Background: an optimization exercise with open tools, aiming at small area, a short achievable clock period and few clock cycles per item. Do not read the settings as production practice. RTL that was checked went through simulation tests only; none was proved equivalent to the original. The series may have gaps, and a smaller design here may also do less where the tests do not look. Function not checked in runs 1 to 4 and 7: the RTL went through the layout flow alone.

Run 1, met1 routing:
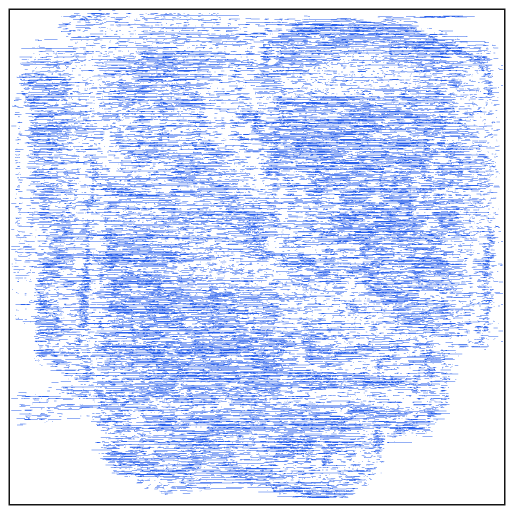
Run 1, signal wires on met2:
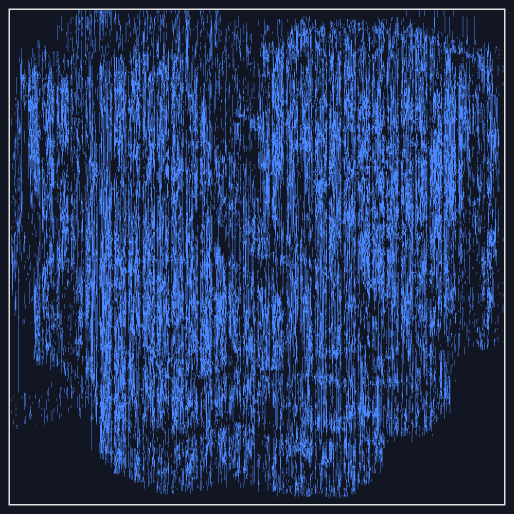
Run 1, met3 routing:
Scale bar: 100 um. Cells faint in the background.
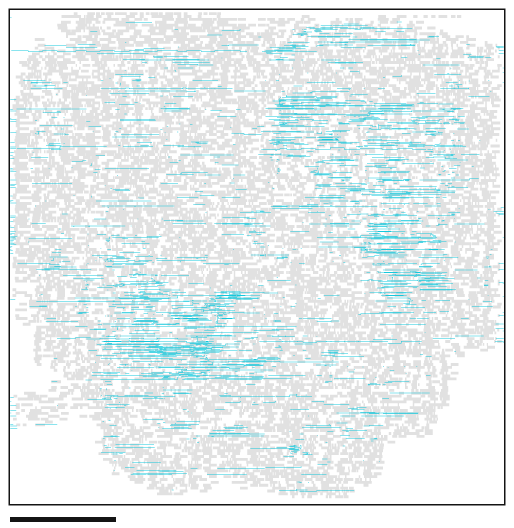
Run 1, signal wires on met4:
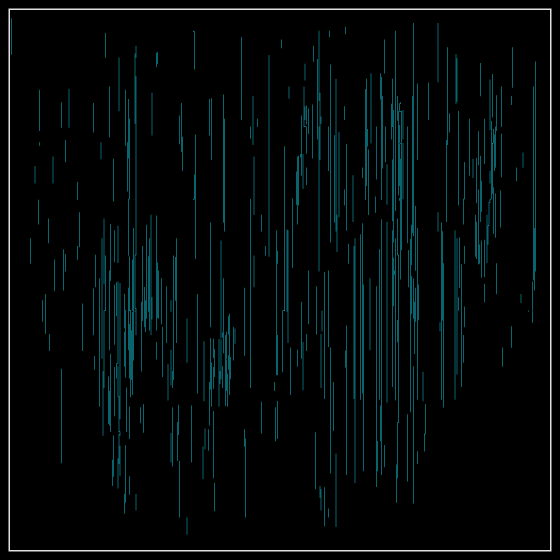
## flow/design.v in outline (module list and top-level ports)
// module calc: 9047 lines
module calc(clk,rst,A,B,C,pushA,stopA,pushB,stopB,pushC,stopC,Z,pushZ);
  // ...
==> flow/flow/run.sh <==
#!/bin/bash
set -euo pipefail
bash standard.sh SETUP_SLACK_MARGIN=6.0 finish > standard_make.log 2>&1
==> flow/standard.sh <==
#!/bin/bash
# synth_recipe.tcl (not shown) runs the flow's synth.tcl, then flattens the netlist and writes it again
# the make line also repeats each setting of config.mk as NAME=value (left out here)
make -C /OpenROAD-flow-scripts/flow DESIGN_CONFIG=/design/flow/config.mk WORK_HOME=/design/flow/orfs CLKGATE_MAP_FILE= SYNTH_SCRIPT=/design/flow/synth_recipe.tcl "${@:-finish}"
==> flow/config.mk <==
export PLATFORM = sky130hd
export DESIGN_NAME = calc
export DESIGN_NICKNAME = calc
export VERILOG_FILES = /design/flow/design.v
export SDC_FILE = /design/flow/constraint.sdc
export NUM_CORES = 4
export LEC_CHECK = 0
export CAP_MARGIN = 20
export CORE_MARGIN = 2
export CORE_UTILIZATION = 50
export SLEW_MARGIN = 20
==> flow/constraint.sdc <==
create_clock -name core_clock -period 9.0 [get_ports {clk}]
set_input_delay 1.8000 -clock core_clock [delete_from_list [all_inputs] [get_ports {clk}]]
set_output_delay 1.8000 -clock core_clock [all_outputs]
set_load 0.01 [all_outputs]
==> impl_metrics.toml, run 1 <==
[status]
status = "complete, no violations"

[clock_network]
tritoncts = "yes"
h-tree-depth = 4
numCtsBuffers = 207
clk_pin_slew_worst_paths_ns = 0.06
clock_latency_ns = 0.90
clockBufferDepth = 3
clock-sinks = 1941
post_cts_buffers = 7
ctsHoldBuffers = 0
ctsResizeCount = 193
cts_root_buffer = "clkbuf_16"

[sta]
worst_pin_slew_ns = 1.17
setup_violations = 0
fin_crit_ns = 3.17
finClkSkew_ns = 0.0832
timing.slew.headroom = 0.220
fmax_mhz = 315
hold_viol = 0
fin_ws_ns = 5.83
timing.hold.ws_ns = 0.322
period_share = 0.352
drv_slew = 0
rsz0062_at_grt = "true"
finalSetupTns_ns = 0

[placement]
dp_cells = 12100
place.gp.congestion = 0.888
dp_slack_ns = 5.79
dp_hpwl_um = 217000
placed_area_um2 = 111000
port_buffers = 136

[route]
drc_errors = 0
routed_wl_um = 304000
drt_iter0_drc = 5713
vias = 67700
met2_length_um = 145000
wl_met3_um = 21800
avgViaCountPerCell = 5.42
wl_met1_um = 118000
dr.pass1.iters = 6
antenna_left = 0
top_layer = "met4"
post_drt_wl_per_cell_um = 24.3

[yosys]
synth.ff_latch_count = 1941
synth_mux_area_frac = 0.00227
synth-async-reset-ratio = 0.00670
synth-edff-count = 96
synthCells = 9557
synth_top_family_by_area = "adder cells"
ys_seq_area_frac = 0.372
yosys_warnings = 1
synth_cell_types = 81
synthAdderAreaFrac = 0.305
synth_commonest_cells = "1832 x dfxtp_1, 1413 x fa_1, 1379 x inv_1"
syn_area_um2 = 107000
avgSynthCellArea_um2 = 11.2
synthMostInstantiatedCell = "dfxtp_1"
synth_compound_area_frac = 0.0812
ys.flop_type = "dfxtp_1"
yosysTopAreaCell = "dfxtp_1"
synth_xor_area_frac = 0.101
synthSimpleGateAreaFrac = 0.0691
yosys-top-cells-area = "dfxtp_1 34%, fa_1 26%, xnor2_1 6.8%"
yosysTopAreaCellShare = 0.342

[final_layout]
largest_class = "multi-input gates"
fillCellCount = 18400
design_area_um2 = 119000
multi_input_area_share = 0.507
final_core_util = 0.556
multiInputGateArea_um2 = 60300
seq_area_um2 = 40000
mostFrequentLayoutCell = "dfxtp_1"
clkCellAreaFrac = 0.0631
nNonClkBuffers = 290
diodes = 7
nClkBuffers = 285
multi_input_gates = 5649
inv_count = 1381
mostFrequentLayoutCells = "1773 x dfxtp_1, 1390 x fa_1, 1365 x inv_1"
drive_gt1_frac = 0.0755
seq_share = 0.336
buf_share = 0.0204
nets = 11300
finalNonFillerCells = 12500
syn_to_final_growth_pct = 10.9
seq_cells = 1941

[critical_path]
r2r_setup_slack_ns = 5.95
cpPeakStageDelay_ns = 0.37
crit_family = "flip-flops"
cp.arrival_ns = 1.37
path_max_fanout = 2
crit_type = "flip-flop to primary output"
rr_worst_depth = 7
slowest_stage = "dfrtp_1"
crit_path_start_kind = "flip-flop"
path_cells = "buf_2"
crit_path_end_kind = "primary output"
critical_path_depth = 1
critPathBufInv = 1
worstPathRequired_ns = 7.20

[global_route]
globalRouteMet2Util = 0.469
grt_pass1_vias = 74000
grt_max_degree = 43
grt_usage = 0.282
met1_usage = 0.350
grt-busiest-layer = "met2"
overflow = 0
antenna_found_initial = 6
grt_pass1_wl_um = 459000
met3_usage = 0.0510

[flow_run]
cap_violations = 0

[die]
start_util = 0.501
rows = 170
core_area_um2 = 214000
die_h_um = 467
ioPinCount = 137
fp.dieW_um = 467
dieArea_um2 = 218000
taps = 2838

[min_path]
hold_path_class = "flip-flop to flip-flop"
min_path_cells = 0
About 'met1 routing':
wire length on this layer	118 mm
nets with wire on the layer	10492

About 'signal wires on met2':
share of all routed wire	48%
wire length on this layer	145 mm
main direction	vertical
nets with wire on the layer	9583

About 'met3 routing':
main direction	horizontal
share of all routed wire	7.2%
wire length on this layer	21.8 mm
nets with wire on the layer	738
longest straight run	175 um

About 'signal wires on met4':
longest straight run	221 um
main direction	vertical

Run 1, congestion heat map:
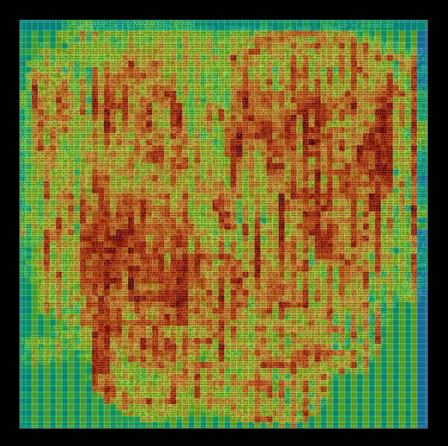

==> run 2: too many edits to list; what changed since run 1 <==
flow/design.v: 9047 -> 7537 lines; modules unchanged: 0
  calc: edited, 9047 -> 7537 lines
==> flow/flow/run.sh (replaced) <==
#!/bin/bash
set -euo pipefail
bash standard.sh SETUP_SLACK_MARGIN=5.5 finish > standard_make.log 2>&1
Run 2, congestion heat map:
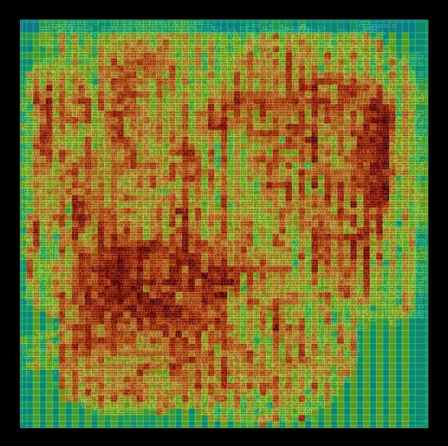
Util after Layout: 0.561
met3 Use GR: 0.0595
Routed wire per std cell: 25.2 um

Run 2, met3 routing:
Scale bar: 100 um. Cells faint in the background.
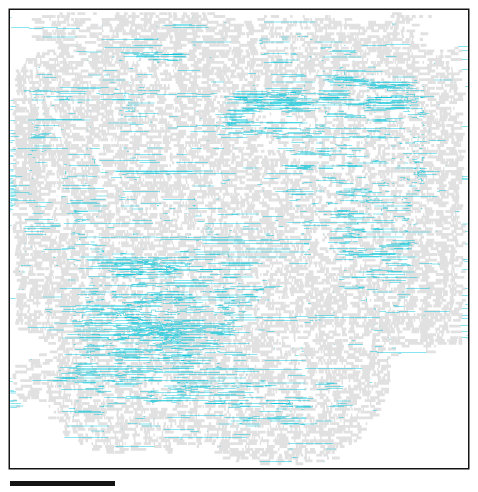
nets with wire on the layer	813
main direction	horizontal
share of all routed wire	8.7%
longest straight run	126 um

==> run 2 against run 1 <==
Effect of this change: register-to-register slack got worse by 0.40 ns; largest cell class unchanged; highest routed layer is now met5; sequential share of layout area fell by 9.5 points; design area fell by 13%; global-route usage rose by 2.3 points; synthesized area fell by 14%; sequential cell count fell by 754; utilization rose by 0.54 points; non-clock buffer count rose by 131; hold slack got worse by 0.0069 ns; via count fell by 4.4%.
==> impl_metrics.toml, run 2 <==
[placement]
place.gp.congestion = 0.966
dp_cells = 11200
placed_area_um2 = 96000
dp_hpwl_um = 203000
port_buffers = 136

[critical_path]
path_cells = "and2_1, fa_1, inv_1, fa_1, fa_1, fa_1, inv_1, fa_1"
slowest_stage = "fa_1"
crit_path_start_kind = "flip-flop"
crit_family = "adder cells"
critical_path_depth = 8
worstPathRequired_ns = 9.67
cp.arrival_ns = 4.12
path_max_fanout = 9
r2r_setup_slack_ns = 5.55
cpPeakStageDelay_ns = 0.54
crit_path_end_kind = "flip-flop"
crit_type = "flip-flop to flip-flop"

[yosys]
synth_cell_types = 80
synth.ff_latch_count = 1187
synthSimpleGateAreaFrac = 0.0821
synthMostInstantiatedCell = "inv_1"
ys_seq_area_frac = 0.267
synthCells = 9000
avgSynthCellArea_um2 = 10.3
yosysTopAreaCell = "fa_1"
yosysTopAreaCellShare = 0.305
synthAdderAreaFrac = 0.353
syn_area_um2 = 92700
synth_mux_area_frac = 0.00251
yosys-top-cells-area = "fa_1 31%, dfxtp_1 23%, xnor2_1 7.0%"

[global_route]
grt_max_degree = 57
grt_pass1_wl_um = 427000
met1_usage = 0.386
overflow = 0
grt_usage = 0.305

[sta]
period_share = 0.383
setup_violations = 0
timing.slew.headroom = 0.277
fin_ws_ns = 5.55
drv_slew = 0
fin_crit_ns = 3.45

[clock_network]
h-tree-depth = 4
clk_pin_slew_worst_paths_ns = 0.06
post_cts_buffers = 53
clock-sinks = 1187
tritoncts = "yes"
ctsResizeCount = 189

[die]
rows = 158
die_h_um = 435
fp.dieW_um = 435
start_util = 0.502

[final_layout]
buf_share = 0.0468
syn_to_final_growth_pct = 11.9
multi_input_area_share = 0.579
nNonClkBuffers = 421
multiInputGateArea_um2 = 60100
drive_gt1_frac = 0.0808
nets = 10800
diodes = 6
seq_share = 0.241
mostFrequentLayoutCell = "inv_1"
nClkBuffers = 192
multi_input_gates = 5669
inv_count = 1532

[min_path]
hold_path_class = "flip-flop to flip-flop"
min_path_cells = 0

[status]
status = "complete, no violations"

[route]
wl_met1_um = 112000
antenna_left = 0
wl_met3_um = 25300
vias = 64700
Run 2, met1 routing:
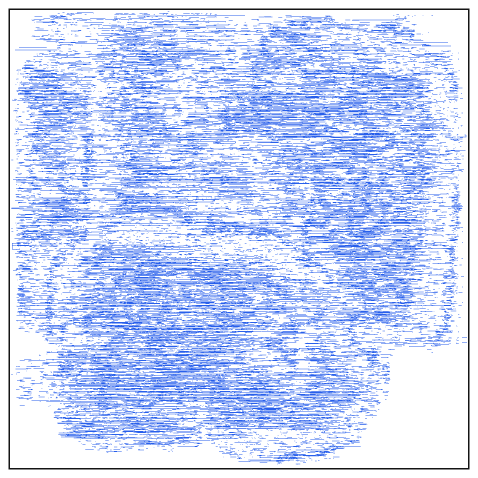
longest straight run	69.5 um
nets with wire on the layer	9978
wire length on this layer	112 mm
main direction	horizontal

Run 2, signal wires on met2:
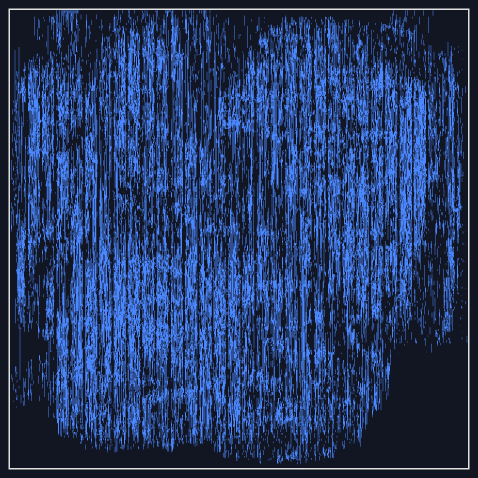
longest straight run	171 um
main direction	vertical
share of all routed wire	46%
wire length on this layer	134 mm

Run 2, signal wires on met4:
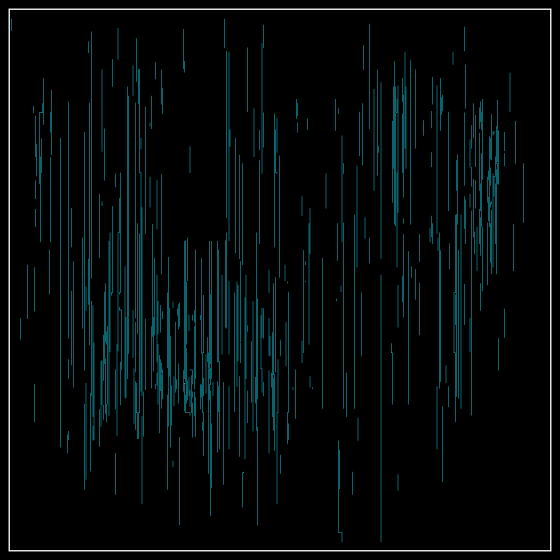

## Run 3: large edit since run 2, in outline
flow/design.v: 7537 -> 8171 lines; modules unchanged: 0
  calc: edited, 7537 -> 8159 lines
  calc_fa: new, 6 lines
  calc_ha: new, 6 lines
==> module calc_ha as of run 3 <==
module calc_ha(a, b, s, co);
  input a, b;
  output s, co;
  assign s = a ^ b;
  assign co = a & b;
endmodule
==> module calc_fa as of run 3 <==
module calc_fa(a, b, c, s, co);
  input a, b, c;
  output s, co;
  assign s = a ^ b ^ c;
  assign co = (a & b) | (c & (a ^ b));
endmodule
==> flow/flow/run.sh (replaced) <==
#!/bin/bash
# The standard layout (standard.sh: ORFS synthesis, floorplan, placement, CTS and
# routing, unchanged) with its timing repair aiming for a setup slack of 5.75 ns, and with buf_1 as the cell that buffers each port.
set -euo pipefail
bash standard.sh SETUP_SLACK_MARGIN=5.75 "BUFFER_PORTS_ARGS=-buffer_cell sky130_fd_sc_hd__buf_1" finish > standard_make.log 2>&1
--- a/flow/config.mk
+++ b/flow/config.mk
@@ -8,4 +8,8 @@
 export CAP_MARGIN = 20
 export CORE_MARGIN = 2
-export CORE_UTILIZATION = 50
+export CORE_UTILIZATION = 62
+export CTS_CLUSTER_DIAMETER = 80
+export CTS_CLUSTER_SIZE = 24
 export SLEW_MARGIN = 20
+export SYNTH_HIERARCHICAL = 1
+export SYNTH_MINIMUM_KEEP_SIZE = 0
Run 3, signal wires on met4:
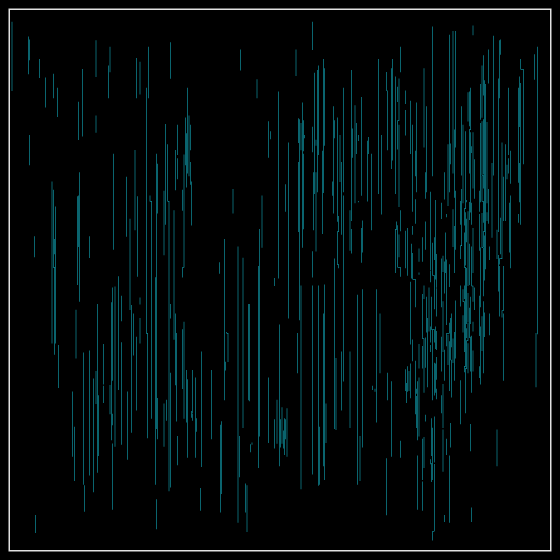
wire length on this layer	18600 um
longest straight run	212 um
share of all routed wire	6.5%
nets with wire on the layer	286
main direction	vertical

Run 3, met1 routing:
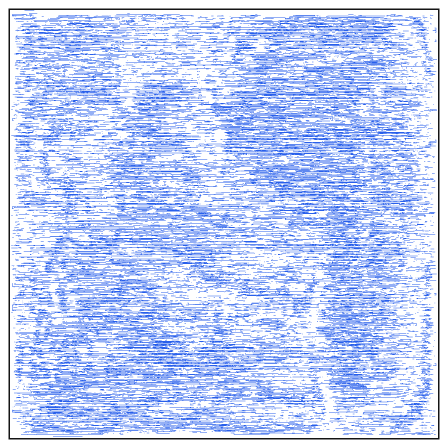
longest straight run	102 um
share of all routed wire	37%
wire length on this layer	106 mm

==> run 3 against run 2 <==
Effect of this change: still clean; first-iteration DRC count fell by 5.2%; critical path type unchanged; largest cell class unchanged.
==> impl_metrics.toml, run 3 <==
[yosys]
yosysTopAreaCellShare = 0.321
synth_xor_area_frac = 0.103
synth_top_family_by_area = "adder cells"
yosys_warnings = 7
synth.ff_latch_count = 1500
synthSimpleGateAreaFrac = 0.0915
ys_seq_area_frac = 0.327
ys.flop_type = "dfxtp_1"
synthCells = 7959
syn_area_um2 = 94900
synth_mux_area_frac = 0
yosys-top-cells-area = "fa_1 32%, dfxtp_1 29%, xnor2_1 9.1%"
synth_compound_area_frac = 0.0894
avgSynthCellArea_um2 = 11.9
yosysTopAreaCell = "fa_1"
synth-async-reset-ratio = 0.00800
synth-edff-count = 96
synthAdderAreaFrac = 0.362
synthMostInstantiatedCell = "fa_1"
synth_cell_types = 74
synth_commonest_cells = "1524 x fa_1, 1392 x dfxtp_1, 989 x xnor2_1"

[final_layout]
inv_count = 30
fillCellCount = 11700
drive_gt1_frac = 0.0591
clkCellAreaFrac = 0.0316
nClkBuffers = 107
seq_share = 0.310
syn_to_final_growth_pct = 5.81
multiInputGateArea_um2 = 61700
largest_class = "multi-input gates"
design_area_um2 = 100000
mostFrequentLayoutCell = "fa_1"
multi_input_gates = 5829
finalNonFillerCells = 9847
diodes = 2
seq_cells = 1500
multi_input_area_share = 0.614
mostFrequentLayoutCells = "1488 x fa_1, 1327 x dfxtp_1, 987 x xnor2_1"
nNonClkBuffers = 299
seq_area_um2 = 31100
buf_share = 0.0176
nets = 9650

[clock_network]
post_cts_buffers = 3
clockBufferDepth = 3
tritoncts = "yes"
clock_latency_ns = 0.77
cts_root_buffer = "clkbuf_16"
clock-sinks = 1500
ctsResizeCount = 44
h-tree-depth = 3
numCtsBuffers = 93
ctsHoldBuffers = 0
clk_pin_slew_worst_paths_ns = 0.09

[sta]
period_share = 0.395
fmax_mhz = 281
rsz0062_at_grt = "true"
finClkSkew_ns = 0.0312
timing.slew.headroom = 0.201
setup_violations = 0
finalSetupTns_ns = 0
fin_crit_ns = 3.55
hold_viol = 0
drv_slew = 0
worst_pin_slew_ns = 1.20
timing.hold.ws_ns = 0.325
fin_ws_ns = 5.45

[die]
core_area_um2 = 152000
ioPinCount = 137
rows = 143
taps = 2030
start_util = 0.624
dieArea_um2 = 156000
die_h_um = 395
fp.dieW_um = 395

[status]
status = "complete, no violations"

[global_route]
grt-busiest-layer = "met2"
met1_usage = 0.461
globalRouteMet2Util = 0.613
grt_usage = 0.371
overflow = 0
grt_pass1_vias = 65300
antenna_found_initial = 10
grt_max_degree = 66
grt_pass1_wl_um = 425000

[critical_path]
cpPeakStageDelay_ns = 0.62
critical_path_depth = 6
critPathBufInv = 0
rr_worst_depth = 6
worstPathRequired_ns = 9.63
crit_type = "flip-flop to flip-flop"
critical_path.most_common_cell = "fa_1"
r2r_setup_slack_ns = 5.45
crit_family = "adder cells"
path_max_fanout = 1
cp.arrival_ns = 4.19
crit_path_start_kind = "flip-flop"
slowest_stage = "fa_1"
path_cells = "fa_1, fa_1, fa_2, fa_1, fa_2, fa_1"
crit_path_end_kind = "flip-flop"

[route]
avgViaCountPerCell = 6.21
antenna_left = 0
routed_wl_um = 287000
top_layer = "met5"
wl_met1_um = 106000
drc_errors = 0
dr.pass1.iters = 8
met2_length_um = 138000
vias = 61100
drt_iter0_drc = 5805
wl_met3_um = 23900
post_drt_wl_per_cell_um = 29.1

[placement]
place.gp.congestion = 0.970
dp_slack_ns = 5.43
port_buffers = 136
dp_cells = 9677
placed_area_um2 = 96800
dp_hpwl_um = 206000

[min_path]
min_path_cells = 0
hold_path_class = "flip-flop to flip-flop"

[flow_run]
cap_violations = 0
Run 3, congestion heat map:
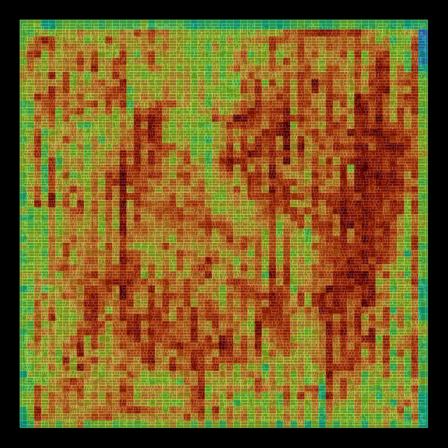
Util after Layout: 0.661
met3 Use GR: 0.0683

Run 3, met3 routing:
Scale bar: 100 um. Cells faint in the background.
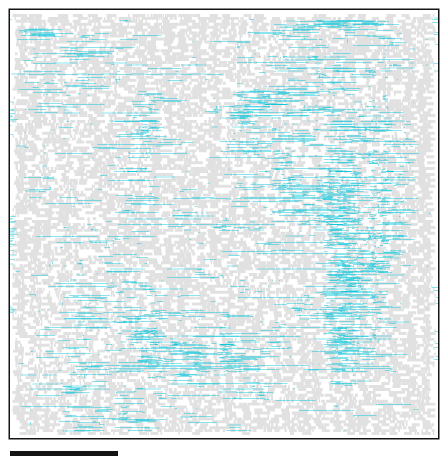
main direction	horizontal
nets with wire on the layer	825
longest straight run	132 um
share of all routed wire	8.3%

Run 3, signal wires on met2:
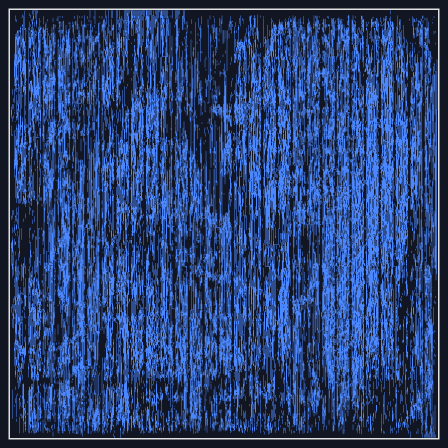

## Run 4: large edit since run 3, in outline
flow/design.v: 8171 -> 7671 lines; modules unchanged: 2
  calc: edited, 8159 -> 7659 lines
==> flow/flow/run.sh (replaced) <==
#!/bin/bash
# The standard layout (standard.sh: ORFS synthesis, floorplan, placement, CTS and
# routing, unchanged) with its timing repair aiming for a setup slack of 5.75 ns.
set -euo pipefail
bash standard.sh SETUP_SLACK_MARGIN=5.75 finish > standard_make.log 2>&1
--- a/flow/config.mk
+++ b/flow/config.mk
@@ -8,5 +8,5 @@
 export CAP_MARGIN = 20
 export CORE_MARGIN = 2
-export CORE_UTILIZATION = 62
+export CORE_UTILIZATION = 50
 export CTS_CLUSTER_DIAMETER = 80
 export CTS_CLUSTER_SIZE = 24
Run 4, signal wires on met2:
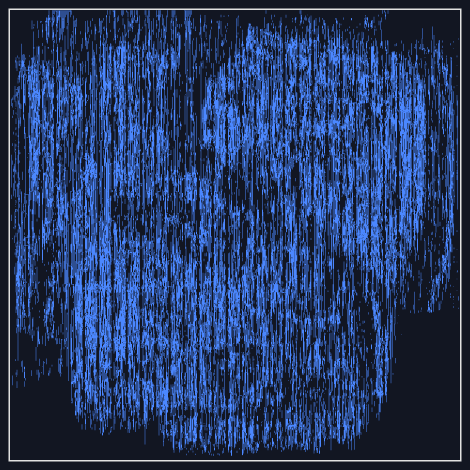
main direction	vertical
share of all routed wire	47%
wire length on this layer	127 mm

Run 4, congestion heat map:
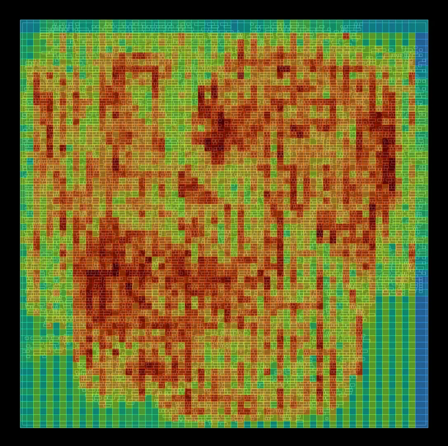
M2 GR Usage: 0.482
global routing's busiest layer: met2

Run 4, met1 routing:
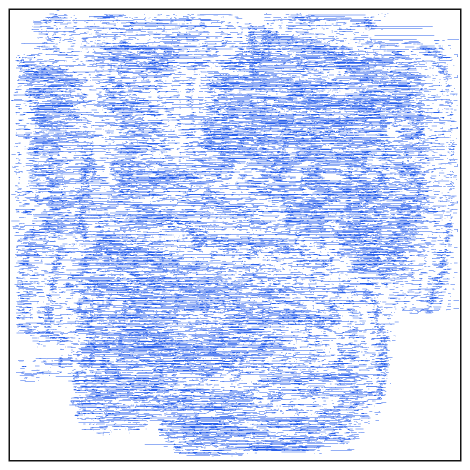
longest straight run	117 um
wire length on this layer	104 mm
share of all routed wire	39%

Run 4, signal wires on met4:
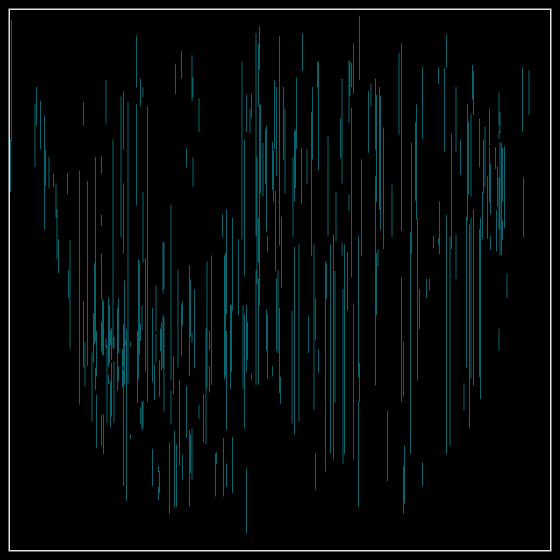
longest straight run	234 um
share of all routed wire	6.4%
nets with wire on the layer	230

==> run 4 against run 3 <==
Effect of this change: still clean; final cell count fell by 0.30%; wire length shrank 5.9%; count of clock-buffer cells in the layout is 12 lower; first-iteration DRC count shrank 11%; die area up 17%; register-to-register slack improved by 0.02 ns; via count fell by 5.4%; critical path type unchanged; highest routed layer unchanged.
==> impl_metrics.toml, run 4 <==
[status]
status = "complete, no violations"

[yosys]
synth_commonest_cells = "1497 x fa_1, 1142 x dfxtp_1, 1061 x xnor2_1"
synthMostInstantiatedCell = "fa_1"
synth.ff_latch_count = 1249
synth_top_family_by_area = "adder cells"
yosysTopAreaCellShare = 0.335
syn_area_um2 = 89600
synth-async-reset-ratio = 0.00881
yosys_warnings = 7
synth_mux_area_frac = 0
synth_compound_area_frac = 0.0947
synthSimpleGateAreaFrac = 0.0899
yosys-top-cells-area = "fa_1 33%, dfxtp_1 26%, xnor2_1 10%"
synth_cell_types = 78
synthAdderAreaFrac = 0.380
yosysTopAreaCell = "fa_1"
synth_xor_area_frac = 0.116
avgSynthCellArea_um2 = 11.9
synth-edff-count = 96
ys_seq_area_frac = 0.290
ys.flop_type = "dfxtp_1"
synthCells = 7534

[global_route]
grt_pass1_wl_um = 400000
overflow = 0
met3_usage = 0.0536
grt_pass1_vias = 62800
antenna_found_initial = 6
grt_usage = 0.296
met1_usage = 0.373
grt_max_degree = 67

[route]
wl_met1_um = 104000
met2_length_um = 127000
avgViaCountPerCell = 5.89
post_drt_wl_per_cell_um = 27.5
drc_errors = 0
routed_wl_um = 270000
antenna_left = 0
vias = 57800
wl_met3_um = 21300
dr.pass1.iters = 8
top_layer = "met5"
drt_iter0_drc = 5188

[placement]
place.gp.congestion = 0.940
dp_cells = 9598
dp_hpwl_um = 190000
placed_area_um2 = 92800
dp_slack_ns = 5.10
port_buffers = 136

[final_layout]
buf_share = 0.0369
multi_input_area_share = 0.631
diodes = 3
fillCellCount = 15000
multiInputGateArea_um2 = 61600
seq_cells = 1249
clkCellAreaFrac = 0.0312
nets = 9316
finalNonFillerCells = 9817
nNonClkBuffers = 343
largest_class = "multi-input gates"
seq_area_um2 = 26300
inv_count = 38
nClkBuffers = 95
mostFrequentLayoutCells = "1458 x fa_1, 1053 x xnor2_1, 1029 x dfxtp_1"
drive_gt1_frac = 0.0775
final_core_util = 0.547
seq_share = 0.269
mostFrequentLayoutCell = "fa_1"
design_area_um2 = 97600
syn_to_final_growth_pct = 8.91
multi_input_gates = 5674

[clock_network]
clk_pin_slew_worst_paths_ns = 0.09
numCtsBuffers = 85
h-tree-depth = 3
ctsResizeCount = 204
cts_root_buffer = "clkbuf_16"
ctsHoldBuffers = 0
clock-sinks = 1249
post_cts_buffers = 17
clock_latency_ns = 0.77
clockBufferDepth = 3
tritoncts = "yes"

[die]
ioPinCount = 137
taps = 2355
core_area_um2 = 178000
die_h_um = 427
fp.dieW_um = 427
dieArea_um2 = 183000
start_util = 0.503
rows = 155

[sta]
fin_crit_ns = 3.53
finalSetupTns_ns = 0
finClkSkew_ns = 0.0484
worst_pin_slew_ns = 1.12
drv_slew = 0
period_share = 0.392
timing.slew.headroom = 0.246
fmax_mhz = 283
timing.hold.ws_ns = 0.312
setup_violations = 0
hold_viol = 0
fin_ws_ns = 5.47
rsz0062_at_grt = "true"

[critical_path]
crit_family = "adder cells"
path_cells = "fa_2, fa_2, fa_1, fa_1, fa_1, fa_1"
slowest_stage = "fa_2"
cp.arrival_ns = 4.16
crit_path_start_kind = "flip-flop"
cpPeakStageDelay_ns = 0.69
crit_path_end_kind = "flip-flop"
worstPathRequired_ns = 9.63
critical_path_depth = 6
path_max_fanout = 1
r2r_setup_slack_ns = 5.47
crit_type = "flip-flop to flip-flop"
rr_worst_depth = 6
critPathBufInv = 0
critical_path.most_common_cell = "fa_1"

[flow_run]
cap_violations = 0

[min_path]
min_path_cells = 0
hold_path_class = "flip-flop to flip-flop"
Run 4, met3 routing:
Scale bar: 100 um. Cells faint in the background.
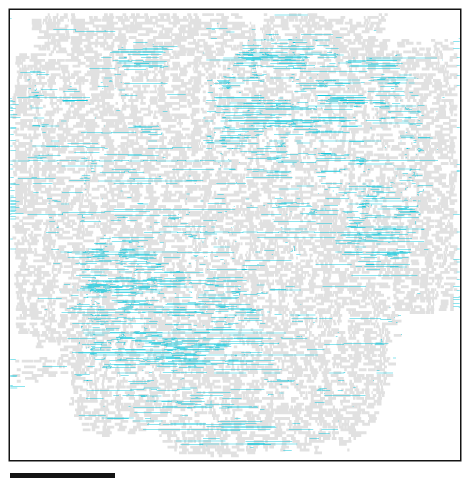

## Run 5: large edit since run 4, in outline
flow/design.v: 7671 -> 7549 lines; modules unchanged: 2
  calc: edited, 7659 -> 7537 lines
==> flow/flow/run.sh (replaced) <==
#!/bin/bash
# The standard layout (standard.sh: ORFS synthesis, floorplan, placement, CTS and
# routing, unchanged) with its timing repair aiming for a setup slack of 5.5 ns.
set -euo pipefail
bash standard.sh SETUP_SLACK_MARGIN=5.5 finish > standard_make.log 2>&1
--- a/flow/config.mk
+++ b/flow/config.mk
@@ -8,5 +8,5 @@
 export CAP_MARGIN = 20
 export CORE_MARGIN = 2
-export CORE_UTILIZATION = 50
+export CORE_UTILIZATION = 62
 export CTS_CLUSTER_DIAMETER = 80
 export CTS_CLUSTER_SIZE = 24
Run 5, met3 routing:
Scale bar: 100 um. Cells faint in the background.
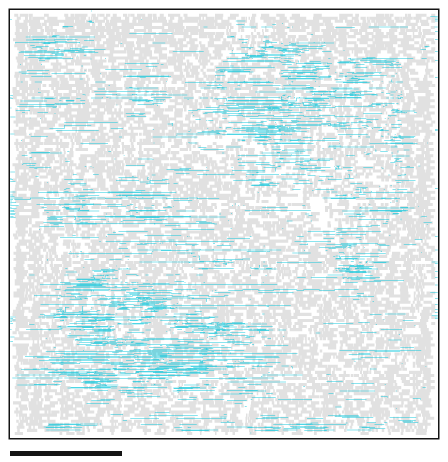
main direction	horizontal
nets with wire on the layer	827

Run 5, signal wires on met4:
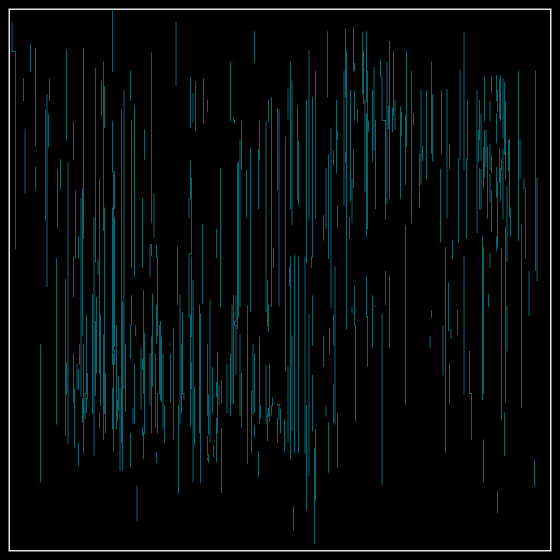
wire length on this layer	18800 um
nets with wire on the layer	272
main direction	vertical
share of all routed wire	7.2%
longest straight run	235 um

Run 5, signal wires on met2:
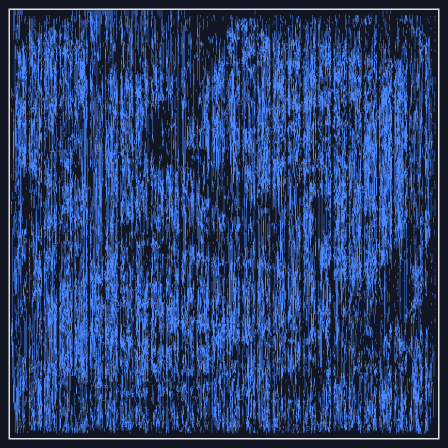
wire length on this layer	122 mm
longest straight run	158 um
nets with wire on the layer	7945

Run 5, congestion heat map:
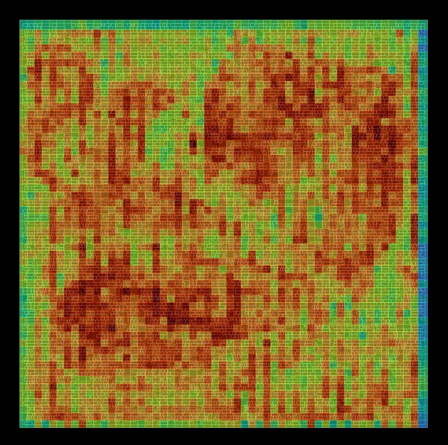
met3 Use GR: 0.0731
M2 GR Usage: 0.587
GRT met1 Usage: 0.455
Util after Layout: 0.667

==> run 5 against run 4 <==
Effect of this change: non-clock buffer count is 8 lower; synthesized area down 1.4%; maximum frequency is 2.7% higher; die area down 20%; largest cell class unchanged.
==> impl_metrics.toml, run 5 <==
[status]
status = "complete, no violations"

[yosys]
syn_area_um2 = 88300
synthMostInstantiatedCell = "fa_1"
synth-edff-count = 96
ys.flop_type = "dfxtp_1"
synthAdderAreaFrac = 0.386
synth_xor_area_frac = 0.117
synthSimpleGateAreaFrac = 0.0936
synth_cell_types = 94
yosys-top-cells-area = "fa_1 34%, dfxtp_1 24%, xnor2_1 10%"
synth.ff_latch_count = 1187
ys_seq_area_frac = 0.281
synth_compound_area_frac = 0.0941
yosys_warnings = 7
avgSynthCellArea_um2 = 11.9
synth_top_family_by_area = "adder cells"
synthCells = 7428

[min_path]
min_path_cells = 0

[route]
drc_errors = 0
vias = 57600
drt_iter0_drc = 5761
avgViaCountPerCell = 6.26
top_layer = "met5"
wl_met3_um = 22100
wl_met1_um = 97600
dr.pass1.iters = 6
routed_wl_um = 261000
antenna_left = 0

[flow_run]
cap_violations = 0

[die]
rows = 138
fp.dieW_um = 381
core_area_um2 = 141000
taps = 1890
ioPinCount = 137
die_h_um = 381
dieArea_um2 = 145000

[final_layout]
multi_input_gates = 5632
fillCellCount = 10700
nNonClkBuffers = 335
inv_count = 41
mostFrequentLayoutCells = "1496 x fa_1, 1041 x xnor2_1, 980 x dfxtp_1"
drive_gt1_frac = 0.0637
diodes = 2
seq_share = 0.265
mostFrequentLayoutCell = "fa_1"
seq_cells = 1187
multiInputGateArea_um2 = 61200
multi_input_area_share = 0.649
largest_class = "multi-input gates"
nets = 9191
clkCellAreaFrac = 0.0240
syn_to_final_growth_pct = 6.88

[critical_path]
cp.arrival_ns = 4.04
path_max_fanout = 12
critical_path_depth = 6
cpPeakStageDelay_ns = 0.67
critPathBufInv = 0
crit_type = "flip-flop to flip-flop"
crit_path_start_kind = "flip-flop"
r2r_setup_slack_ns = 5.56
crit_family = "adder cells"
path_cells = "and2_1, fa_1, fa_1, fa_1, fa_1, fa_1"

[global_route]
overflow = 0
grt_pass1_wl_um = 392000
grt_usage = 0.364
grt_pass1_vias = 62400
grt-busiest-layer = "met2"
grt_max_degree = 66
antenna_found_initial = 11

[sta]
fin_ws_ns = 5.56
period_share = 0.382
fin_crit_ns = 3.44
fmax_mhz = 291
hold_viol = 0
worst_pin_slew_ns = 1.06
timing.slew.headroom = 0.288
finClkSkew_ns = 0.0487
drv_slew = 0
rsz0062_at_grt = "true"
timing.hold.ws_ns = 0.315

[placement]
dp_hpwl_um = 187000
place.gp.congestion = 0.934
dp_cells = 9020
placed_area_um2 = 90800
dp_slack_ns = 4.96
port_buffers = 136

[clock_network]
post_cts_buffers = 38
ctsResizeCount = 89
numCtsBuffers = 69
clock-sinks = 1187
cts_root_buffer = "clkbuf_16"
clk_pin_slew_worst_paths_ns = 0.09
tritoncts = "yes"
ctsHoldBuffers = 0
clockBufferDepth = 3
Testbench counts for the RTL of run 5, summed over its fixed seeds: cycles 16,056, items 16,000.
Run 5, met1 routing:
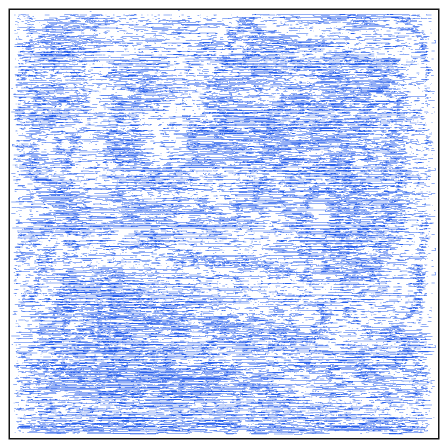

==> run 6, diff against run 5 <==
--- a/flow/config.mk
+++ b/flow/config.mk
@@ -7,7 +7,7 @@
 export LEC_CHECK = 0
 export CAP_MARGIN = 20
 export CORE_MARGIN = 2
-export CORE_UTILIZATION = 62
+export CORE_UTILIZATION = 50
 export CTS_CLUSTER_DIAMETER = 80
 export CTS_CLUSTER_SIZE = 24
 export SLEW_MARGIN = 20
Run 6, met1 routing:
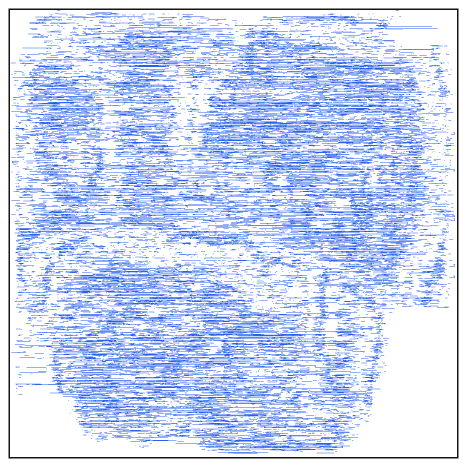
wire length on this layer	102 mm
share of all routed wire	39%

Run 6, signal wires on met2:
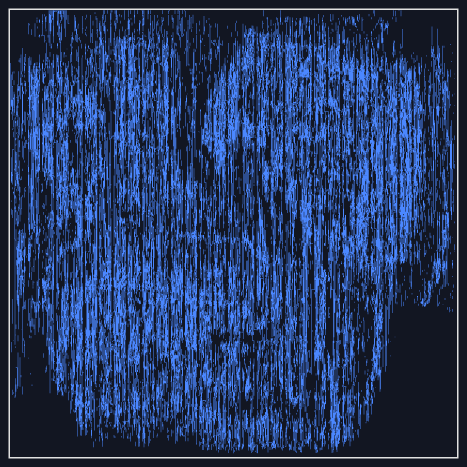
share of all routed wire	47%
longest straight run	147 um
nets with wire on the layer	7858
wire length on this layer	123 mm
main direction	vertical

==> run 6 against run 5 <==
Effect of this change: first-iteration DRC count shrank 6.4%; wire length grew 0.88%; design area grew 0.99%; setup slack lost 0.024 ns; utilization shrank 12 points; final cell count grew 5.1%; largest cell class unchanged.
==> impl_metrics.toml, run 6 <==
[final_layout]
seq_area_um2 = 24900
largest_class = "multi-input gates"
multiInputGateArea_um2 = 61300
drive_gt1_frac = 0.0659
nClkBuffers = 93
design_area_um2 = 95300
clkCellAreaFrac = 0.0297
mostFrequentLayoutCells = "1496 x fa_1, 1042 x xnor2_1, 992 x dfxtp_1"
mostFrequentLayoutCell = "fa_1"
seq_share = 0.262
diodes = 1
fillCellCount = 15000
nets = 9194
seq_cells = 1187

[global_route]
grt_max_degree = 66
grt_pass1_vias = 61700
overflow = 0
antenna_found_initial = 7
grt_pass1_wl_um = 396000
grt-busiest-layer = "met2"

[yosys]
synthAdderAreaFrac = 0.386
yosysTopAreaCellShare = 0.339
synthCells = 7428
synth-edff-count = 96
synth_mux_area_frac = 0.000128
synth_compound_area_frac = 0.0941
yosys-top-cells-area = "fa_1 34%, dfxtp_1 24%, xnor2_1 10%"
synthSimpleGateAreaFrac = 0.0936
ys.flop_type = "dfxtp_1"
synth.ff_latch_count = 1187

[critical_path]
crit_type = "flip-flop to flip-flop"
path_cells = "and2_1, fa_1, fa_1, fa_1, fa_1, fa_1"
critPathBufInv = 0
path_max_fanout = 13
worstPathRequired_ns = 9.62
slowest_stage = "dfxtp_1"
cp.arrival_ns = 4.08
cpPeakStageDelay_ns = 0.78

[die]
ioPinCount = 137
die_h_um = 424
dieArea_um2 = 180000
taps = 2340
core_area_um2 = 176000
fp.dieW_um = 424
rows = 154

[status]
status = "complete, no violations"

[placement]
dp_hpwl_um = 190000
dp_slack_ns = 5.07
placed_area_um2 = 91500

[route]
drt_iter0_drc = 5395
wl_met3_um = 20100
avgViaCountPerCell = 5.88
top_layer = "met5"

[sta]
finalSetupTns_ns = 0
timing.slew.headroom = 0.224
period_share = 0.385
worst_pin_slew_ns = 1.16
fin_crit_ns = 3.46
drv_slew = 0
fin_ws_ns = 5.54
timing.hold.ws_ns = 0.330
hold_viol = 0

[clock_network]
numCtsBuffers = 79
h-tree-depth = 3
clk_pin_slew_worst_paths_ns = 0.09
ctsResizeCount = 93
clockBufferDepth = 3
clock-sinks = 1187

[min_path]
min_path_cells = 0
Run 6, signal wires on met4:
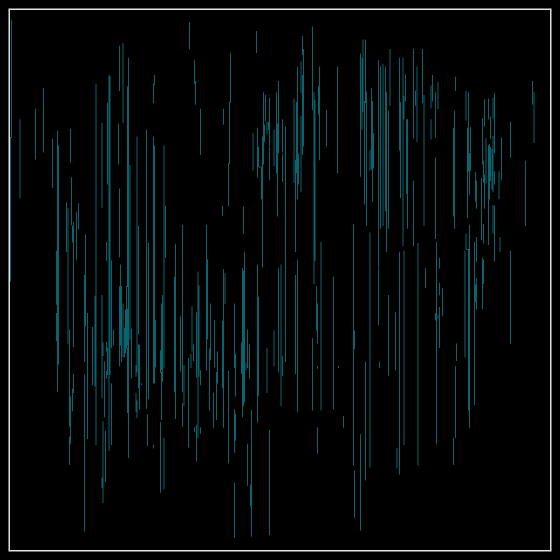
nets with wire on the layer	230
share of all routed wire	6.8%
wire length on this layer	17800 um
longest straight run	314 um
main direction	vertical

Run 6, congestion heat map:
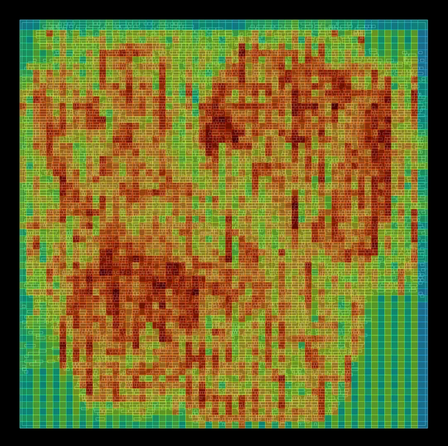
met3 Use GR: 0.0563
Util after Layout: 0.542
Total GRT Usage: 0.296
GRT met1 Usage: 0.371

Run 6, met3 routing:
Scale bar: 100 um. Cells faint in the background.
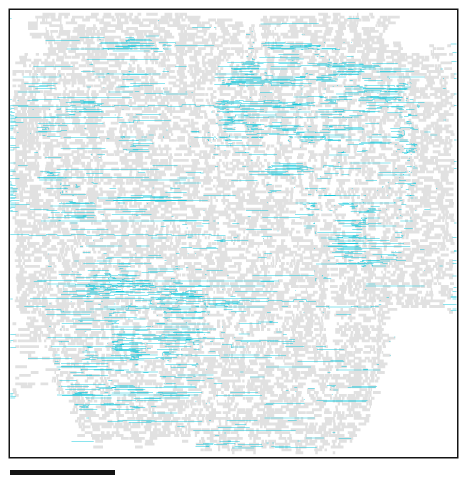

--- run 7: outline of the changes from run 6 ---
flow/design.v: 7549 -> 7433 lines; modules unchanged: 2
  calc: edited, 7537 -> 7421 lines
--- a/flow/config.mk
+++ b/flow/config.mk
@@ -8,5 +8,5 @@
 export CAP_MARGIN = 20
 export CORE_MARGIN = 2
-export CORE_UTILIZATION = 50
+export CORE_UTILIZATION = 55
 export CTS_CLUSTER_DIAMETER = 80
 export CTS_CLUSTER_SIZE = 24
Run 7, met3 routing:
Scale bar: 100 um. Cells faint in the background.
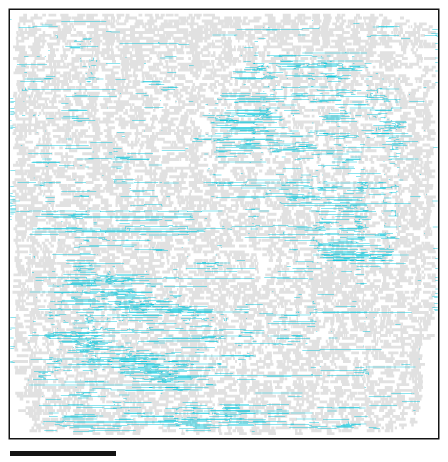
main direction	horizontal
share of all routed wire	8.2%
longest straight run	186 um
nets with wire on the layer	842
wire length on this layer	23.4 mm

Run 7, congestion heat map:
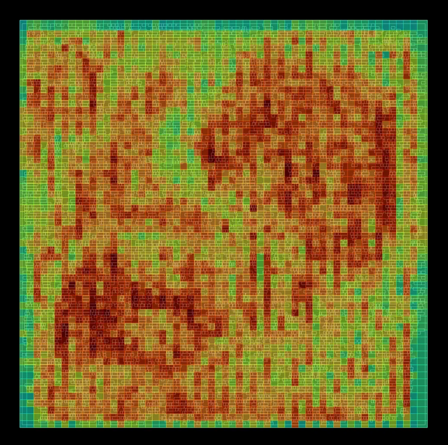
Routed wire per std cell: 29.6 um
M2 GR Usage: 0.556
GRT met1 Usage: 0.445
Total GRT Usage: 0.345
met3 Use GR: 0.0599

Run 7, signal wires on met2:
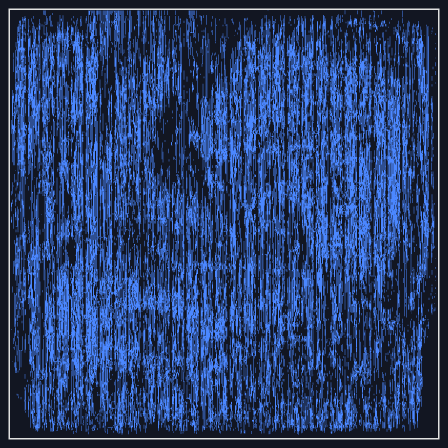
longest straight run	136 um
wire length on this layer	133 mm

Run 7, signal wires on met4:
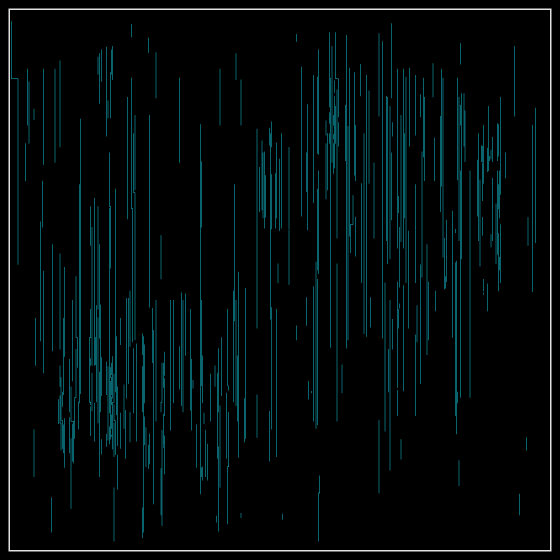
main direction	vertical
longest straight run	276 um
nets with wire on the layer	245
share of all routed wire	6.5%

==> run 7 against run 6 <==
Effect of this change: still clean; wire length rose by 7.9%; count of clock-buffer cells in the layout is 1 lower; non-clock buffer count rose by 101; register-to-register slack worse by 0.29 ns; critical endpoint is now p6_sum375129; highest routed layer unchanged.
==> impl_metrics.toml, run 7 <==
[final_layout]
mostFrequentLayoutCell = "fa_1"
nets = 9387
drive_gt1_frac = 0.0948
finalNonFillerCells = 9599
mostFrequentLayoutCells = "1483 x fa_1, 1037 x xnor2_1, 887 x dfxtp_1"
fillCellCount = 12900
multi_input_gates = 5774
buf_share = 0.0485
diodes = 3
multi_input_area_share = 0.645
seq_share = 0.248
inv_count = 47
nNonClkBuffers = 429
design_area_um2 = 96600
syn_to_final_growth_pct = 10.2
clkCellAreaFrac = 0.0295
nClkBuffers = 92
seq_cells = 1129

[yosys]
synthAdderAreaFrac = 0.390
synthMostInstantiatedCell = "fa_1"
synth_mux_area_frac = 0.000357
yosys-top-cells-area = "fa_1 34%, dfxtp_1 23%, xnor2_1 10%"
synth-edff-count = 96
synthCells = 7522
yosys_warnings = 7
yosysTopAreaCellShare = 0.342
avgSynthCellArea_um2 = 11.7
synth_xor_area_frac = 0.117
ys_seq_area_frac = 0.269

[clock_network]
ctsResizeCount = 216
clk_pin_slew_worst_paths_ns = 0.09
post_cts_buffers = 49
h-tree-depth = 3
clockBufferDepth = 3
numCtsBuffers = 81
cts_root_buffer = "clkbuf_16"
clock-sinks = 1129
ctsHoldBuffers = 0

[sta]
timing.hold.ws_ns = 0.318
hold_viol = 0
fmax_mhz = 267
fin_ws_ns = 5.25
setup_violations = 0
fin_crit_ns = 3.75
period_share = 0.417
finalSetupTns_ns = 0
rsz0062_at_grt = "true"
drv_slew = 0

[status]
status = "complete, no violations"

[critical_path]
critPathBufInv = 0
crit_path_end_kind = "flip-flop"
cpPeakStageDelay_ns = 0.56
critical_path_depth = 13
rr_worst_depth = 13
worstPathRequired_ns = 9.63
path_cells = "fa_1, fa_1, fa_1, ha_4, a21o_1, a21o_1, or3_4, o21ai_4, nand2_2, o211a_1, o21a_1, nor2_2, xnor2_1"
slowest_stage = "fa_1"
crit_type = "flip-flop to flip-flop"
r2r_setup_slack_ns = 5.25

[global_route]
antenna_found_initial = 7
grt-busiest-layer = "met2"
overflow = 0
grt_max_degree = 61

[route]
vias = 59000
wl_met1_um = 109000
met2_length_um = 133000
drt_iter0_drc = 6015
dr.pass1.iters = 9
avgViaCountPerCell = 6.15
top_layer = "met5"
routed_wl_um = 284000
drc_errors = 0

[die]
core_area_um2 = 158000
taps = 2072
fp.dieW_um = 403
ioPinCount = 137
dieArea_um2 = 163000
die_h_um = 403

[min_path]
min_path_cells = 0

[placement]
place.gp.congestion = 0.957
dp_slack_ns = 4.83
dp_cells = 9304
placed_area_um2 = 90600
dp_hpwl_um = 198000
port_buffers = 136
Run 7, met1 routing:
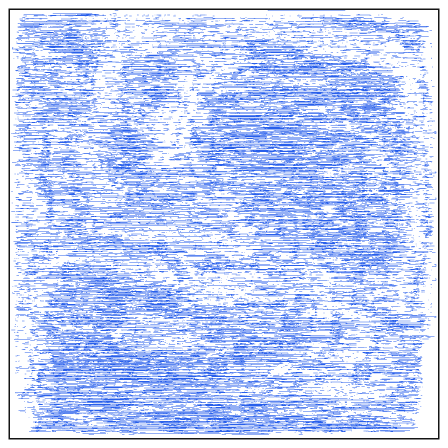

--- run 8: outline of the changes from run 7 ---
flow/design.v: 7433 -> 7551 lines; modules unchanged: 2
  calc: edited, 7421 -> 7539 lines
==> flow/flow/run.sh (replaced) <==
#!/bin/bash
# The standard layout (standard.sh: ORFS synthesis, floorplan, placement, CTS and
# routing, unchanged) with its timing repair aiming for a setup slack of 5.5 ns, and with buf_1 as the cell that buffers each port.
set -euo pipefail
bash standard.sh SETUP_SLACK_MARGIN=5.5 "BUFFER_PORTS_ARGS=-buffer_cell sky130_fd_sc_hd__buf_1" finish > standard_make.log 2>&1
--- a/flow/config.mk
+++ b/flow/config.mk
@@ -8,5 +8,5 @@
 export CAP_MARGIN = 20
 export CORE_MARGIN = 2
-export CORE_UTILIZATION = 55
+export CORE_UTILIZATION = 62
 export CTS_CLUSTER_DIAMETER = 80
 export CTS_CLUSTER_SIZE = 24
Run 8, met1 routing:
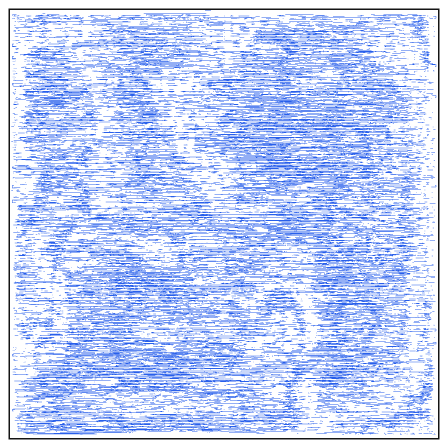
main direction	horizontal
longest straight run	99.4 um

Run 8, congestion heat map:
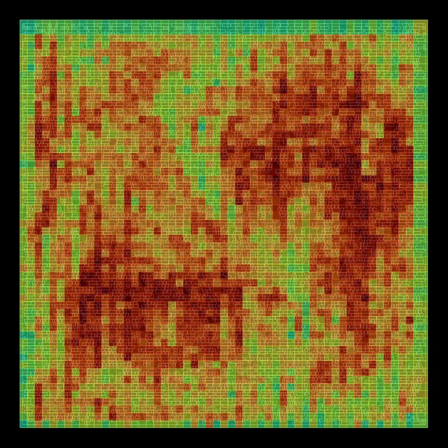
GRT met1 Usage: 0.479
Total GRT Usage: 0.386
M2 GR Usage: 0.602
Routed wire per std cell: 30.0 um

Run 8, signal wires on met4:
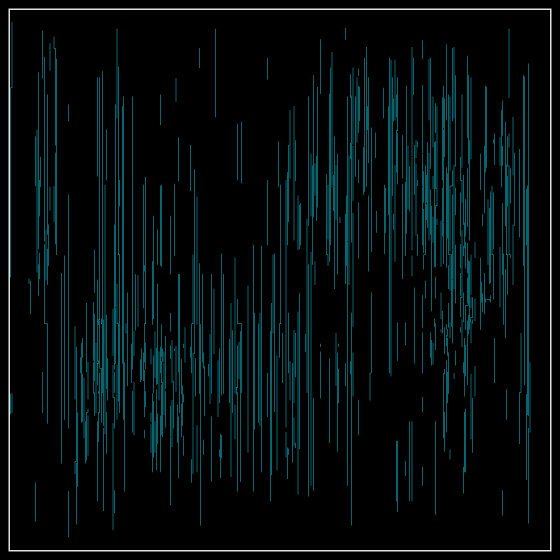
main direction	vertical
nets with wire on the layer	355

Run 8, met3 routing:
Scale bar: 100 um. Cells faint in the background.
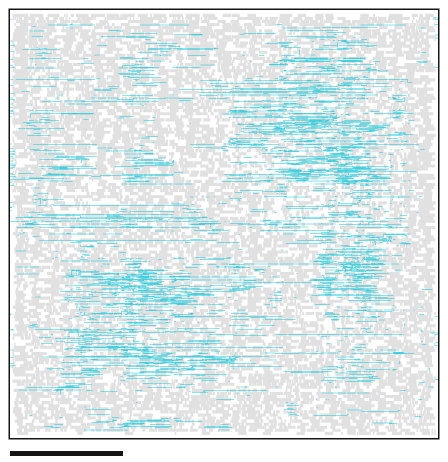
share of all routed wire	9.1%
wire length on this layer	24.8 mm
main direction	horizontal

==> run 8 against run 7 <==
Effect of this change: still clean on timing, DRC and antenna; wire length fell by 4.4%; via count shrank 3.4%; sequential share of layout area rose by 2.2 points; final cell count is 5.8% lower; synthesized area decreased by 0.73%; die area down 12%; largest cell class unchanged.
==> impl_metrics.toml, run 8 <==
[placement]
dp_cells = 8850
port_buffers = 136
place.gp.congestion = 1.00
dp_hpwl_um = 195000
placed_area_um2 = 88900
dp_slack_ns = 5.03

[route]
wl_met3_um = 24800
met2_length_um = 123000
drc_errors = 0
dr.pass1.iters = 10
wl_met1_um = 99500
avgViaCountPerCell = 6.31
drt_iter0_drc = 6058
routed_wl_um = 271000
vias = 57000
top_layer = "met5"
antenna_left = 0

[sta]
finClkSkew_ns = 0.0501
fin_ws_ns = 5.45
fmax_mhz = 282
finalSetupTns_ns = 0
worst_pin_slew_ns = 0.880
period_share = 0.394
timing.hold.ws_ns = 0.320
drv_slew = 0
timing.slew.headroom = 0.413
fin_crit_ns = 3.55
hold_viol = 0
setup_violations = 0
rsz0062_at_grt = "true"

[final_layout]
syn_to_final_growth_pct = 6.40
multiInputGateArea_um2 = 60100
final_core_util = 0.664
largest_class = "multi-input gates"
seq_area_um2 = 25100
mostFrequentLayoutCells = "1522 x fa_1, 1043 x xnor2_1, 984 x dfxtp_1"
multi_input_gates = 5467
mostFrequentLayoutCell = "fa_1"
clkCellAreaFrac = 0.0285
drive_gt1_frac = 0.0631
diodes = 3
nets = 9004
fillCellCount = 10700
nClkBuffers = 90
design_area_um2 = 92600
inv_count = 36
nNonClkBuffers = 336
seq_cells = 1190
seq_share = 0.270
multi_input_area_share = 0.649
finalNonFillerCells = 9040
buf_share = 0.0255

[global_route]
met3_usage = 0.0822
grt_max_degree = 59
antenna_found_initial = 12
grt_pass1_wl_um = 400000
overflow = 0
grt_pass1_vias = 61200
grt-busiest-layer = "met2"

[yosys]
synthSimpleGateAreaFrac = 0.0905
synth_cell_types = 63
synth_compound_area_frac = 0.0892
synth_top_family_by_area = "adder cells"
synth_mux_area_frac = 0.000115
yosysTopAreaCell = "fa_1"
synth-edff-count = 96
ys_seq_area_frac = 0.285
yosysTopAreaCellShare = 0.350
synthCells = 7243
synth-async-reset-ratio = 0.00924
synthAdderAreaFrac = 0.389
yosys_warnings = 7
synth.ff_latch_count = 1190
avgSynthCellArea_um2 = 12.0
synth_xor_area_frac = 0.117
synthMostInstantiatedCell = "fa_1"
syn_area_um2 = 87100
yosys-top-cells-area = "fa_1 35%, dfxtp_1 25%, xnor2_1 11%"
ys.flop_type = "dfxtp_1"
synth_commonest_cells = "1524 x fa_1, 1083 x dfxtp_1, 1044 x xnor2_1"

[clock_network]
clockBufferDepth = 3
clock-sinks = 1190
cts_root_buffer = "clkbuf_16"
tritoncts = "yes"
post_cts_buffers = 31
clock_latency_ns = 0.74
h-tree-depth = 3
clk_pin_slew_worst_paths_ns = 0.09
ctsResizeCount = 87
numCtsBuffers = 76
ctsHoldBuffers = 0

[critical_path]
slowest_stage = "fa_1"
path_cells = "buf_4, a22oi_1, xnor2_1, fa_1, fa_1, fa_1, xnor2_1, xnor2_1, xnor2_1, xnor2_1, xnor2_1"
crit_type = "flip-flop to flip-flop"
rr_worst_depth = 11
worstPathRequired_ns = 9.59
path_max_fanout = 19
crit_path_start_kind = "flip-flop"
critPathBufInv = 1
cpPeakStageDelay_ns = 0.73
crit_path_end_kind = "flip-flop"
cp.arrival_ns = 4.14
crit_family = "adder cells"
critical_path_depth = 11
r2r_setup_slack_ns = 5.45
critical_path.most_common_cell = "xnor2_1"

[status]
status = "complete, no violations"

[die]
core_area_um2 = 140000
start_util = 0.624
ioPinCount = 137
rows = 137
taps = 1876
dieArea_um2 = 143000
fp.dieW_um = 379
die_h_um = 379

[flow_run]
cap_violations = 0

[min_path]
hold_path_class = "flip-flop to flip-flop"
min_path_cells = 0
Testbench counts for the RTL of run 8, summed over its fixed seeds: cycles 16,056, items 16,000.
Run 8, signal wires on met2:
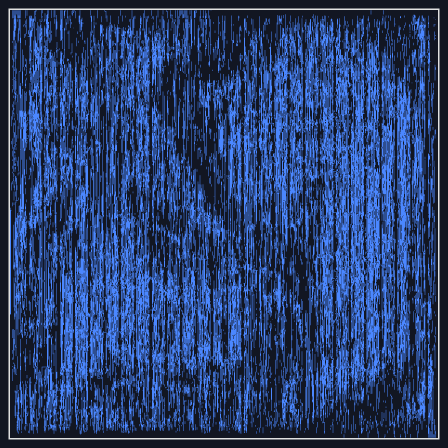

==> run 9, diff against run 8 <==
==> flow/flow/run.sh (replaced) <==
#!/bin/bash
# The standard layout (standard.sh: ORFS synthesis, floorplan, placement, CTS and
# routing, unchanged) with its timing repair aiming for a setup slack of 5.6 ns.
set -euo pipefail
bash standard.sh SETUP_SLACK_MARGIN=5.6 finish > standard_make.log 2>&1
Run 9, signal wires on met2:
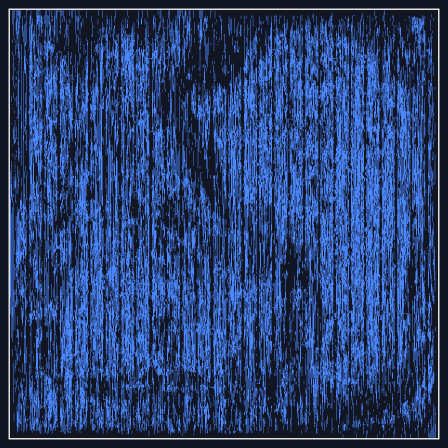
wire length on this layer	127 mm
main direction	vertical

Run 9, met3 routing:
Scale bar: 100 um. Cells faint in the background.
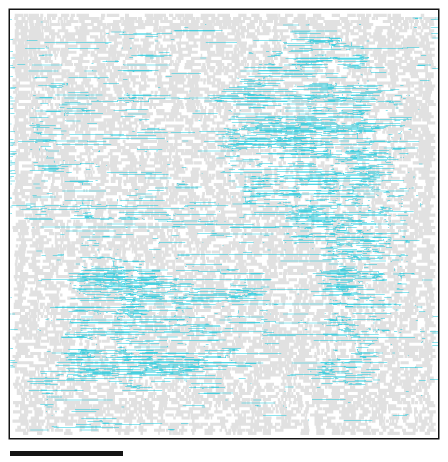
longest straight run	159 um
wire length on this layer	27.4 mm
main direction	horizontal

Run 9, congestion heat map:
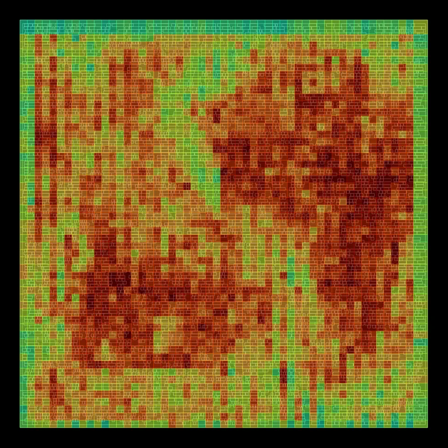
met3 Use GR: 0.0794
M2 GR Usage: 0.608
Routed wire per std cell: 31.0 um

Run 9, signal wires on met4:
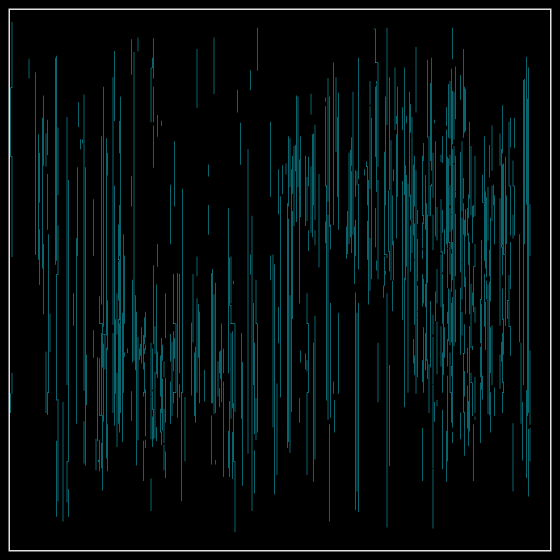
share of all routed wire	9.1%
main direction	vertical
longest straight run	242 um
wire length on this layer	25.6 mm
nets with wire on the layer	346

==> run 9 against run 8 <==
Effect of this change: die area is the same; first-iteration DRC count up 5.8%; setup slack improved by 0.14 ns; final cell count increased by 0.48%; sequential cell count unchanged; synthesized area did not move; utilization is 1.6 points higher; critical endpoint is now p5_s3649; highest routed layer unchanged.
==> impl_metrics.toml, run 9 <==
[status]
status = "complete, no violations"

[placement]
dp_hpwl_um = 195000
port_buffers = 136
dp_slack_ns = 5.00
placed_area_um2 = 89800
dp_cells = 8854

[min_path]
min_path_cells = 0
hold_path_class = "flip-flop to flip-flop"

[die]
taps = 1876
die_h_um = 379
start_util = 0.624
core_area_um2 = 140000
dieArea_um2 = 143000
fp.dieW_um = 379
ioPinCount = 137

[critical_path]
worstPathRequired_ns = 9.58
crit_path_start_kind = "flip-flop"
crit_family = "adder cells"
critical_path.most_common_cell = "fa_1"
critPathBufInv = 2
path_max_fanout = 20
rr_worst_depth = 8
slowest_stage = "fa_1"
cp.arrival_ns = 3.98

[sta]
fmax_mhz = 294
hold_viol = 0
timing.slew.headroom = 0.428
timing.hold.ws_ns = 0.314
finalSetupTns_ns = 0
fin_ws_ns = 5.59

[final_layout]
mostFrequentLayoutCells = "1515 x fa_1, 1039 x xnor2_1, 946 x dfxtp_1"
nNonClkBuffers = 390
drive_gt1_frac = 0.0771
fillCellCount = 10500
seq_share = 0.266
buf_share = 0.0479
nets = 9055
multi_input_gates = 5467
nClkBuffers = 88
mostFrequentLayoutCell = "fa_1"
multiInputGateArea_um2 = 60200
clkCellAreaFrac = 0.0256
seq_area_um2 = 25200
multi_input_area_share = 0.635
final_core_util = 0.680

[clock_network]
cts_root_buffer = "clkbuf_16"
clock_latency_ns = 0.73
clockBufferDepth = 3
tritoncts = "yes"
numCtsBuffers = 73
ctsResizeCount = 203
ctsHoldBuffers = 0
clock-sinks = 1190

[yosys]
synthAdderAreaFrac = 0.389
avgSynthCellArea_um2 = 12.0
yosys-top-cells-area = "fa_1 35%, dfxtp_1 25%, xnor2_1 11%"
yosys_warnings = 7
synth.ff_latch_count = 1190
synthCells = 7243
ys.flop_type = "dfxtp_1"
yosysTopAreaCell = "fa_1"
ys_seq_area_frac = 0.285
syn_area_um2 = 87100
synthSimpleGateAreaFrac = 0.0905
synth_top_family_by_area = "adder cells"
synth-async-reset-ratio = 0.00924

[route]
avgViaCountPerCell = 6.39
wl_met1_um = 101000
vias = 58000
met2_length_um = 127000
drc_errors = 0
routed_wl_um = 282000
top_layer = "met5"
antenna_left = 0

[flow_run]
cap_violations = 0

[global_route]
grt_pass1_wl_um = 400000
grt_pass1_vias = 61200
grt_usage = 0.386
overflow = 0
Run 9, met1 routing:
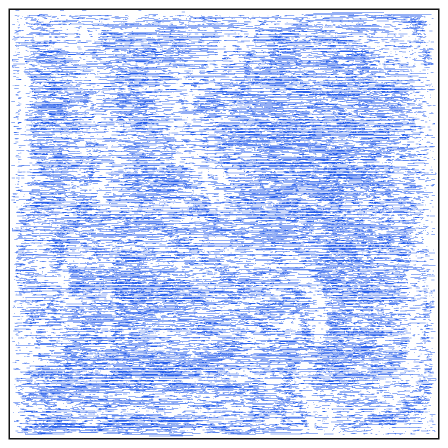

==> run 10, diff against run 9 <==
==> flow/flow/run.sh (replaced) <==
#!/bin/bash
# The standard layout (standard.sh: ORFS synthesis, floorplan, placement, CTS and
# routing, unchanged) with its timing repair aiming for a setup slack of 5.75 ns, and with buf_1 as the cell that buffers each port.
set -euo pipefail
bash standard.sh SETUP_SLACK_MARGIN=5.75 "BUFFER_PORTS_ARGS=-buffer_cell sky130_fd_sc_hd__buf_1" finish > standard_make.log 2>&1
Run 10, met1 routing:
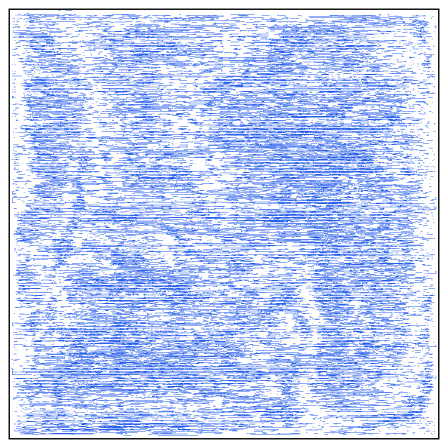
main direction	horizontal
longest straight run	80.5 um
share of all routed wire	35%
wire length on this layer	103 mm

Run 10, signal wires on met2:
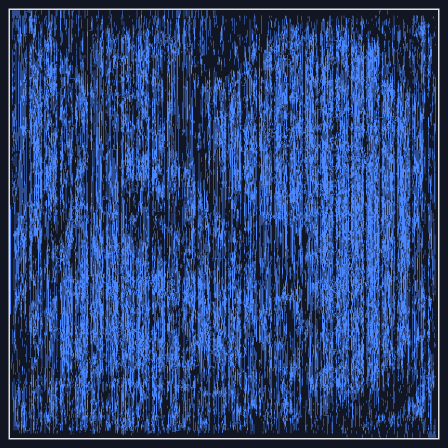
main direction	vertical
share of all routed wire	45%
nets with wire on the layer	8005
longest straight run	110 um

==> run 10 against run 9 <==
Effect of this change: still clean; non-clock buffer count grew 124; synthesized cell count is the same; maximum frequency grew 1.2%; first-iteration DRC count rose by 17%; final cell count grew 1.6%; sequential cell count did not move; count of clock-buffer cells in the layout rose by 1; wire length rose by 5.4%; critical path depth decreased by 1; critical path type unchanged; critical endpoint is now p5_s3651; largest cell class unchanged.
==> impl_metrics.toml, run 10 <==
[status]
status = "complete, no violations"

[route]
wl_met1_um = 103000
drt_iter0_drc = 7493
routed_wl_um = 297000
top_layer = "met5"
wl_met3_um = 32100
met2_length_um = 134000
dr.pass1.iters = 9
avgViaCountPerCell = 6.47
vias = 59700
antenna_left = 0
drc_errors = 0

[die]
core_area_um2 = 140000
taps = 1876
dieArea_um2 = 143000
rows = 137
die_h_um = 379
start_util = 0.624
ioPinCount = 137
fp.dieW_um = 379

[global_route]
overflow = 0
antenna_found_initial = 20
grt-busiest-layer = "met2"
met3_usage = 0.0869
grt_pass1_wl_um = 409000
grt_max_degree = 43
grt_pass1_vias = 61400

[min_path]
hold_path_class = "flip-flop to flip-flop"
min_path_cells = 0

[final_layout]
design_area_um2 = 97000
drive_gt1_frac = 0.117
fillCellCount = 10200
inv_count = 36
finalNonFillerCells = 9231
syn_to_final_growth_pct = 11.4
multi_input_gates = 5467
mostFrequentLayoutCells = "1419 x fa_1, 1032 x xnor2_1, 917 x dfxtp_1"
nClkBuffers = 89
multiInputGateArea_um2 = 60700
seq_area_um2 = 25300
seq_cells = 1190
mostFrequentLayoutCell = "fa_1"
largest_class = "multi-input gates"
diodes = 18
seq_share = 0.261
multi_input_area_share = 0.626
clkCellAreaFrac = 0.0271
buf_share = 0.0594
nNonClkBuffers = 514
nets = 9181

[critical_path]
cp.arrival_ns = 3.96
critical_path_depth = 7
path_max_fanout = 5
critical_path.most_common_cell = "fa_1"
r2r_setup_slack_ns = 5.63
worstPathRequired_ns = 9.60
slowest_stage = "dfxtp_4"
path_cells = "buf_12, and2_1, fa_1, fa_1, fa_1, fa_1, fa_2"
crit_type = "flip-flop to flip-flop"
rr_worst_depth = 7
cpPeakStageDelay_ns = 0.53
critPathBufInv = 1
crit_path_start_kind = "flip-flop"
crit_path_end_kind = "flip-flop"
crit_family = "adder cells"

[yosys]
synth_cell_types = 63
synth_compound_area_frac = 0.0892
synth.ff_latch_count = 1190
synth_commonest_cells = "1524 x fa_1, 1083 x dfxtp_1, 1044 x xnor2_1"
yosys-top-cells-area = "fa_1 35%, dfxtp_1 25%, xnor2_1 11%"
ys.flop_type = "dfxtp_1"
synth-async-reset-ratio = 0.00924
yosys_warnings = 7
synth_top_family_by_area = "adder cells"
synth_mux_area_frac = 0.000115
yosysTopAreaCellShare = 0.350
synthMostInstantiatedCell = "fa_1"
syn_area_um2 = 87100
synthCells = 7243
synth-edff-count = 96
synthAdderAreaFrac = 0.389
synthSimpleGateAreaFrac = 0.0905
synth_xor_area_frac = 0.117
ys_seq_area_frac = 0.285
avgSynthCellArea_um2 = 12.0
yosysTopAreaCell = "fa_1"

[sta]
rsz0062_at_grt = "true"
fmax_mhz = 297
worst_pin_slew_ns = 0.858
hold_viol = 0
drv_slew = 0
period_share = 0.374
timing.hold.ws_ns = 0.322
fin_ws_ns = 5.63
setup_violations = 0
fin_crit_ns = 3.37
finClkSkew_ns = 0.0559
finalSetupTns_ns = 0
timing.slew.headroom = 0.427

[clock_network]
ctsResizeCount = 342
numCtsBuffers = 75
ctsHoldBuffers = 0
clock-sinks = 1190
clock_latency_ns = 0.73
clk_pin_slew_worst_paths_ns = 0.09
tritoncts = "yes"
clockBufferDepth = 3
h-tree-depth = 3
cts_root_buffer = "clkbuf_16"
post_cts_buffers = 95

[placement]
port_buffers = 136
dp_cells = 8857
dp_hpwl_um = 195000
place.gp.congestion = 0.981
placed_area_um2 = 89000
dp_slack_ns = 5.04

[flow_run]
cap_violations = 0
Run 10, congestion heat map:
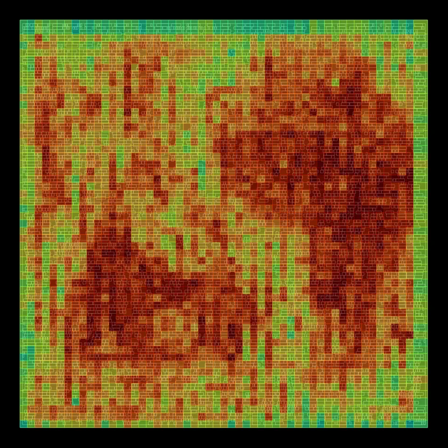
GRT met1 Usage: 0.492
M2 GR Usage: 0.623
Routed wire per std cell: 32.2 um
Util after Layout: 0.695
Total GRT Usage: 0.396

Run 10, met3 routing:
Scale bar: 100 um. Cells faint in the background.
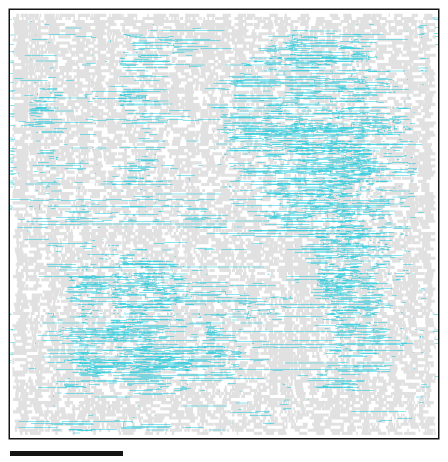
share of all routed wire	11%
longest straight run	174 um
nets with wire on the layer	1054

Run 10, signal wires on met4:
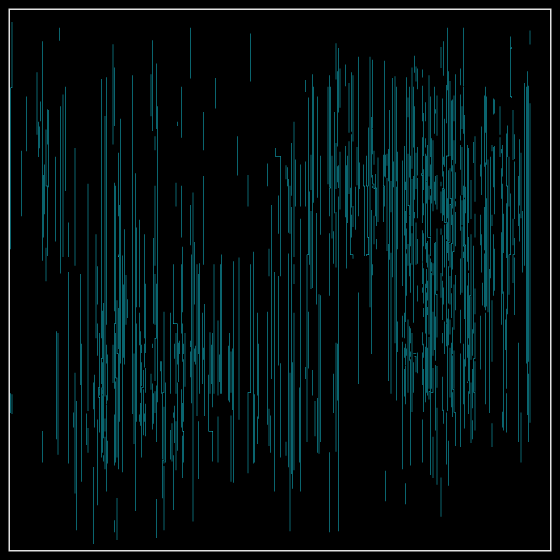

==> run 11, diff against run 10 <==
==> flow/flow/run.sh (replaced) <==
#!/bin/bash
# The standard layout (standard.sh: ORFS synthesis, floorplan, placement, CTS and
# routing, unchanged) with its timing repair aiming for a setup slack of 5.65 ns, and with buf_1 as the cell that buffers each port.
set -euo pipefail
bash standard.sh SETUP_SLACK_MARGIN=5.65 "BUFFER_PORTS_ARGS=-buffer_cell sky130_fd_sc_hd__buf_1" finish > standard_make.log 2>&1
--- a/flow/config.mk
+++ b/flow/config.mk
@@ -5,6 +5,7 @@
 export SDC_FILE = /design/flow/constraint.sdc
 export NUM_CORES = 4
 export LEC_CHECK = 0
+export ABC_AREA = 1
 export CAP_MARGIN = 20
 export CORE_MARGIN = 2
 export CORE_UTILIZATION = 62
Run 11, signal wires on met4:
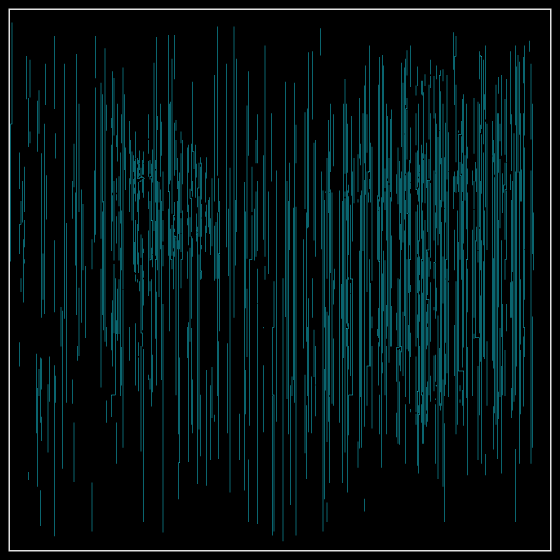
main direction	vertical
share of all routed wire	11%
longest straight run	246 um
nets with wire on the layer	518
wire length on this layer	36.6 mm

Run 11, met3 routing:
Scale bar: 100 um. Cells faint in the background.
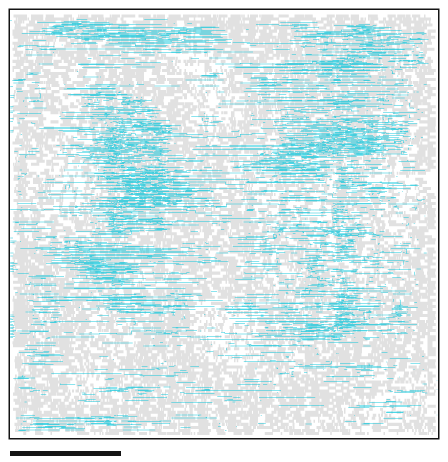
nets with wire on the layer	1427
wire length on this layer	36.6 mm
main direction	horizontal
longest straight run	158 um
share of all routed wire	11%

==> run 11 against run 10 <==
Effect of this change: final cell count grew 21%; wire length grew 10%; critical path type unchanged; first-iteration DRC count grew 11%; sequential share of layout area shrank 1.2 points; via count grew 13%; global-route usage grew 4.1 points; utilization grew 0.90 points.
==> impl_metrics.toml, run 11 <==
[route]
vias = 67600
top_layer = "met5"
antenna_left = 0
routed_wl_um = 327000
met2_length_um = 143000
drt_iter0_drc = 8345

[global_route]
overflow = 0
grt_pass1_vias = 69000
grt_max_degree = 36
met1_usage = 0.511
grt-busiest-layer = "met2"
antenna_found_initial = 17

[sta]
finalSetupTns_ns = 0
timing.slew.headroom = 0.214
drv_slew = 0
fin_ws_ns = 5.46
fmax_mhz = 283
finClkSkew_ns = 0.0377
period_share = 0.393

[die]
taps = 1903
dieArea_um2 = 148000
fp.dieW_um = 385
start_util = 0.625
rows = 139

[min_path]
hold_path_class = "flip-flop to flip-flop"

[yosys]
syn_area_um2 = 89900
synth_mux_area_frac = 0.00501
synthAdderAreaFrac = 0.377
synth-async-reset-ratio = 0.00924
synthSimpleGateAreaFrac = 0.0882
ys_seq_area_frac = 0.276
ys.flop_type = "dfxtp_1"
synth_xor_area_frac = 0.104
synthMostInstantiatedCell = "nand2_1"
synth_commonest_cells = "1607 x nand2_1, 1524 x fa_1, 1253 x inv_1"
synth_cell_types = 55
yosysTopAreaCell = "fa_1"

[clock_network]
ctsResizeCount = 432
clock-sinks = 1190
clk_pin_slew_worst_paths_ns = 0.10
ctsHoldBuffers = 0
post_cts_buffers = 235
clock_latency_ns = 0.76
numCtsBuffers = 80

[final_layout]
syn_to_final_growth_pct = 12.6
seq_cells = 1190
diodes = 18
inv_count = 1375
seq_area_um2 = 25200
seq_share = 0.249
mostFrequentLayoutCell = "nand2_1"
drive_gt1_frac = 0.134
nets = 11100
multiInputGateArea_um2 = 59100

[placement]
port_buffers = 136
dp_hpwl_um = 229000
placed_area_um2 = 91500
dp_cells = 10600

[critical_path]
r2r_setup_slack_ns = 5.46
cpPeakStageDelay_ns = 1.00
rr_worst_depth = 8
crit_type = "flip-flop to flip-flop"
critical_path.most_common_cell = "fa_1"

[flow_run]
cap_violations = 0

[status]
status = "complete, no violations"
Run 11, met1 routing:
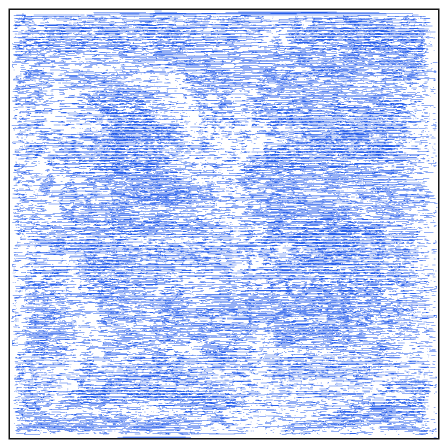
wire length on this layer	110 mm
nets with wire on the layer	10455
main direction	horizontal
longest straight run	190 um

Run 11, congestion heat map:
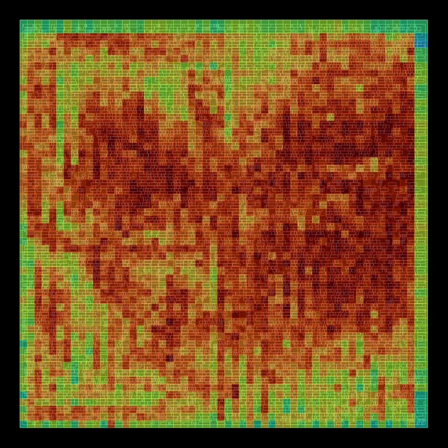
Total GRT Usage: 0.437
met3 Use GR: 0.124
Util after Layout: 0.704
M2 GR Usage: 0.667
Routed wire per std cell: 29.2 um

Run 11, signal wires on met2:
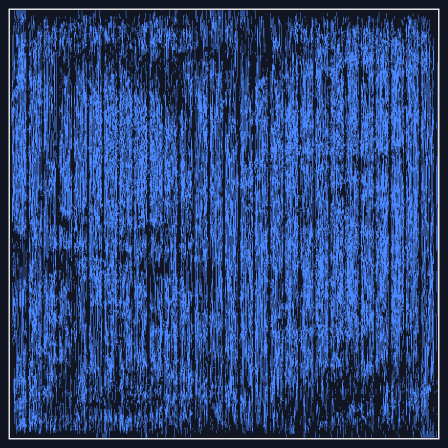

==> run 12, diff against run 11 <==
--- a/flow/config.mk
+++ b/flow/config.mk
@@ -5,7 +5,6 @@
 export SDC_FILE = /design/flow/constraint.sdc
 export NUM_CORES = 4
 export LEC_CHECK = 0
-export ABC_AREA = 1
 export CAP_MARGIN = 20
 export CORE_MARGIN = 2
 export CORE_UTILIZATION = 62
Run 12, signal wires on met2:
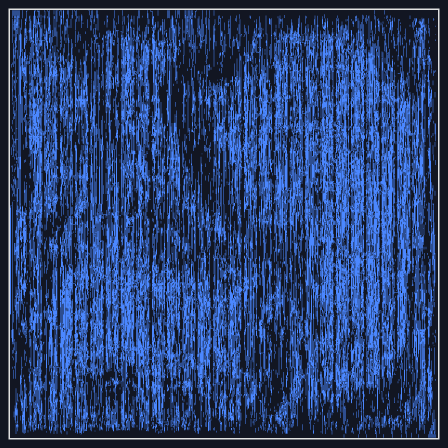
longest straight run	133 um
main direction	vertical

Run 12, signal wires on met4:
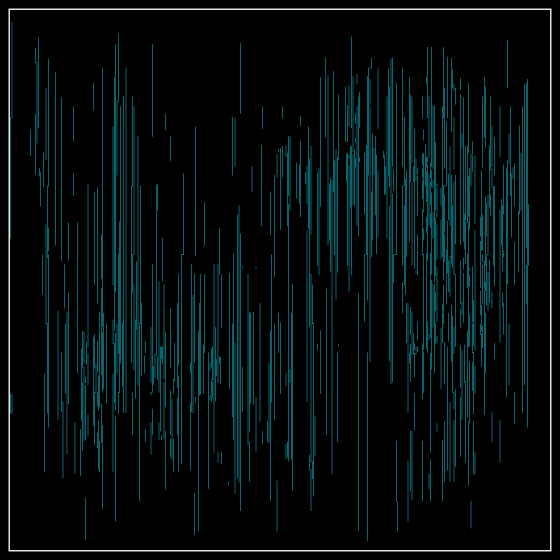
main direction	vertical
wire length on this layer	26.2 mm
nets with wire on the layer	380
share of all routed wire	9.3%

==> run 12 against run 11 <==
Effect of this change: sequential share of layout area up 1.8 points; hold slack lost 0.0038 ns; critical path type unchanged; highest routed layer unchanged; register-to-register slack gained 0.15 ns; non-clock buffer count decreased by 221.
==> impl_metrics.toml, run 12 <==
[min_path]
min_path_cells = 0

[route]
dr.pass1.iters = 10
top_layer = "met5"
wl_met3_um = 28400
vias = 58100
wl_met1_um = 100000
drt_iter0_drc = 6596
drc_errors = 0
avgViaCountPerCell = 6.39
routed_wl_um = 282000
post_drt_wl_per_cell_um = 31.0
met2_length_um = 127000

[status]
status = "complete, no violations"

[critical_path]
cp.arrival_ns = 3.98
crit_path_start_kind = "flip-flop"
r2r_setup_slack_ns = 5.62
rr_worst_depth = 7
cpPeakStageDelay_ns = 0.58
critical_path_depth = 7
crit_type = "flip-flop to flip-flop"
critical_path.most_common_cell = "fa_1"

[yosys]
synth-async-reset-ratio = 0.00924
synth_xor_area_frac = 0.117
synth.ff_latch_count = 1190
synth_commonest_cells = "1524 x fa_1, 1083 x dfxtp_1, 1044 x xnor2_1"
syn_area_um2 = 87100
ys.flop_type = "dfxtp_1"
yosys_warnings = 7
yosys-top-cells-area = "fa_1 35%, dfxtp_1 25%, xnor2_1 11%"
synth_top_family_by_area = "adder cells"
synthCells = 7243
avgSynthCellArea_um2 = 12.0
synth_compound_area_frac = 0.0892
synthAdderAreaFrac = 0.389
synthSimpleGateAreaFrac = 0.0905
synth_cell_types = 63
ys_seq_area_frac = 0.285
yosysTopAreaCellShare = 0.350
synthMostInstantiatedCell = "fa_1"

[sta]
fmax_mhz = 295
finalSetupTns_ns = 0
finClkSkew_ns = 0.0423
timing.hold.ws_ns = 0.325
period_share = 0.376
rsz0062_at_grt = "true"
hold_viol = 0
drv_slew = 0
setup_violations = 0
fin_crit_ns = 3.38
worst_pin_slew_ns = 0.974
fin_ws_ns = 5.62
timing.slew.headroom = 0.350

[die]
fp.dieW_um = 379
ioPinCount = 137
taps = 1876
core_area_um2 = 140000
die_h_um = 379
rows = 137
dieArea_um2 = 143000

[global_route]
overflow = 0
met3_usage = 0.0952
grt_pass1_wl_um = 402000
met1_usage = 0.471
grt_pass1_vias = 61700
grt_usage = 0.388
globalRouteMet2Util = 0.607
grt-busiest-layer = "met2"

[final_layout]
nets = 9064
largest_class = "multi-input gates"
seq_cells = 1190
nNonClkBuffers = 397
multi_input_area_share = 0.638
finalNonFillerCells = 9100
seq_area_um2 = 25200
multi_input_gates = 5467
buf_share = 0.0413
drive_gt1_frac = 0.0834
mostFrequentLayoutCells = "1497 x fa_1, 1035 x xnor2_1, 941 x dfxtp_1"
fillCellCount = 10600
inv_count = 36
design_area_um2 = 94500
final_core_util = 0.677
seq_share = 0.267
mostFrequentLayoutCell = "fa_1"

[placement]
place.gp.congestion = 1.00
dp_cells = 8856
dp_hpwl_um = 197000
dp_slack_ns = 5.02
placed_area_um2 = 88900

[clock_network]
clk_pin_slew_worst_paths_ns = 0.09
clock-sinks = 1190
cts_root_buffer = "clkbuf_16"
ctsHoldBuffers = 0
numCtsBuffers = 75
clockBufferDepth = 3
h-tree-depth = 3
tritoncts = "yes"
post_cts_buffers = 65
clock_latency_ns = 0.74

[flow_run]
cap_violations = 0
Run 12, met1 routing:
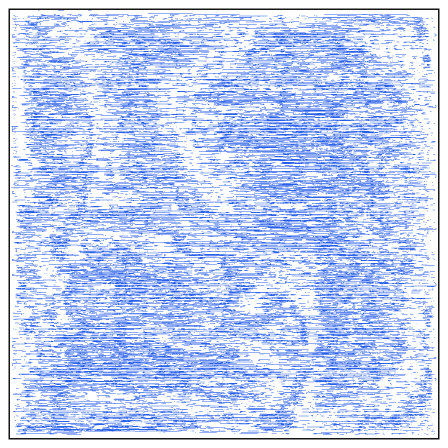
nets with wire on the layer	8177
main direction	horizontal

Run 12, met3 routing:
Scale bar: 100 um. Cells faint in the background.
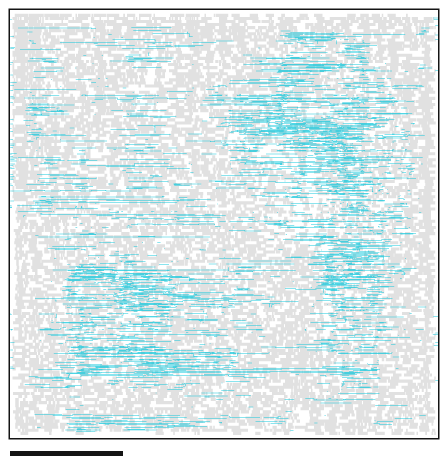
share of all routed wire	10%
wire length on this layer	28.4 mm

Run 12, congestion heat map:
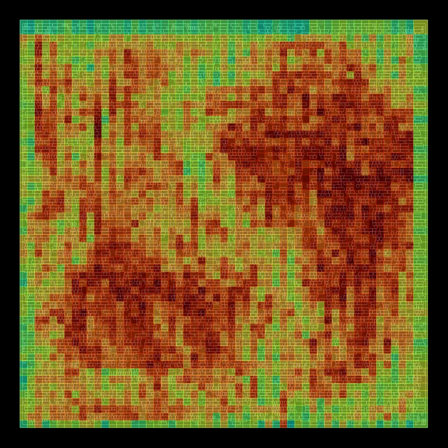

==> run 13, diff against run 12 <==
--- a/flow/config.mk
+++ b/flow/config.mk
@@ -7,7 +7,7 @@
 export LEC_CHECK = 0
 export CAP_MARGIN = 20
 export CORE_MARGIN = 2
-export CORE_UTILIZATION = 62
+export CORE_UTILIZATION = 70
 export CTS_CLUSTER_DIAMETER = 80
 export CTS_CLUSTER_SIZE = 24
 export SLEW_MARGIN = 20
Run 13, congestion heat map:
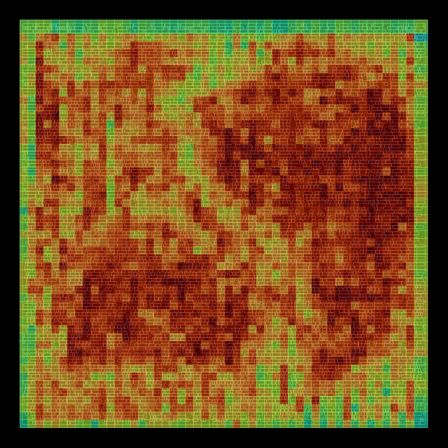
Total GRT Usage: 0.440
Util after Layout: 0.759
met3 Use GR: 0.138

Run 13, signal wires on met2:
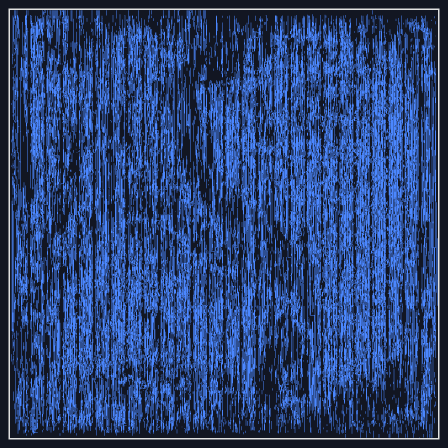
wire length on this layer	126 mm
nets with wire on the layer	7921
share of all routed wire	44%
longest straight run	150 um

==> run 13 against run 12 <==
Effect of this change: still clean on timing, DRC and antenna; hold slack better by 0.00095 ns; global-route usage up 5.2 points; via count up 2.9%; design area down 0.72%; count of clock-buffer cells in the layout down 6; first-iteration DRC count up 25%; non-clock buffer count down 7; synthesized area unchanged; sequential cell count unchanged; critical endpoint is now p5_s3517; largest cell class unchanged.
==> impl_metrics.toml, run 13 <==
[status]
status = "complete, no violations"

[clock_network]
ctsHoldBuffers = 0
clk_pin_slew_worst_paths_ns = 0.10
clockBufferDepth = 3
ctsResizeCount = 227
post_cts_buffers = 53
clock-sinks = 1190

[sta]
setup_violations = 0
drv_slew = 0
fin_crit_ns = 3.41
finalSetupTns_ns = 0
finClkSkew_ns = 0.0405
period_share = 0.379
timing.slew.headroom = 0.272

[yosys]
yosys-top-cells-area = "fa_1 35%, dfxtp_1 25%, xnor2_1 11%"
yosysTopAreaCellShare = 0.350
synth-async-reset-ratio = 0.00924
synthCells = 7243
synth_commonest_cells = "1524 x fa_1, 1083 x dfxtp_1, 1044 x xnor2_1"
synth.ff_latch_count = 1190
synth-edff-count = 96
avgSynthCellArea_um2 = 12.0
synth_compound_area_frac = 0.0892
synthMostInstantiatedCell = "fa_1"
syn_area_um2 = 87100
synthSimpleGateAreaFrac = 0.0905

[die]
start_util = 0.704
rows = 129
taps = 1637

[final_layout]
inv_count = 36
mostFrequentLayoutCell = "fa_1"
design_area_um2 = 93800
nets = 9050
seq_area_um2 = 25200
diodes = 13
drive_gt1_frac = 0.0779
finalNonFillerCells = 8841
largest_class = "multi-input gates"
nNonClkBuffers = 390

[route]
top_layer = "met5"
met2_length_um = 126000
routed_wl_um = 286000
drc_errors = 0
wl_met1_um = 94100
wl_met3_um = 35100
antenna_left = 0

[placement]
dp_slack_ns = 5.06
placed_area_um2 = 88500
dp_hpwl_um = 191000
place.gp.congestion = 1.04

[critical_path]
crit_family = "adder cells"
rr_worst_depth = 7
cpPeakStageDelay_ns = 0.69
crit_path_start_kind = "flip-flop"
critical_path.most_common_cell = "fa_1"
path_cells = "buf_16, a22oi_1, xnor2_1, fa_1, fa_1, fa_1, fa_1"
critPathBufInv = 1
r2r_setup_slack_ns = 5.59

[min_path]
hold_path_class = "flip-flop to flip-flop"

[global_route]
globalRouteMet2Util = 0.668
grt_max_degree = 58
overflow = 0
Run 13, met1 routing:
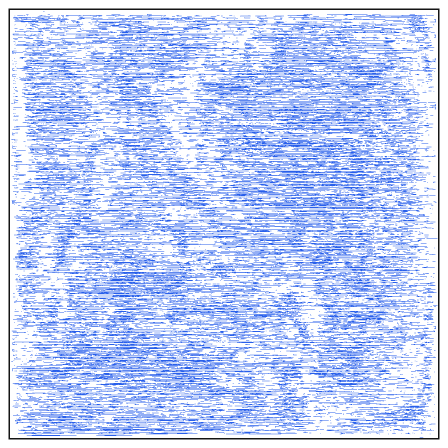
main direction	horizontal
wire length on this layer	94.1 mm
nets with wire on the layer	8237

Run 13, met3 routing:
Scale bar: 100 um. Cells faint in the background.
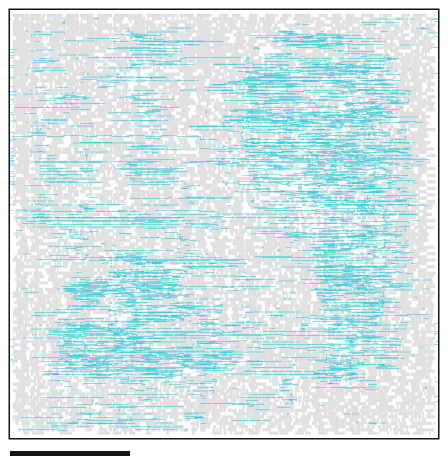
share of all routed wire	12%
longest straight run	139 um
wire length on this layer	35.1 mm
main direction	horizontal

Run 13, signal wires on met4:
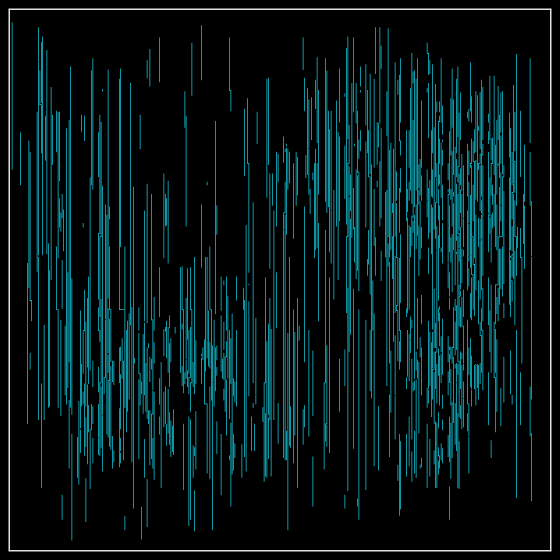

==> run 14, diff against run 13 <==
--- a/flow/config.mk
+++ b/flow/config.mk
@@ -7,9 +7,9 @@
 export LEC_CHECK = 0
 export CAP_MARGIN = 20
 export CORE_MARGIN = 2
-export CORE_UTILIZATION = 70
-export CTS_CLUSTER_DIAMETER = 80
-export CTS_CLUSTER_SIZE = 24
+export CORE_UTILIZATION = 62
+export CTS_CLUSTER_DIAMETER = 90
+export CTS_CLUSTER_SIZE = 28
 export SLEW_MARGIN = 20
 export SYNTH_HIERARCHICAL = 1
 export SYNTH_MINIMUM_KEEP_SIZE = 0
Run 14, signal wires on met4:
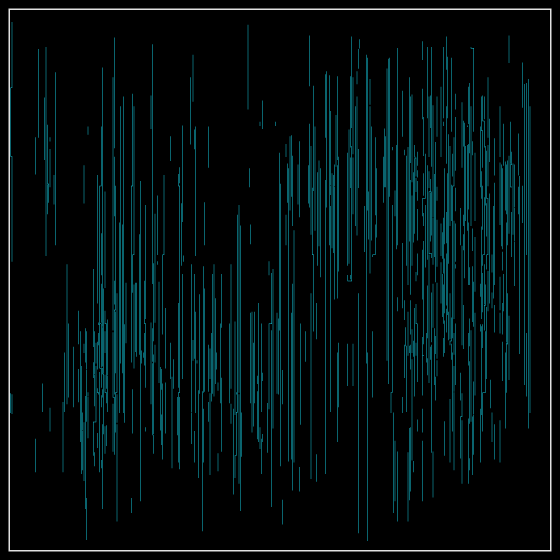
nets with wire on the layer	387
longest straight run	245 um

Run 14, met3 routing:
Scale bar: 100 um. Cells faint in the background.
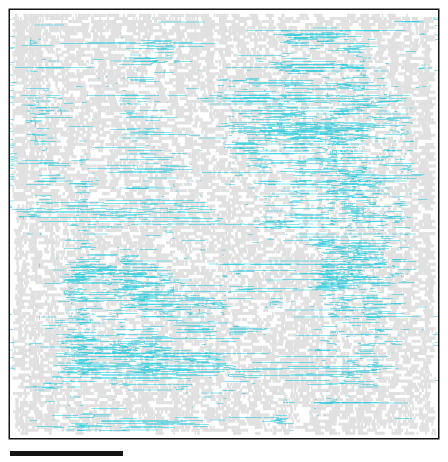
main direction	horizontal
longest straight run	158 um

Run 14, congestion heat map:
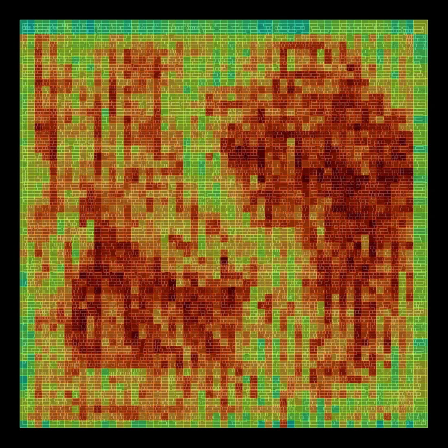
met3 Use GR: 0.0878
Total GRT Usage: 0.387
Util after Layout: 0.675
GRT met1 Usage: 0.476

Run 14, met1 routing:
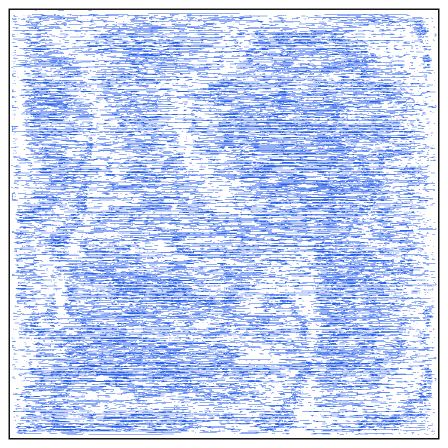
main direction	horizontal
nets with wire on the layer	8183
wire length on this layer	101 mm

==> run 14 against run 13 <==
Effect of this change: first-iteration DRC count down 18%; hold slack worse by 0.0062 ns; non-clock buffer count is 29 higher; synthesized cell count did not move; critical endpoint is now p5_s3521; largest cell class unchanged.
==> impl_metrics.toml, run 14 <==
[yosys]
synth_mux_area_frac = 0.000115
avgSynthCellArea_um2 = 12.0
synthSimpleGateAreaFrac = 0.0905
synth_cell_types = 63
synth_xor_area_frac = 0.117
yosysTopAreaCell = "fa_1"
synthAdderAreaFrac = 0.389
ys.flop_type = "dfxtp_1"
synth_top_family_by_area = "adder cells"
synth-edff-count = 96
synthCells = 7243
yosys-top-cells-area = "fa_1 35%, dfxtp_1 25%, xnor2_1 11%"
yosysTopAreaCellShare = 0.350
yosys_warnings = 7
synth_compound_area_frac = 0.0892
syn_area_um2 = 87100
synthMostInstantiatedCell = "fa_1"
ys_seq_area_frac = 0.285
synth_commonest_cells = "1524 x fa_1, 1083 x dfxtp_1, 1044 x xnor2_1"
synth-async-reset-ratio = 0.00924
synth.ff_latch_count = 1190

[clock_network]
clk_pin_slew_worst_paths_ns = 0.10
clockBufferDepth = 3
numCtsBuffers = 58
ctsHoldBuffers = 0
cts_root_buffer = "clkbuf_16"
clock_latency_ns = 0.75
clock-sinks = 1190
post_cts_buffers = 61
tritoncts = "yes"
h-tree-depth = 2
ctsResizeCount = 258

[critical_path]
crit_path_start_kind = "flip-flop"
crit_path_end_kind = "flip-flop"
cp.arrival_ns = 3.94
critical_path_depth = 6
crit_type = "flip-flop to flip-flop"
path_max_fanout = 9
cpPeakStageDelay_ns = 0.60
rr_worst_depth = 6
r2r_setup_slack_ns = 5.67
critPathBufInv = 0
slowest_stage = "dfxtp_1"
critical_path.most_common_cell = "fa_1"
worstPathRequired_ns = 9.61
crit_family = "adder cells"
path_cells = "a22oi_1, xnor2_1, fa_1, fa_1, fa_1, fa_1"

[die]
rows = 137
start_util = 0.624
fp.dieW_um = 379
die_h_um = 379
taps = 1876
core_area_um2 = 140000
ioPinCount = 137
dieArea_um2 = 143000

[route]
post_drt_wl_per_cell_um = 31.3
avgViaCountPerCell = 6.39
met2_length_um = 128000
antenna_left = 0
vias = 58100
drc_errors = 0
wl_met3_um = 29100
dr.pass1.iters = 7
top_layer = "met5"
drt_iter0_drc = 6747
wl_met1_um = 101000

[sta]
period_share = 0.370
drv_slew = 0
worst_pin_slew_ns = 0.997
finClkSkew_ns = 0.0480
hold_viol = 0
setup_violations = 0
rsz0062_at_grt = "true"
finalSetupTns_ns = 0
timing.hold.ws_ns = 0.320
fin_ws_ns = 5.67
fmax_mhz = 300
fin_crit_ns = 3.33
timing.slew.headroom = 0.334

[final_layout]
nNonClkBuffers = 419
multi_input_area_share = 0.640
multi_input_gates = 5467
buf_share = 0.0450
mostFrequentLayoutCell = "fa_1"
finalNonFillerCells = 9090
multiInputGateArea_um2 = 60300
seq_cells = 1190
drive_gt1_frac = 0.0831
diodes = 7
syn_to_final_growth_pct = 8.22
nets = 9069
seq_area_um2 = 25200
clkCellAreaFrac = 0.0205
inv_count = 36
mostFrequentLayoutCells = "1493 x fa_1, 1035 x xnor2_1, 944 x dfxtp_1"
nClkBuffers = 65
design_area_um2 = 94200
fillCellCount = 10600
seq_share = 0.268
largest_class = "multi-input gates"

[placement]
port_buffers = 136
dp_cells = 8856
place.gp.congestion = 1.00
dp_hpwl_um = 197000
dp_slack_ns = 5.02
placed_area_um2 = 88900

[global_route]
antenna_found_initial = 13
grt_max_degree = 53
grt_pass1_vias = 61600
overflow = 0
grt_pass1_wl_um = 402000
globalRouteMet2Util = 0.601

[status]
status = "complete, no violations"

[min_path]
min_path_cells = 0
hold_path_class = "flip-flop to flip-flop"

[flow_run]
cap_violations = 0
Run 14, signal wires on met2:
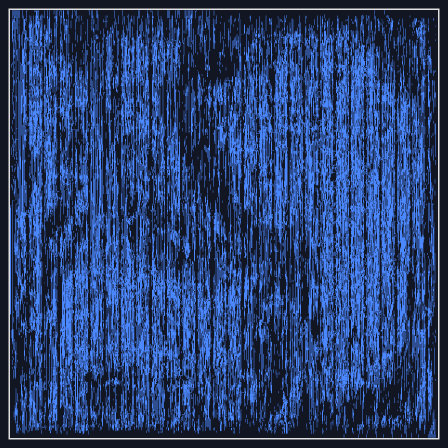

==> run 15, diff against run 14 <==
--- a/flow/config.mk
+++ b/flow/config.mk
@@ -8,8 +8,8 @@
 export CAP_MARGIN = 20
 export CORE_MARGIN = 2
 export CORE_UTILIZATION = 62
-export CTS_CLUSTER_DIAMETER = 90
-export CTS_CLUSTER_SIZE = 28
+export CTS_CLUSTER_DIAMETER = 100
+export CTS_CLUSTER_SIZE = 32
 export SLEW_MARGIN = 20
 export SYNTH_HIERARCHICAL = 1
 export SYNTH_MINIMUM_KEEP_SIZE = 0
Run 15, signal wires on met2:
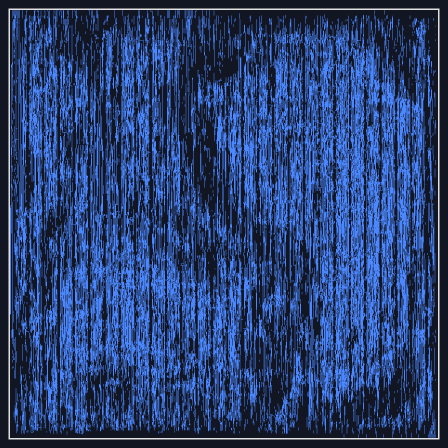
main direction	vertical
longest straight run	149 um
wire length on this layer	128 mm
nets with wire on the layer	7777
share of all routed wire	45%

Run 15, signal wires on met4:
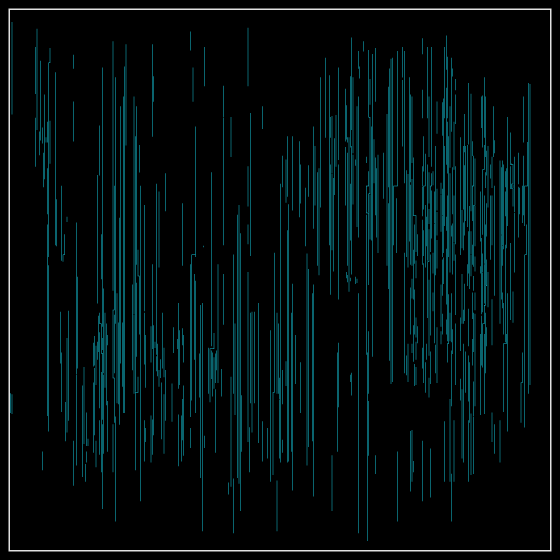
share of all routed wire	9.0%
main direction	vertical
wire length on this layer	25.3 mm
nets with wire on the layer	377

==> run 15 against run 14 <==
Effect of this change: critical path depth up 5; first-iteration DRC count down 0.16%; utilization down 0.56 points; wire length down 0.98%; setup slack worse by 0.062 ns; synthesized cell count unchanged; design area down 0.84%; hold slack better by 0.0095 ns; critical path type unchanged.
==> impl_metrics.toml, run 15 <==
[final_layout]
seq_cells = 1190
multi_input_gates = 5467
final_core_util = 0.670
multi_input_area_share = 0.645
mostFrequentLayoutCell = "fa_1"
design_area_um2 = 93400
nets = 9044
mostFrequentLayoutCells = "1499 x fa_1, 1035 x xnor2_1, 949 x dfxtp_1"
seq_area_um2 = 25200
seq_share = 0.270
syn_to_final_growth_pct = 7.32
clkCellAreaFrac = 0.0168
drive_gt1_frac = 0.0770
finalNonFillerCells = 9055
nNonClkBuffers = 404
multiInputGateArea_um2 = 60300
diodes = 6

[yosys]
ys.flop_type = "dfxtp_1"
synthMostInstantiatedCell = "fa_1"
synthSimpleGateAreaFrac = 0.0905
synth_top_family_by_area = "adder cells"
synth-async-reset-ratio = 0.00924
synth-edff-count = 96
avgSynthCellArea_um2 = 12.0
synthAdderAreaFrac = 0.389
yosysTopAreaCellShare = 0.350
syn_area_um2 = 87100
synth_commonest_cells = "1524 x fa_1, 1083 x dfxtp_1, 1044 x xnor2_1"
synth_cell_types = 63
ys_seq_area_frac = 0.285
yosys-top-cells-area = "fa_1 35%, dfxtp_1 25%, xnor2_1 11%"
synth.ff_latch_count = 1190
synth_compound_area_frac = 0.0892
yosys_warnings = 7
synthCells = 7243
synth_xor_area_frac = 0.117

[die]
fp.dieW_um = 379
start_util = 0.624
ioPinCount = 137
taps = 1876
dieArea_um2 = 143000
core_area_um2 = 140000
rows = 137

[route]
drt_iter0_drc = 6736
drc_errors = 0
post_drt_wl_per_cell_um = 31.1
antenna_left = 0
top_layer = "met5"
wl_met3_um = 27300
dr.pass1.iters = 9
routed_wl_um = 281000
vias = 57900

[sta]
fmax_mhz = 294
drv_slew = 0
fin_ws_ns = 5.60
timing.slew.headroom = 0.322
worst_pin_slew_ns = 1.02
hold_viol = 0
setup_violations = 0
finClkSkew_ns = 0.0365
rsz0062_at_grt = "true"
finalSetupTns_ns = 0
fin_crit_ns = 3.40
timing.hold.ws_ns = 0.329

[global_route]
grt_pass1_wl_um = 400000
grt_usage = 0.384
grt_max_degree = 59
globalRouteMet2Util = 0.603
grt_pass1_vias = 61200
met3_usage = 0.0832
grt-busiest-layer = "met2"

[clock_network]
ctsResizeCount = 254
clock_latency_ns = 0.74
clock-sinks = 1190
post_cts_buffers = 62
tritoncts = "yes"
h-tree-depth = 2
numCtsBuffers = 48
ctsHoldBuffers = 0
clockBufferDepth = 3
clk_pin_slew_worst_paths_ns = 0.12

[critical_path]
critical_path.most_common_cell = "ha_1"
crit_type = "flip-flop to flip-flop"
r2r_setup_slack_ns = 5.60
cp.arrival_ns = 3.94
slowest_stage = "xnor2_1"
path_cells = "and2_1, ha_1, ha_1, o21ai_0, nor3_1, nor2_1, a2111oi_4, o211ai_1, buf_4, a31oi_1, xnor2_1"
critical_path_depth = 11
critPathBufInv = 1
crit_path_start_kind = "flip-flop"
crit_family = "XOR/XNOR gates"
path_max_fanout = 5
worstPathRequired_ns = 9.54
cpPeakStageDelay_ns = 0.73

[placement]
dp_hpwl_um = 197000
place.gp.congestion = 1.00
dp_cells = 8856
placed_area_um2 = 88900
dp_slack_ns = 5.02
port_buffers = 136

[status]
status = "complete, no violations"

[flow_run]
cap_violations = 0

[min_path]
min_path_cells = 0
Run 15, met3 routing:
Scale bar: 100 um. Cells faint in the background.
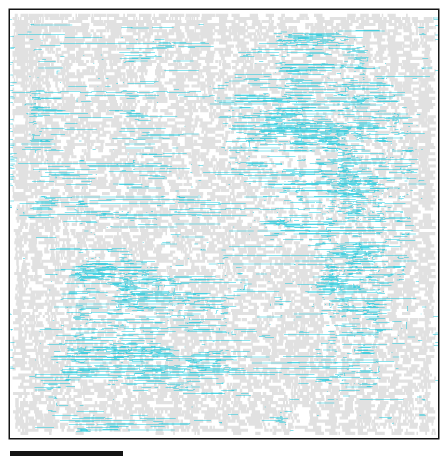
wire length on this layer	27.3 mm
main direction	horizontal

Run 15, met1 routing:
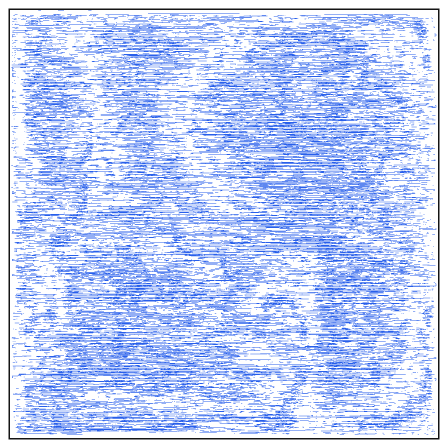
share of all routed wire	36%
wire length on this layer	101 mm
main direction	horizontal

## re-timing with driven ports
Ports are ideal in the flow. The routed layouts listed here were re-timed in OpenROAD.
Step 1: set_driving_cell puts a clkbuf_16 on clk and a buf_2 on each other input, an assumption about the parent block.
Step 2 moves the port delays by t, midway between the first and last clock arrival at a register: inputs arrive t later, outputs are due t later. That takes back most of the time a late clock gives input paths.
Slacks: ideal ports / drivers / drivers and shift; pairs: ideal ports / drivers.
run	shift t [ns]	setup WS [ns]	worst register clock-pin slew, ns	worst data-port slew with drivers (ns)	pins driven straight from the clock port
run 1	0.953	5.830 / 5.740 / 5.952	0.07 / 0.07	0.05	1
run 2	0.889	5.549 / 5.478 / 5.549	0.08 / 0.08	0.04	1
run 3	0.843	5.446 / 5.446 / 5.446	0.10 / 0.10	0.07	1
run 4	0.825	5.469 / 5.469 / 5.469	0.10 / 0.10	0.06	1
run 5	0.790	5.561 / 5.518 / 5.561	0.10 / 0.10	0.06	1
run 6	0.824	5.537 / 5.512 / 5.537	0.10 / 0.10	0.06	1
run 7	0.801	5.251 / 5.251 / 5.251	0.10 / 0.10	0.06	1
run 8	0.796	5.454 / 5.454 / 5.454	0.10 / 0.10	0.10	1
run 9	0.788	5.593 / 5.580 / 5.593	0.10 / 0.10	0.11	1
run 10	0.787	5.633 / 5.633 / 5.633	0.10 / 0.10	0.10	1
run 11	0.832	5.464 / 5.464 / 5.464	0.10 / 0.10	0.07	1
run 12	0.806	5.616 / 5.616 / 5.616	0.10 / 0.10	0.10	1
run 13	0.793	5.589 / 5.589 / 5.589	0.10 / 0.10	0.10	1
run 14	0.809	5.667 / 5.667 / 5.667	0.12 / 0.12	0.10	1
run 15	0.803	5.604 / 5.604 / 5.604	0.12 / 0.12	0.10	1
After both steps setup and hold are still met in every run listed.
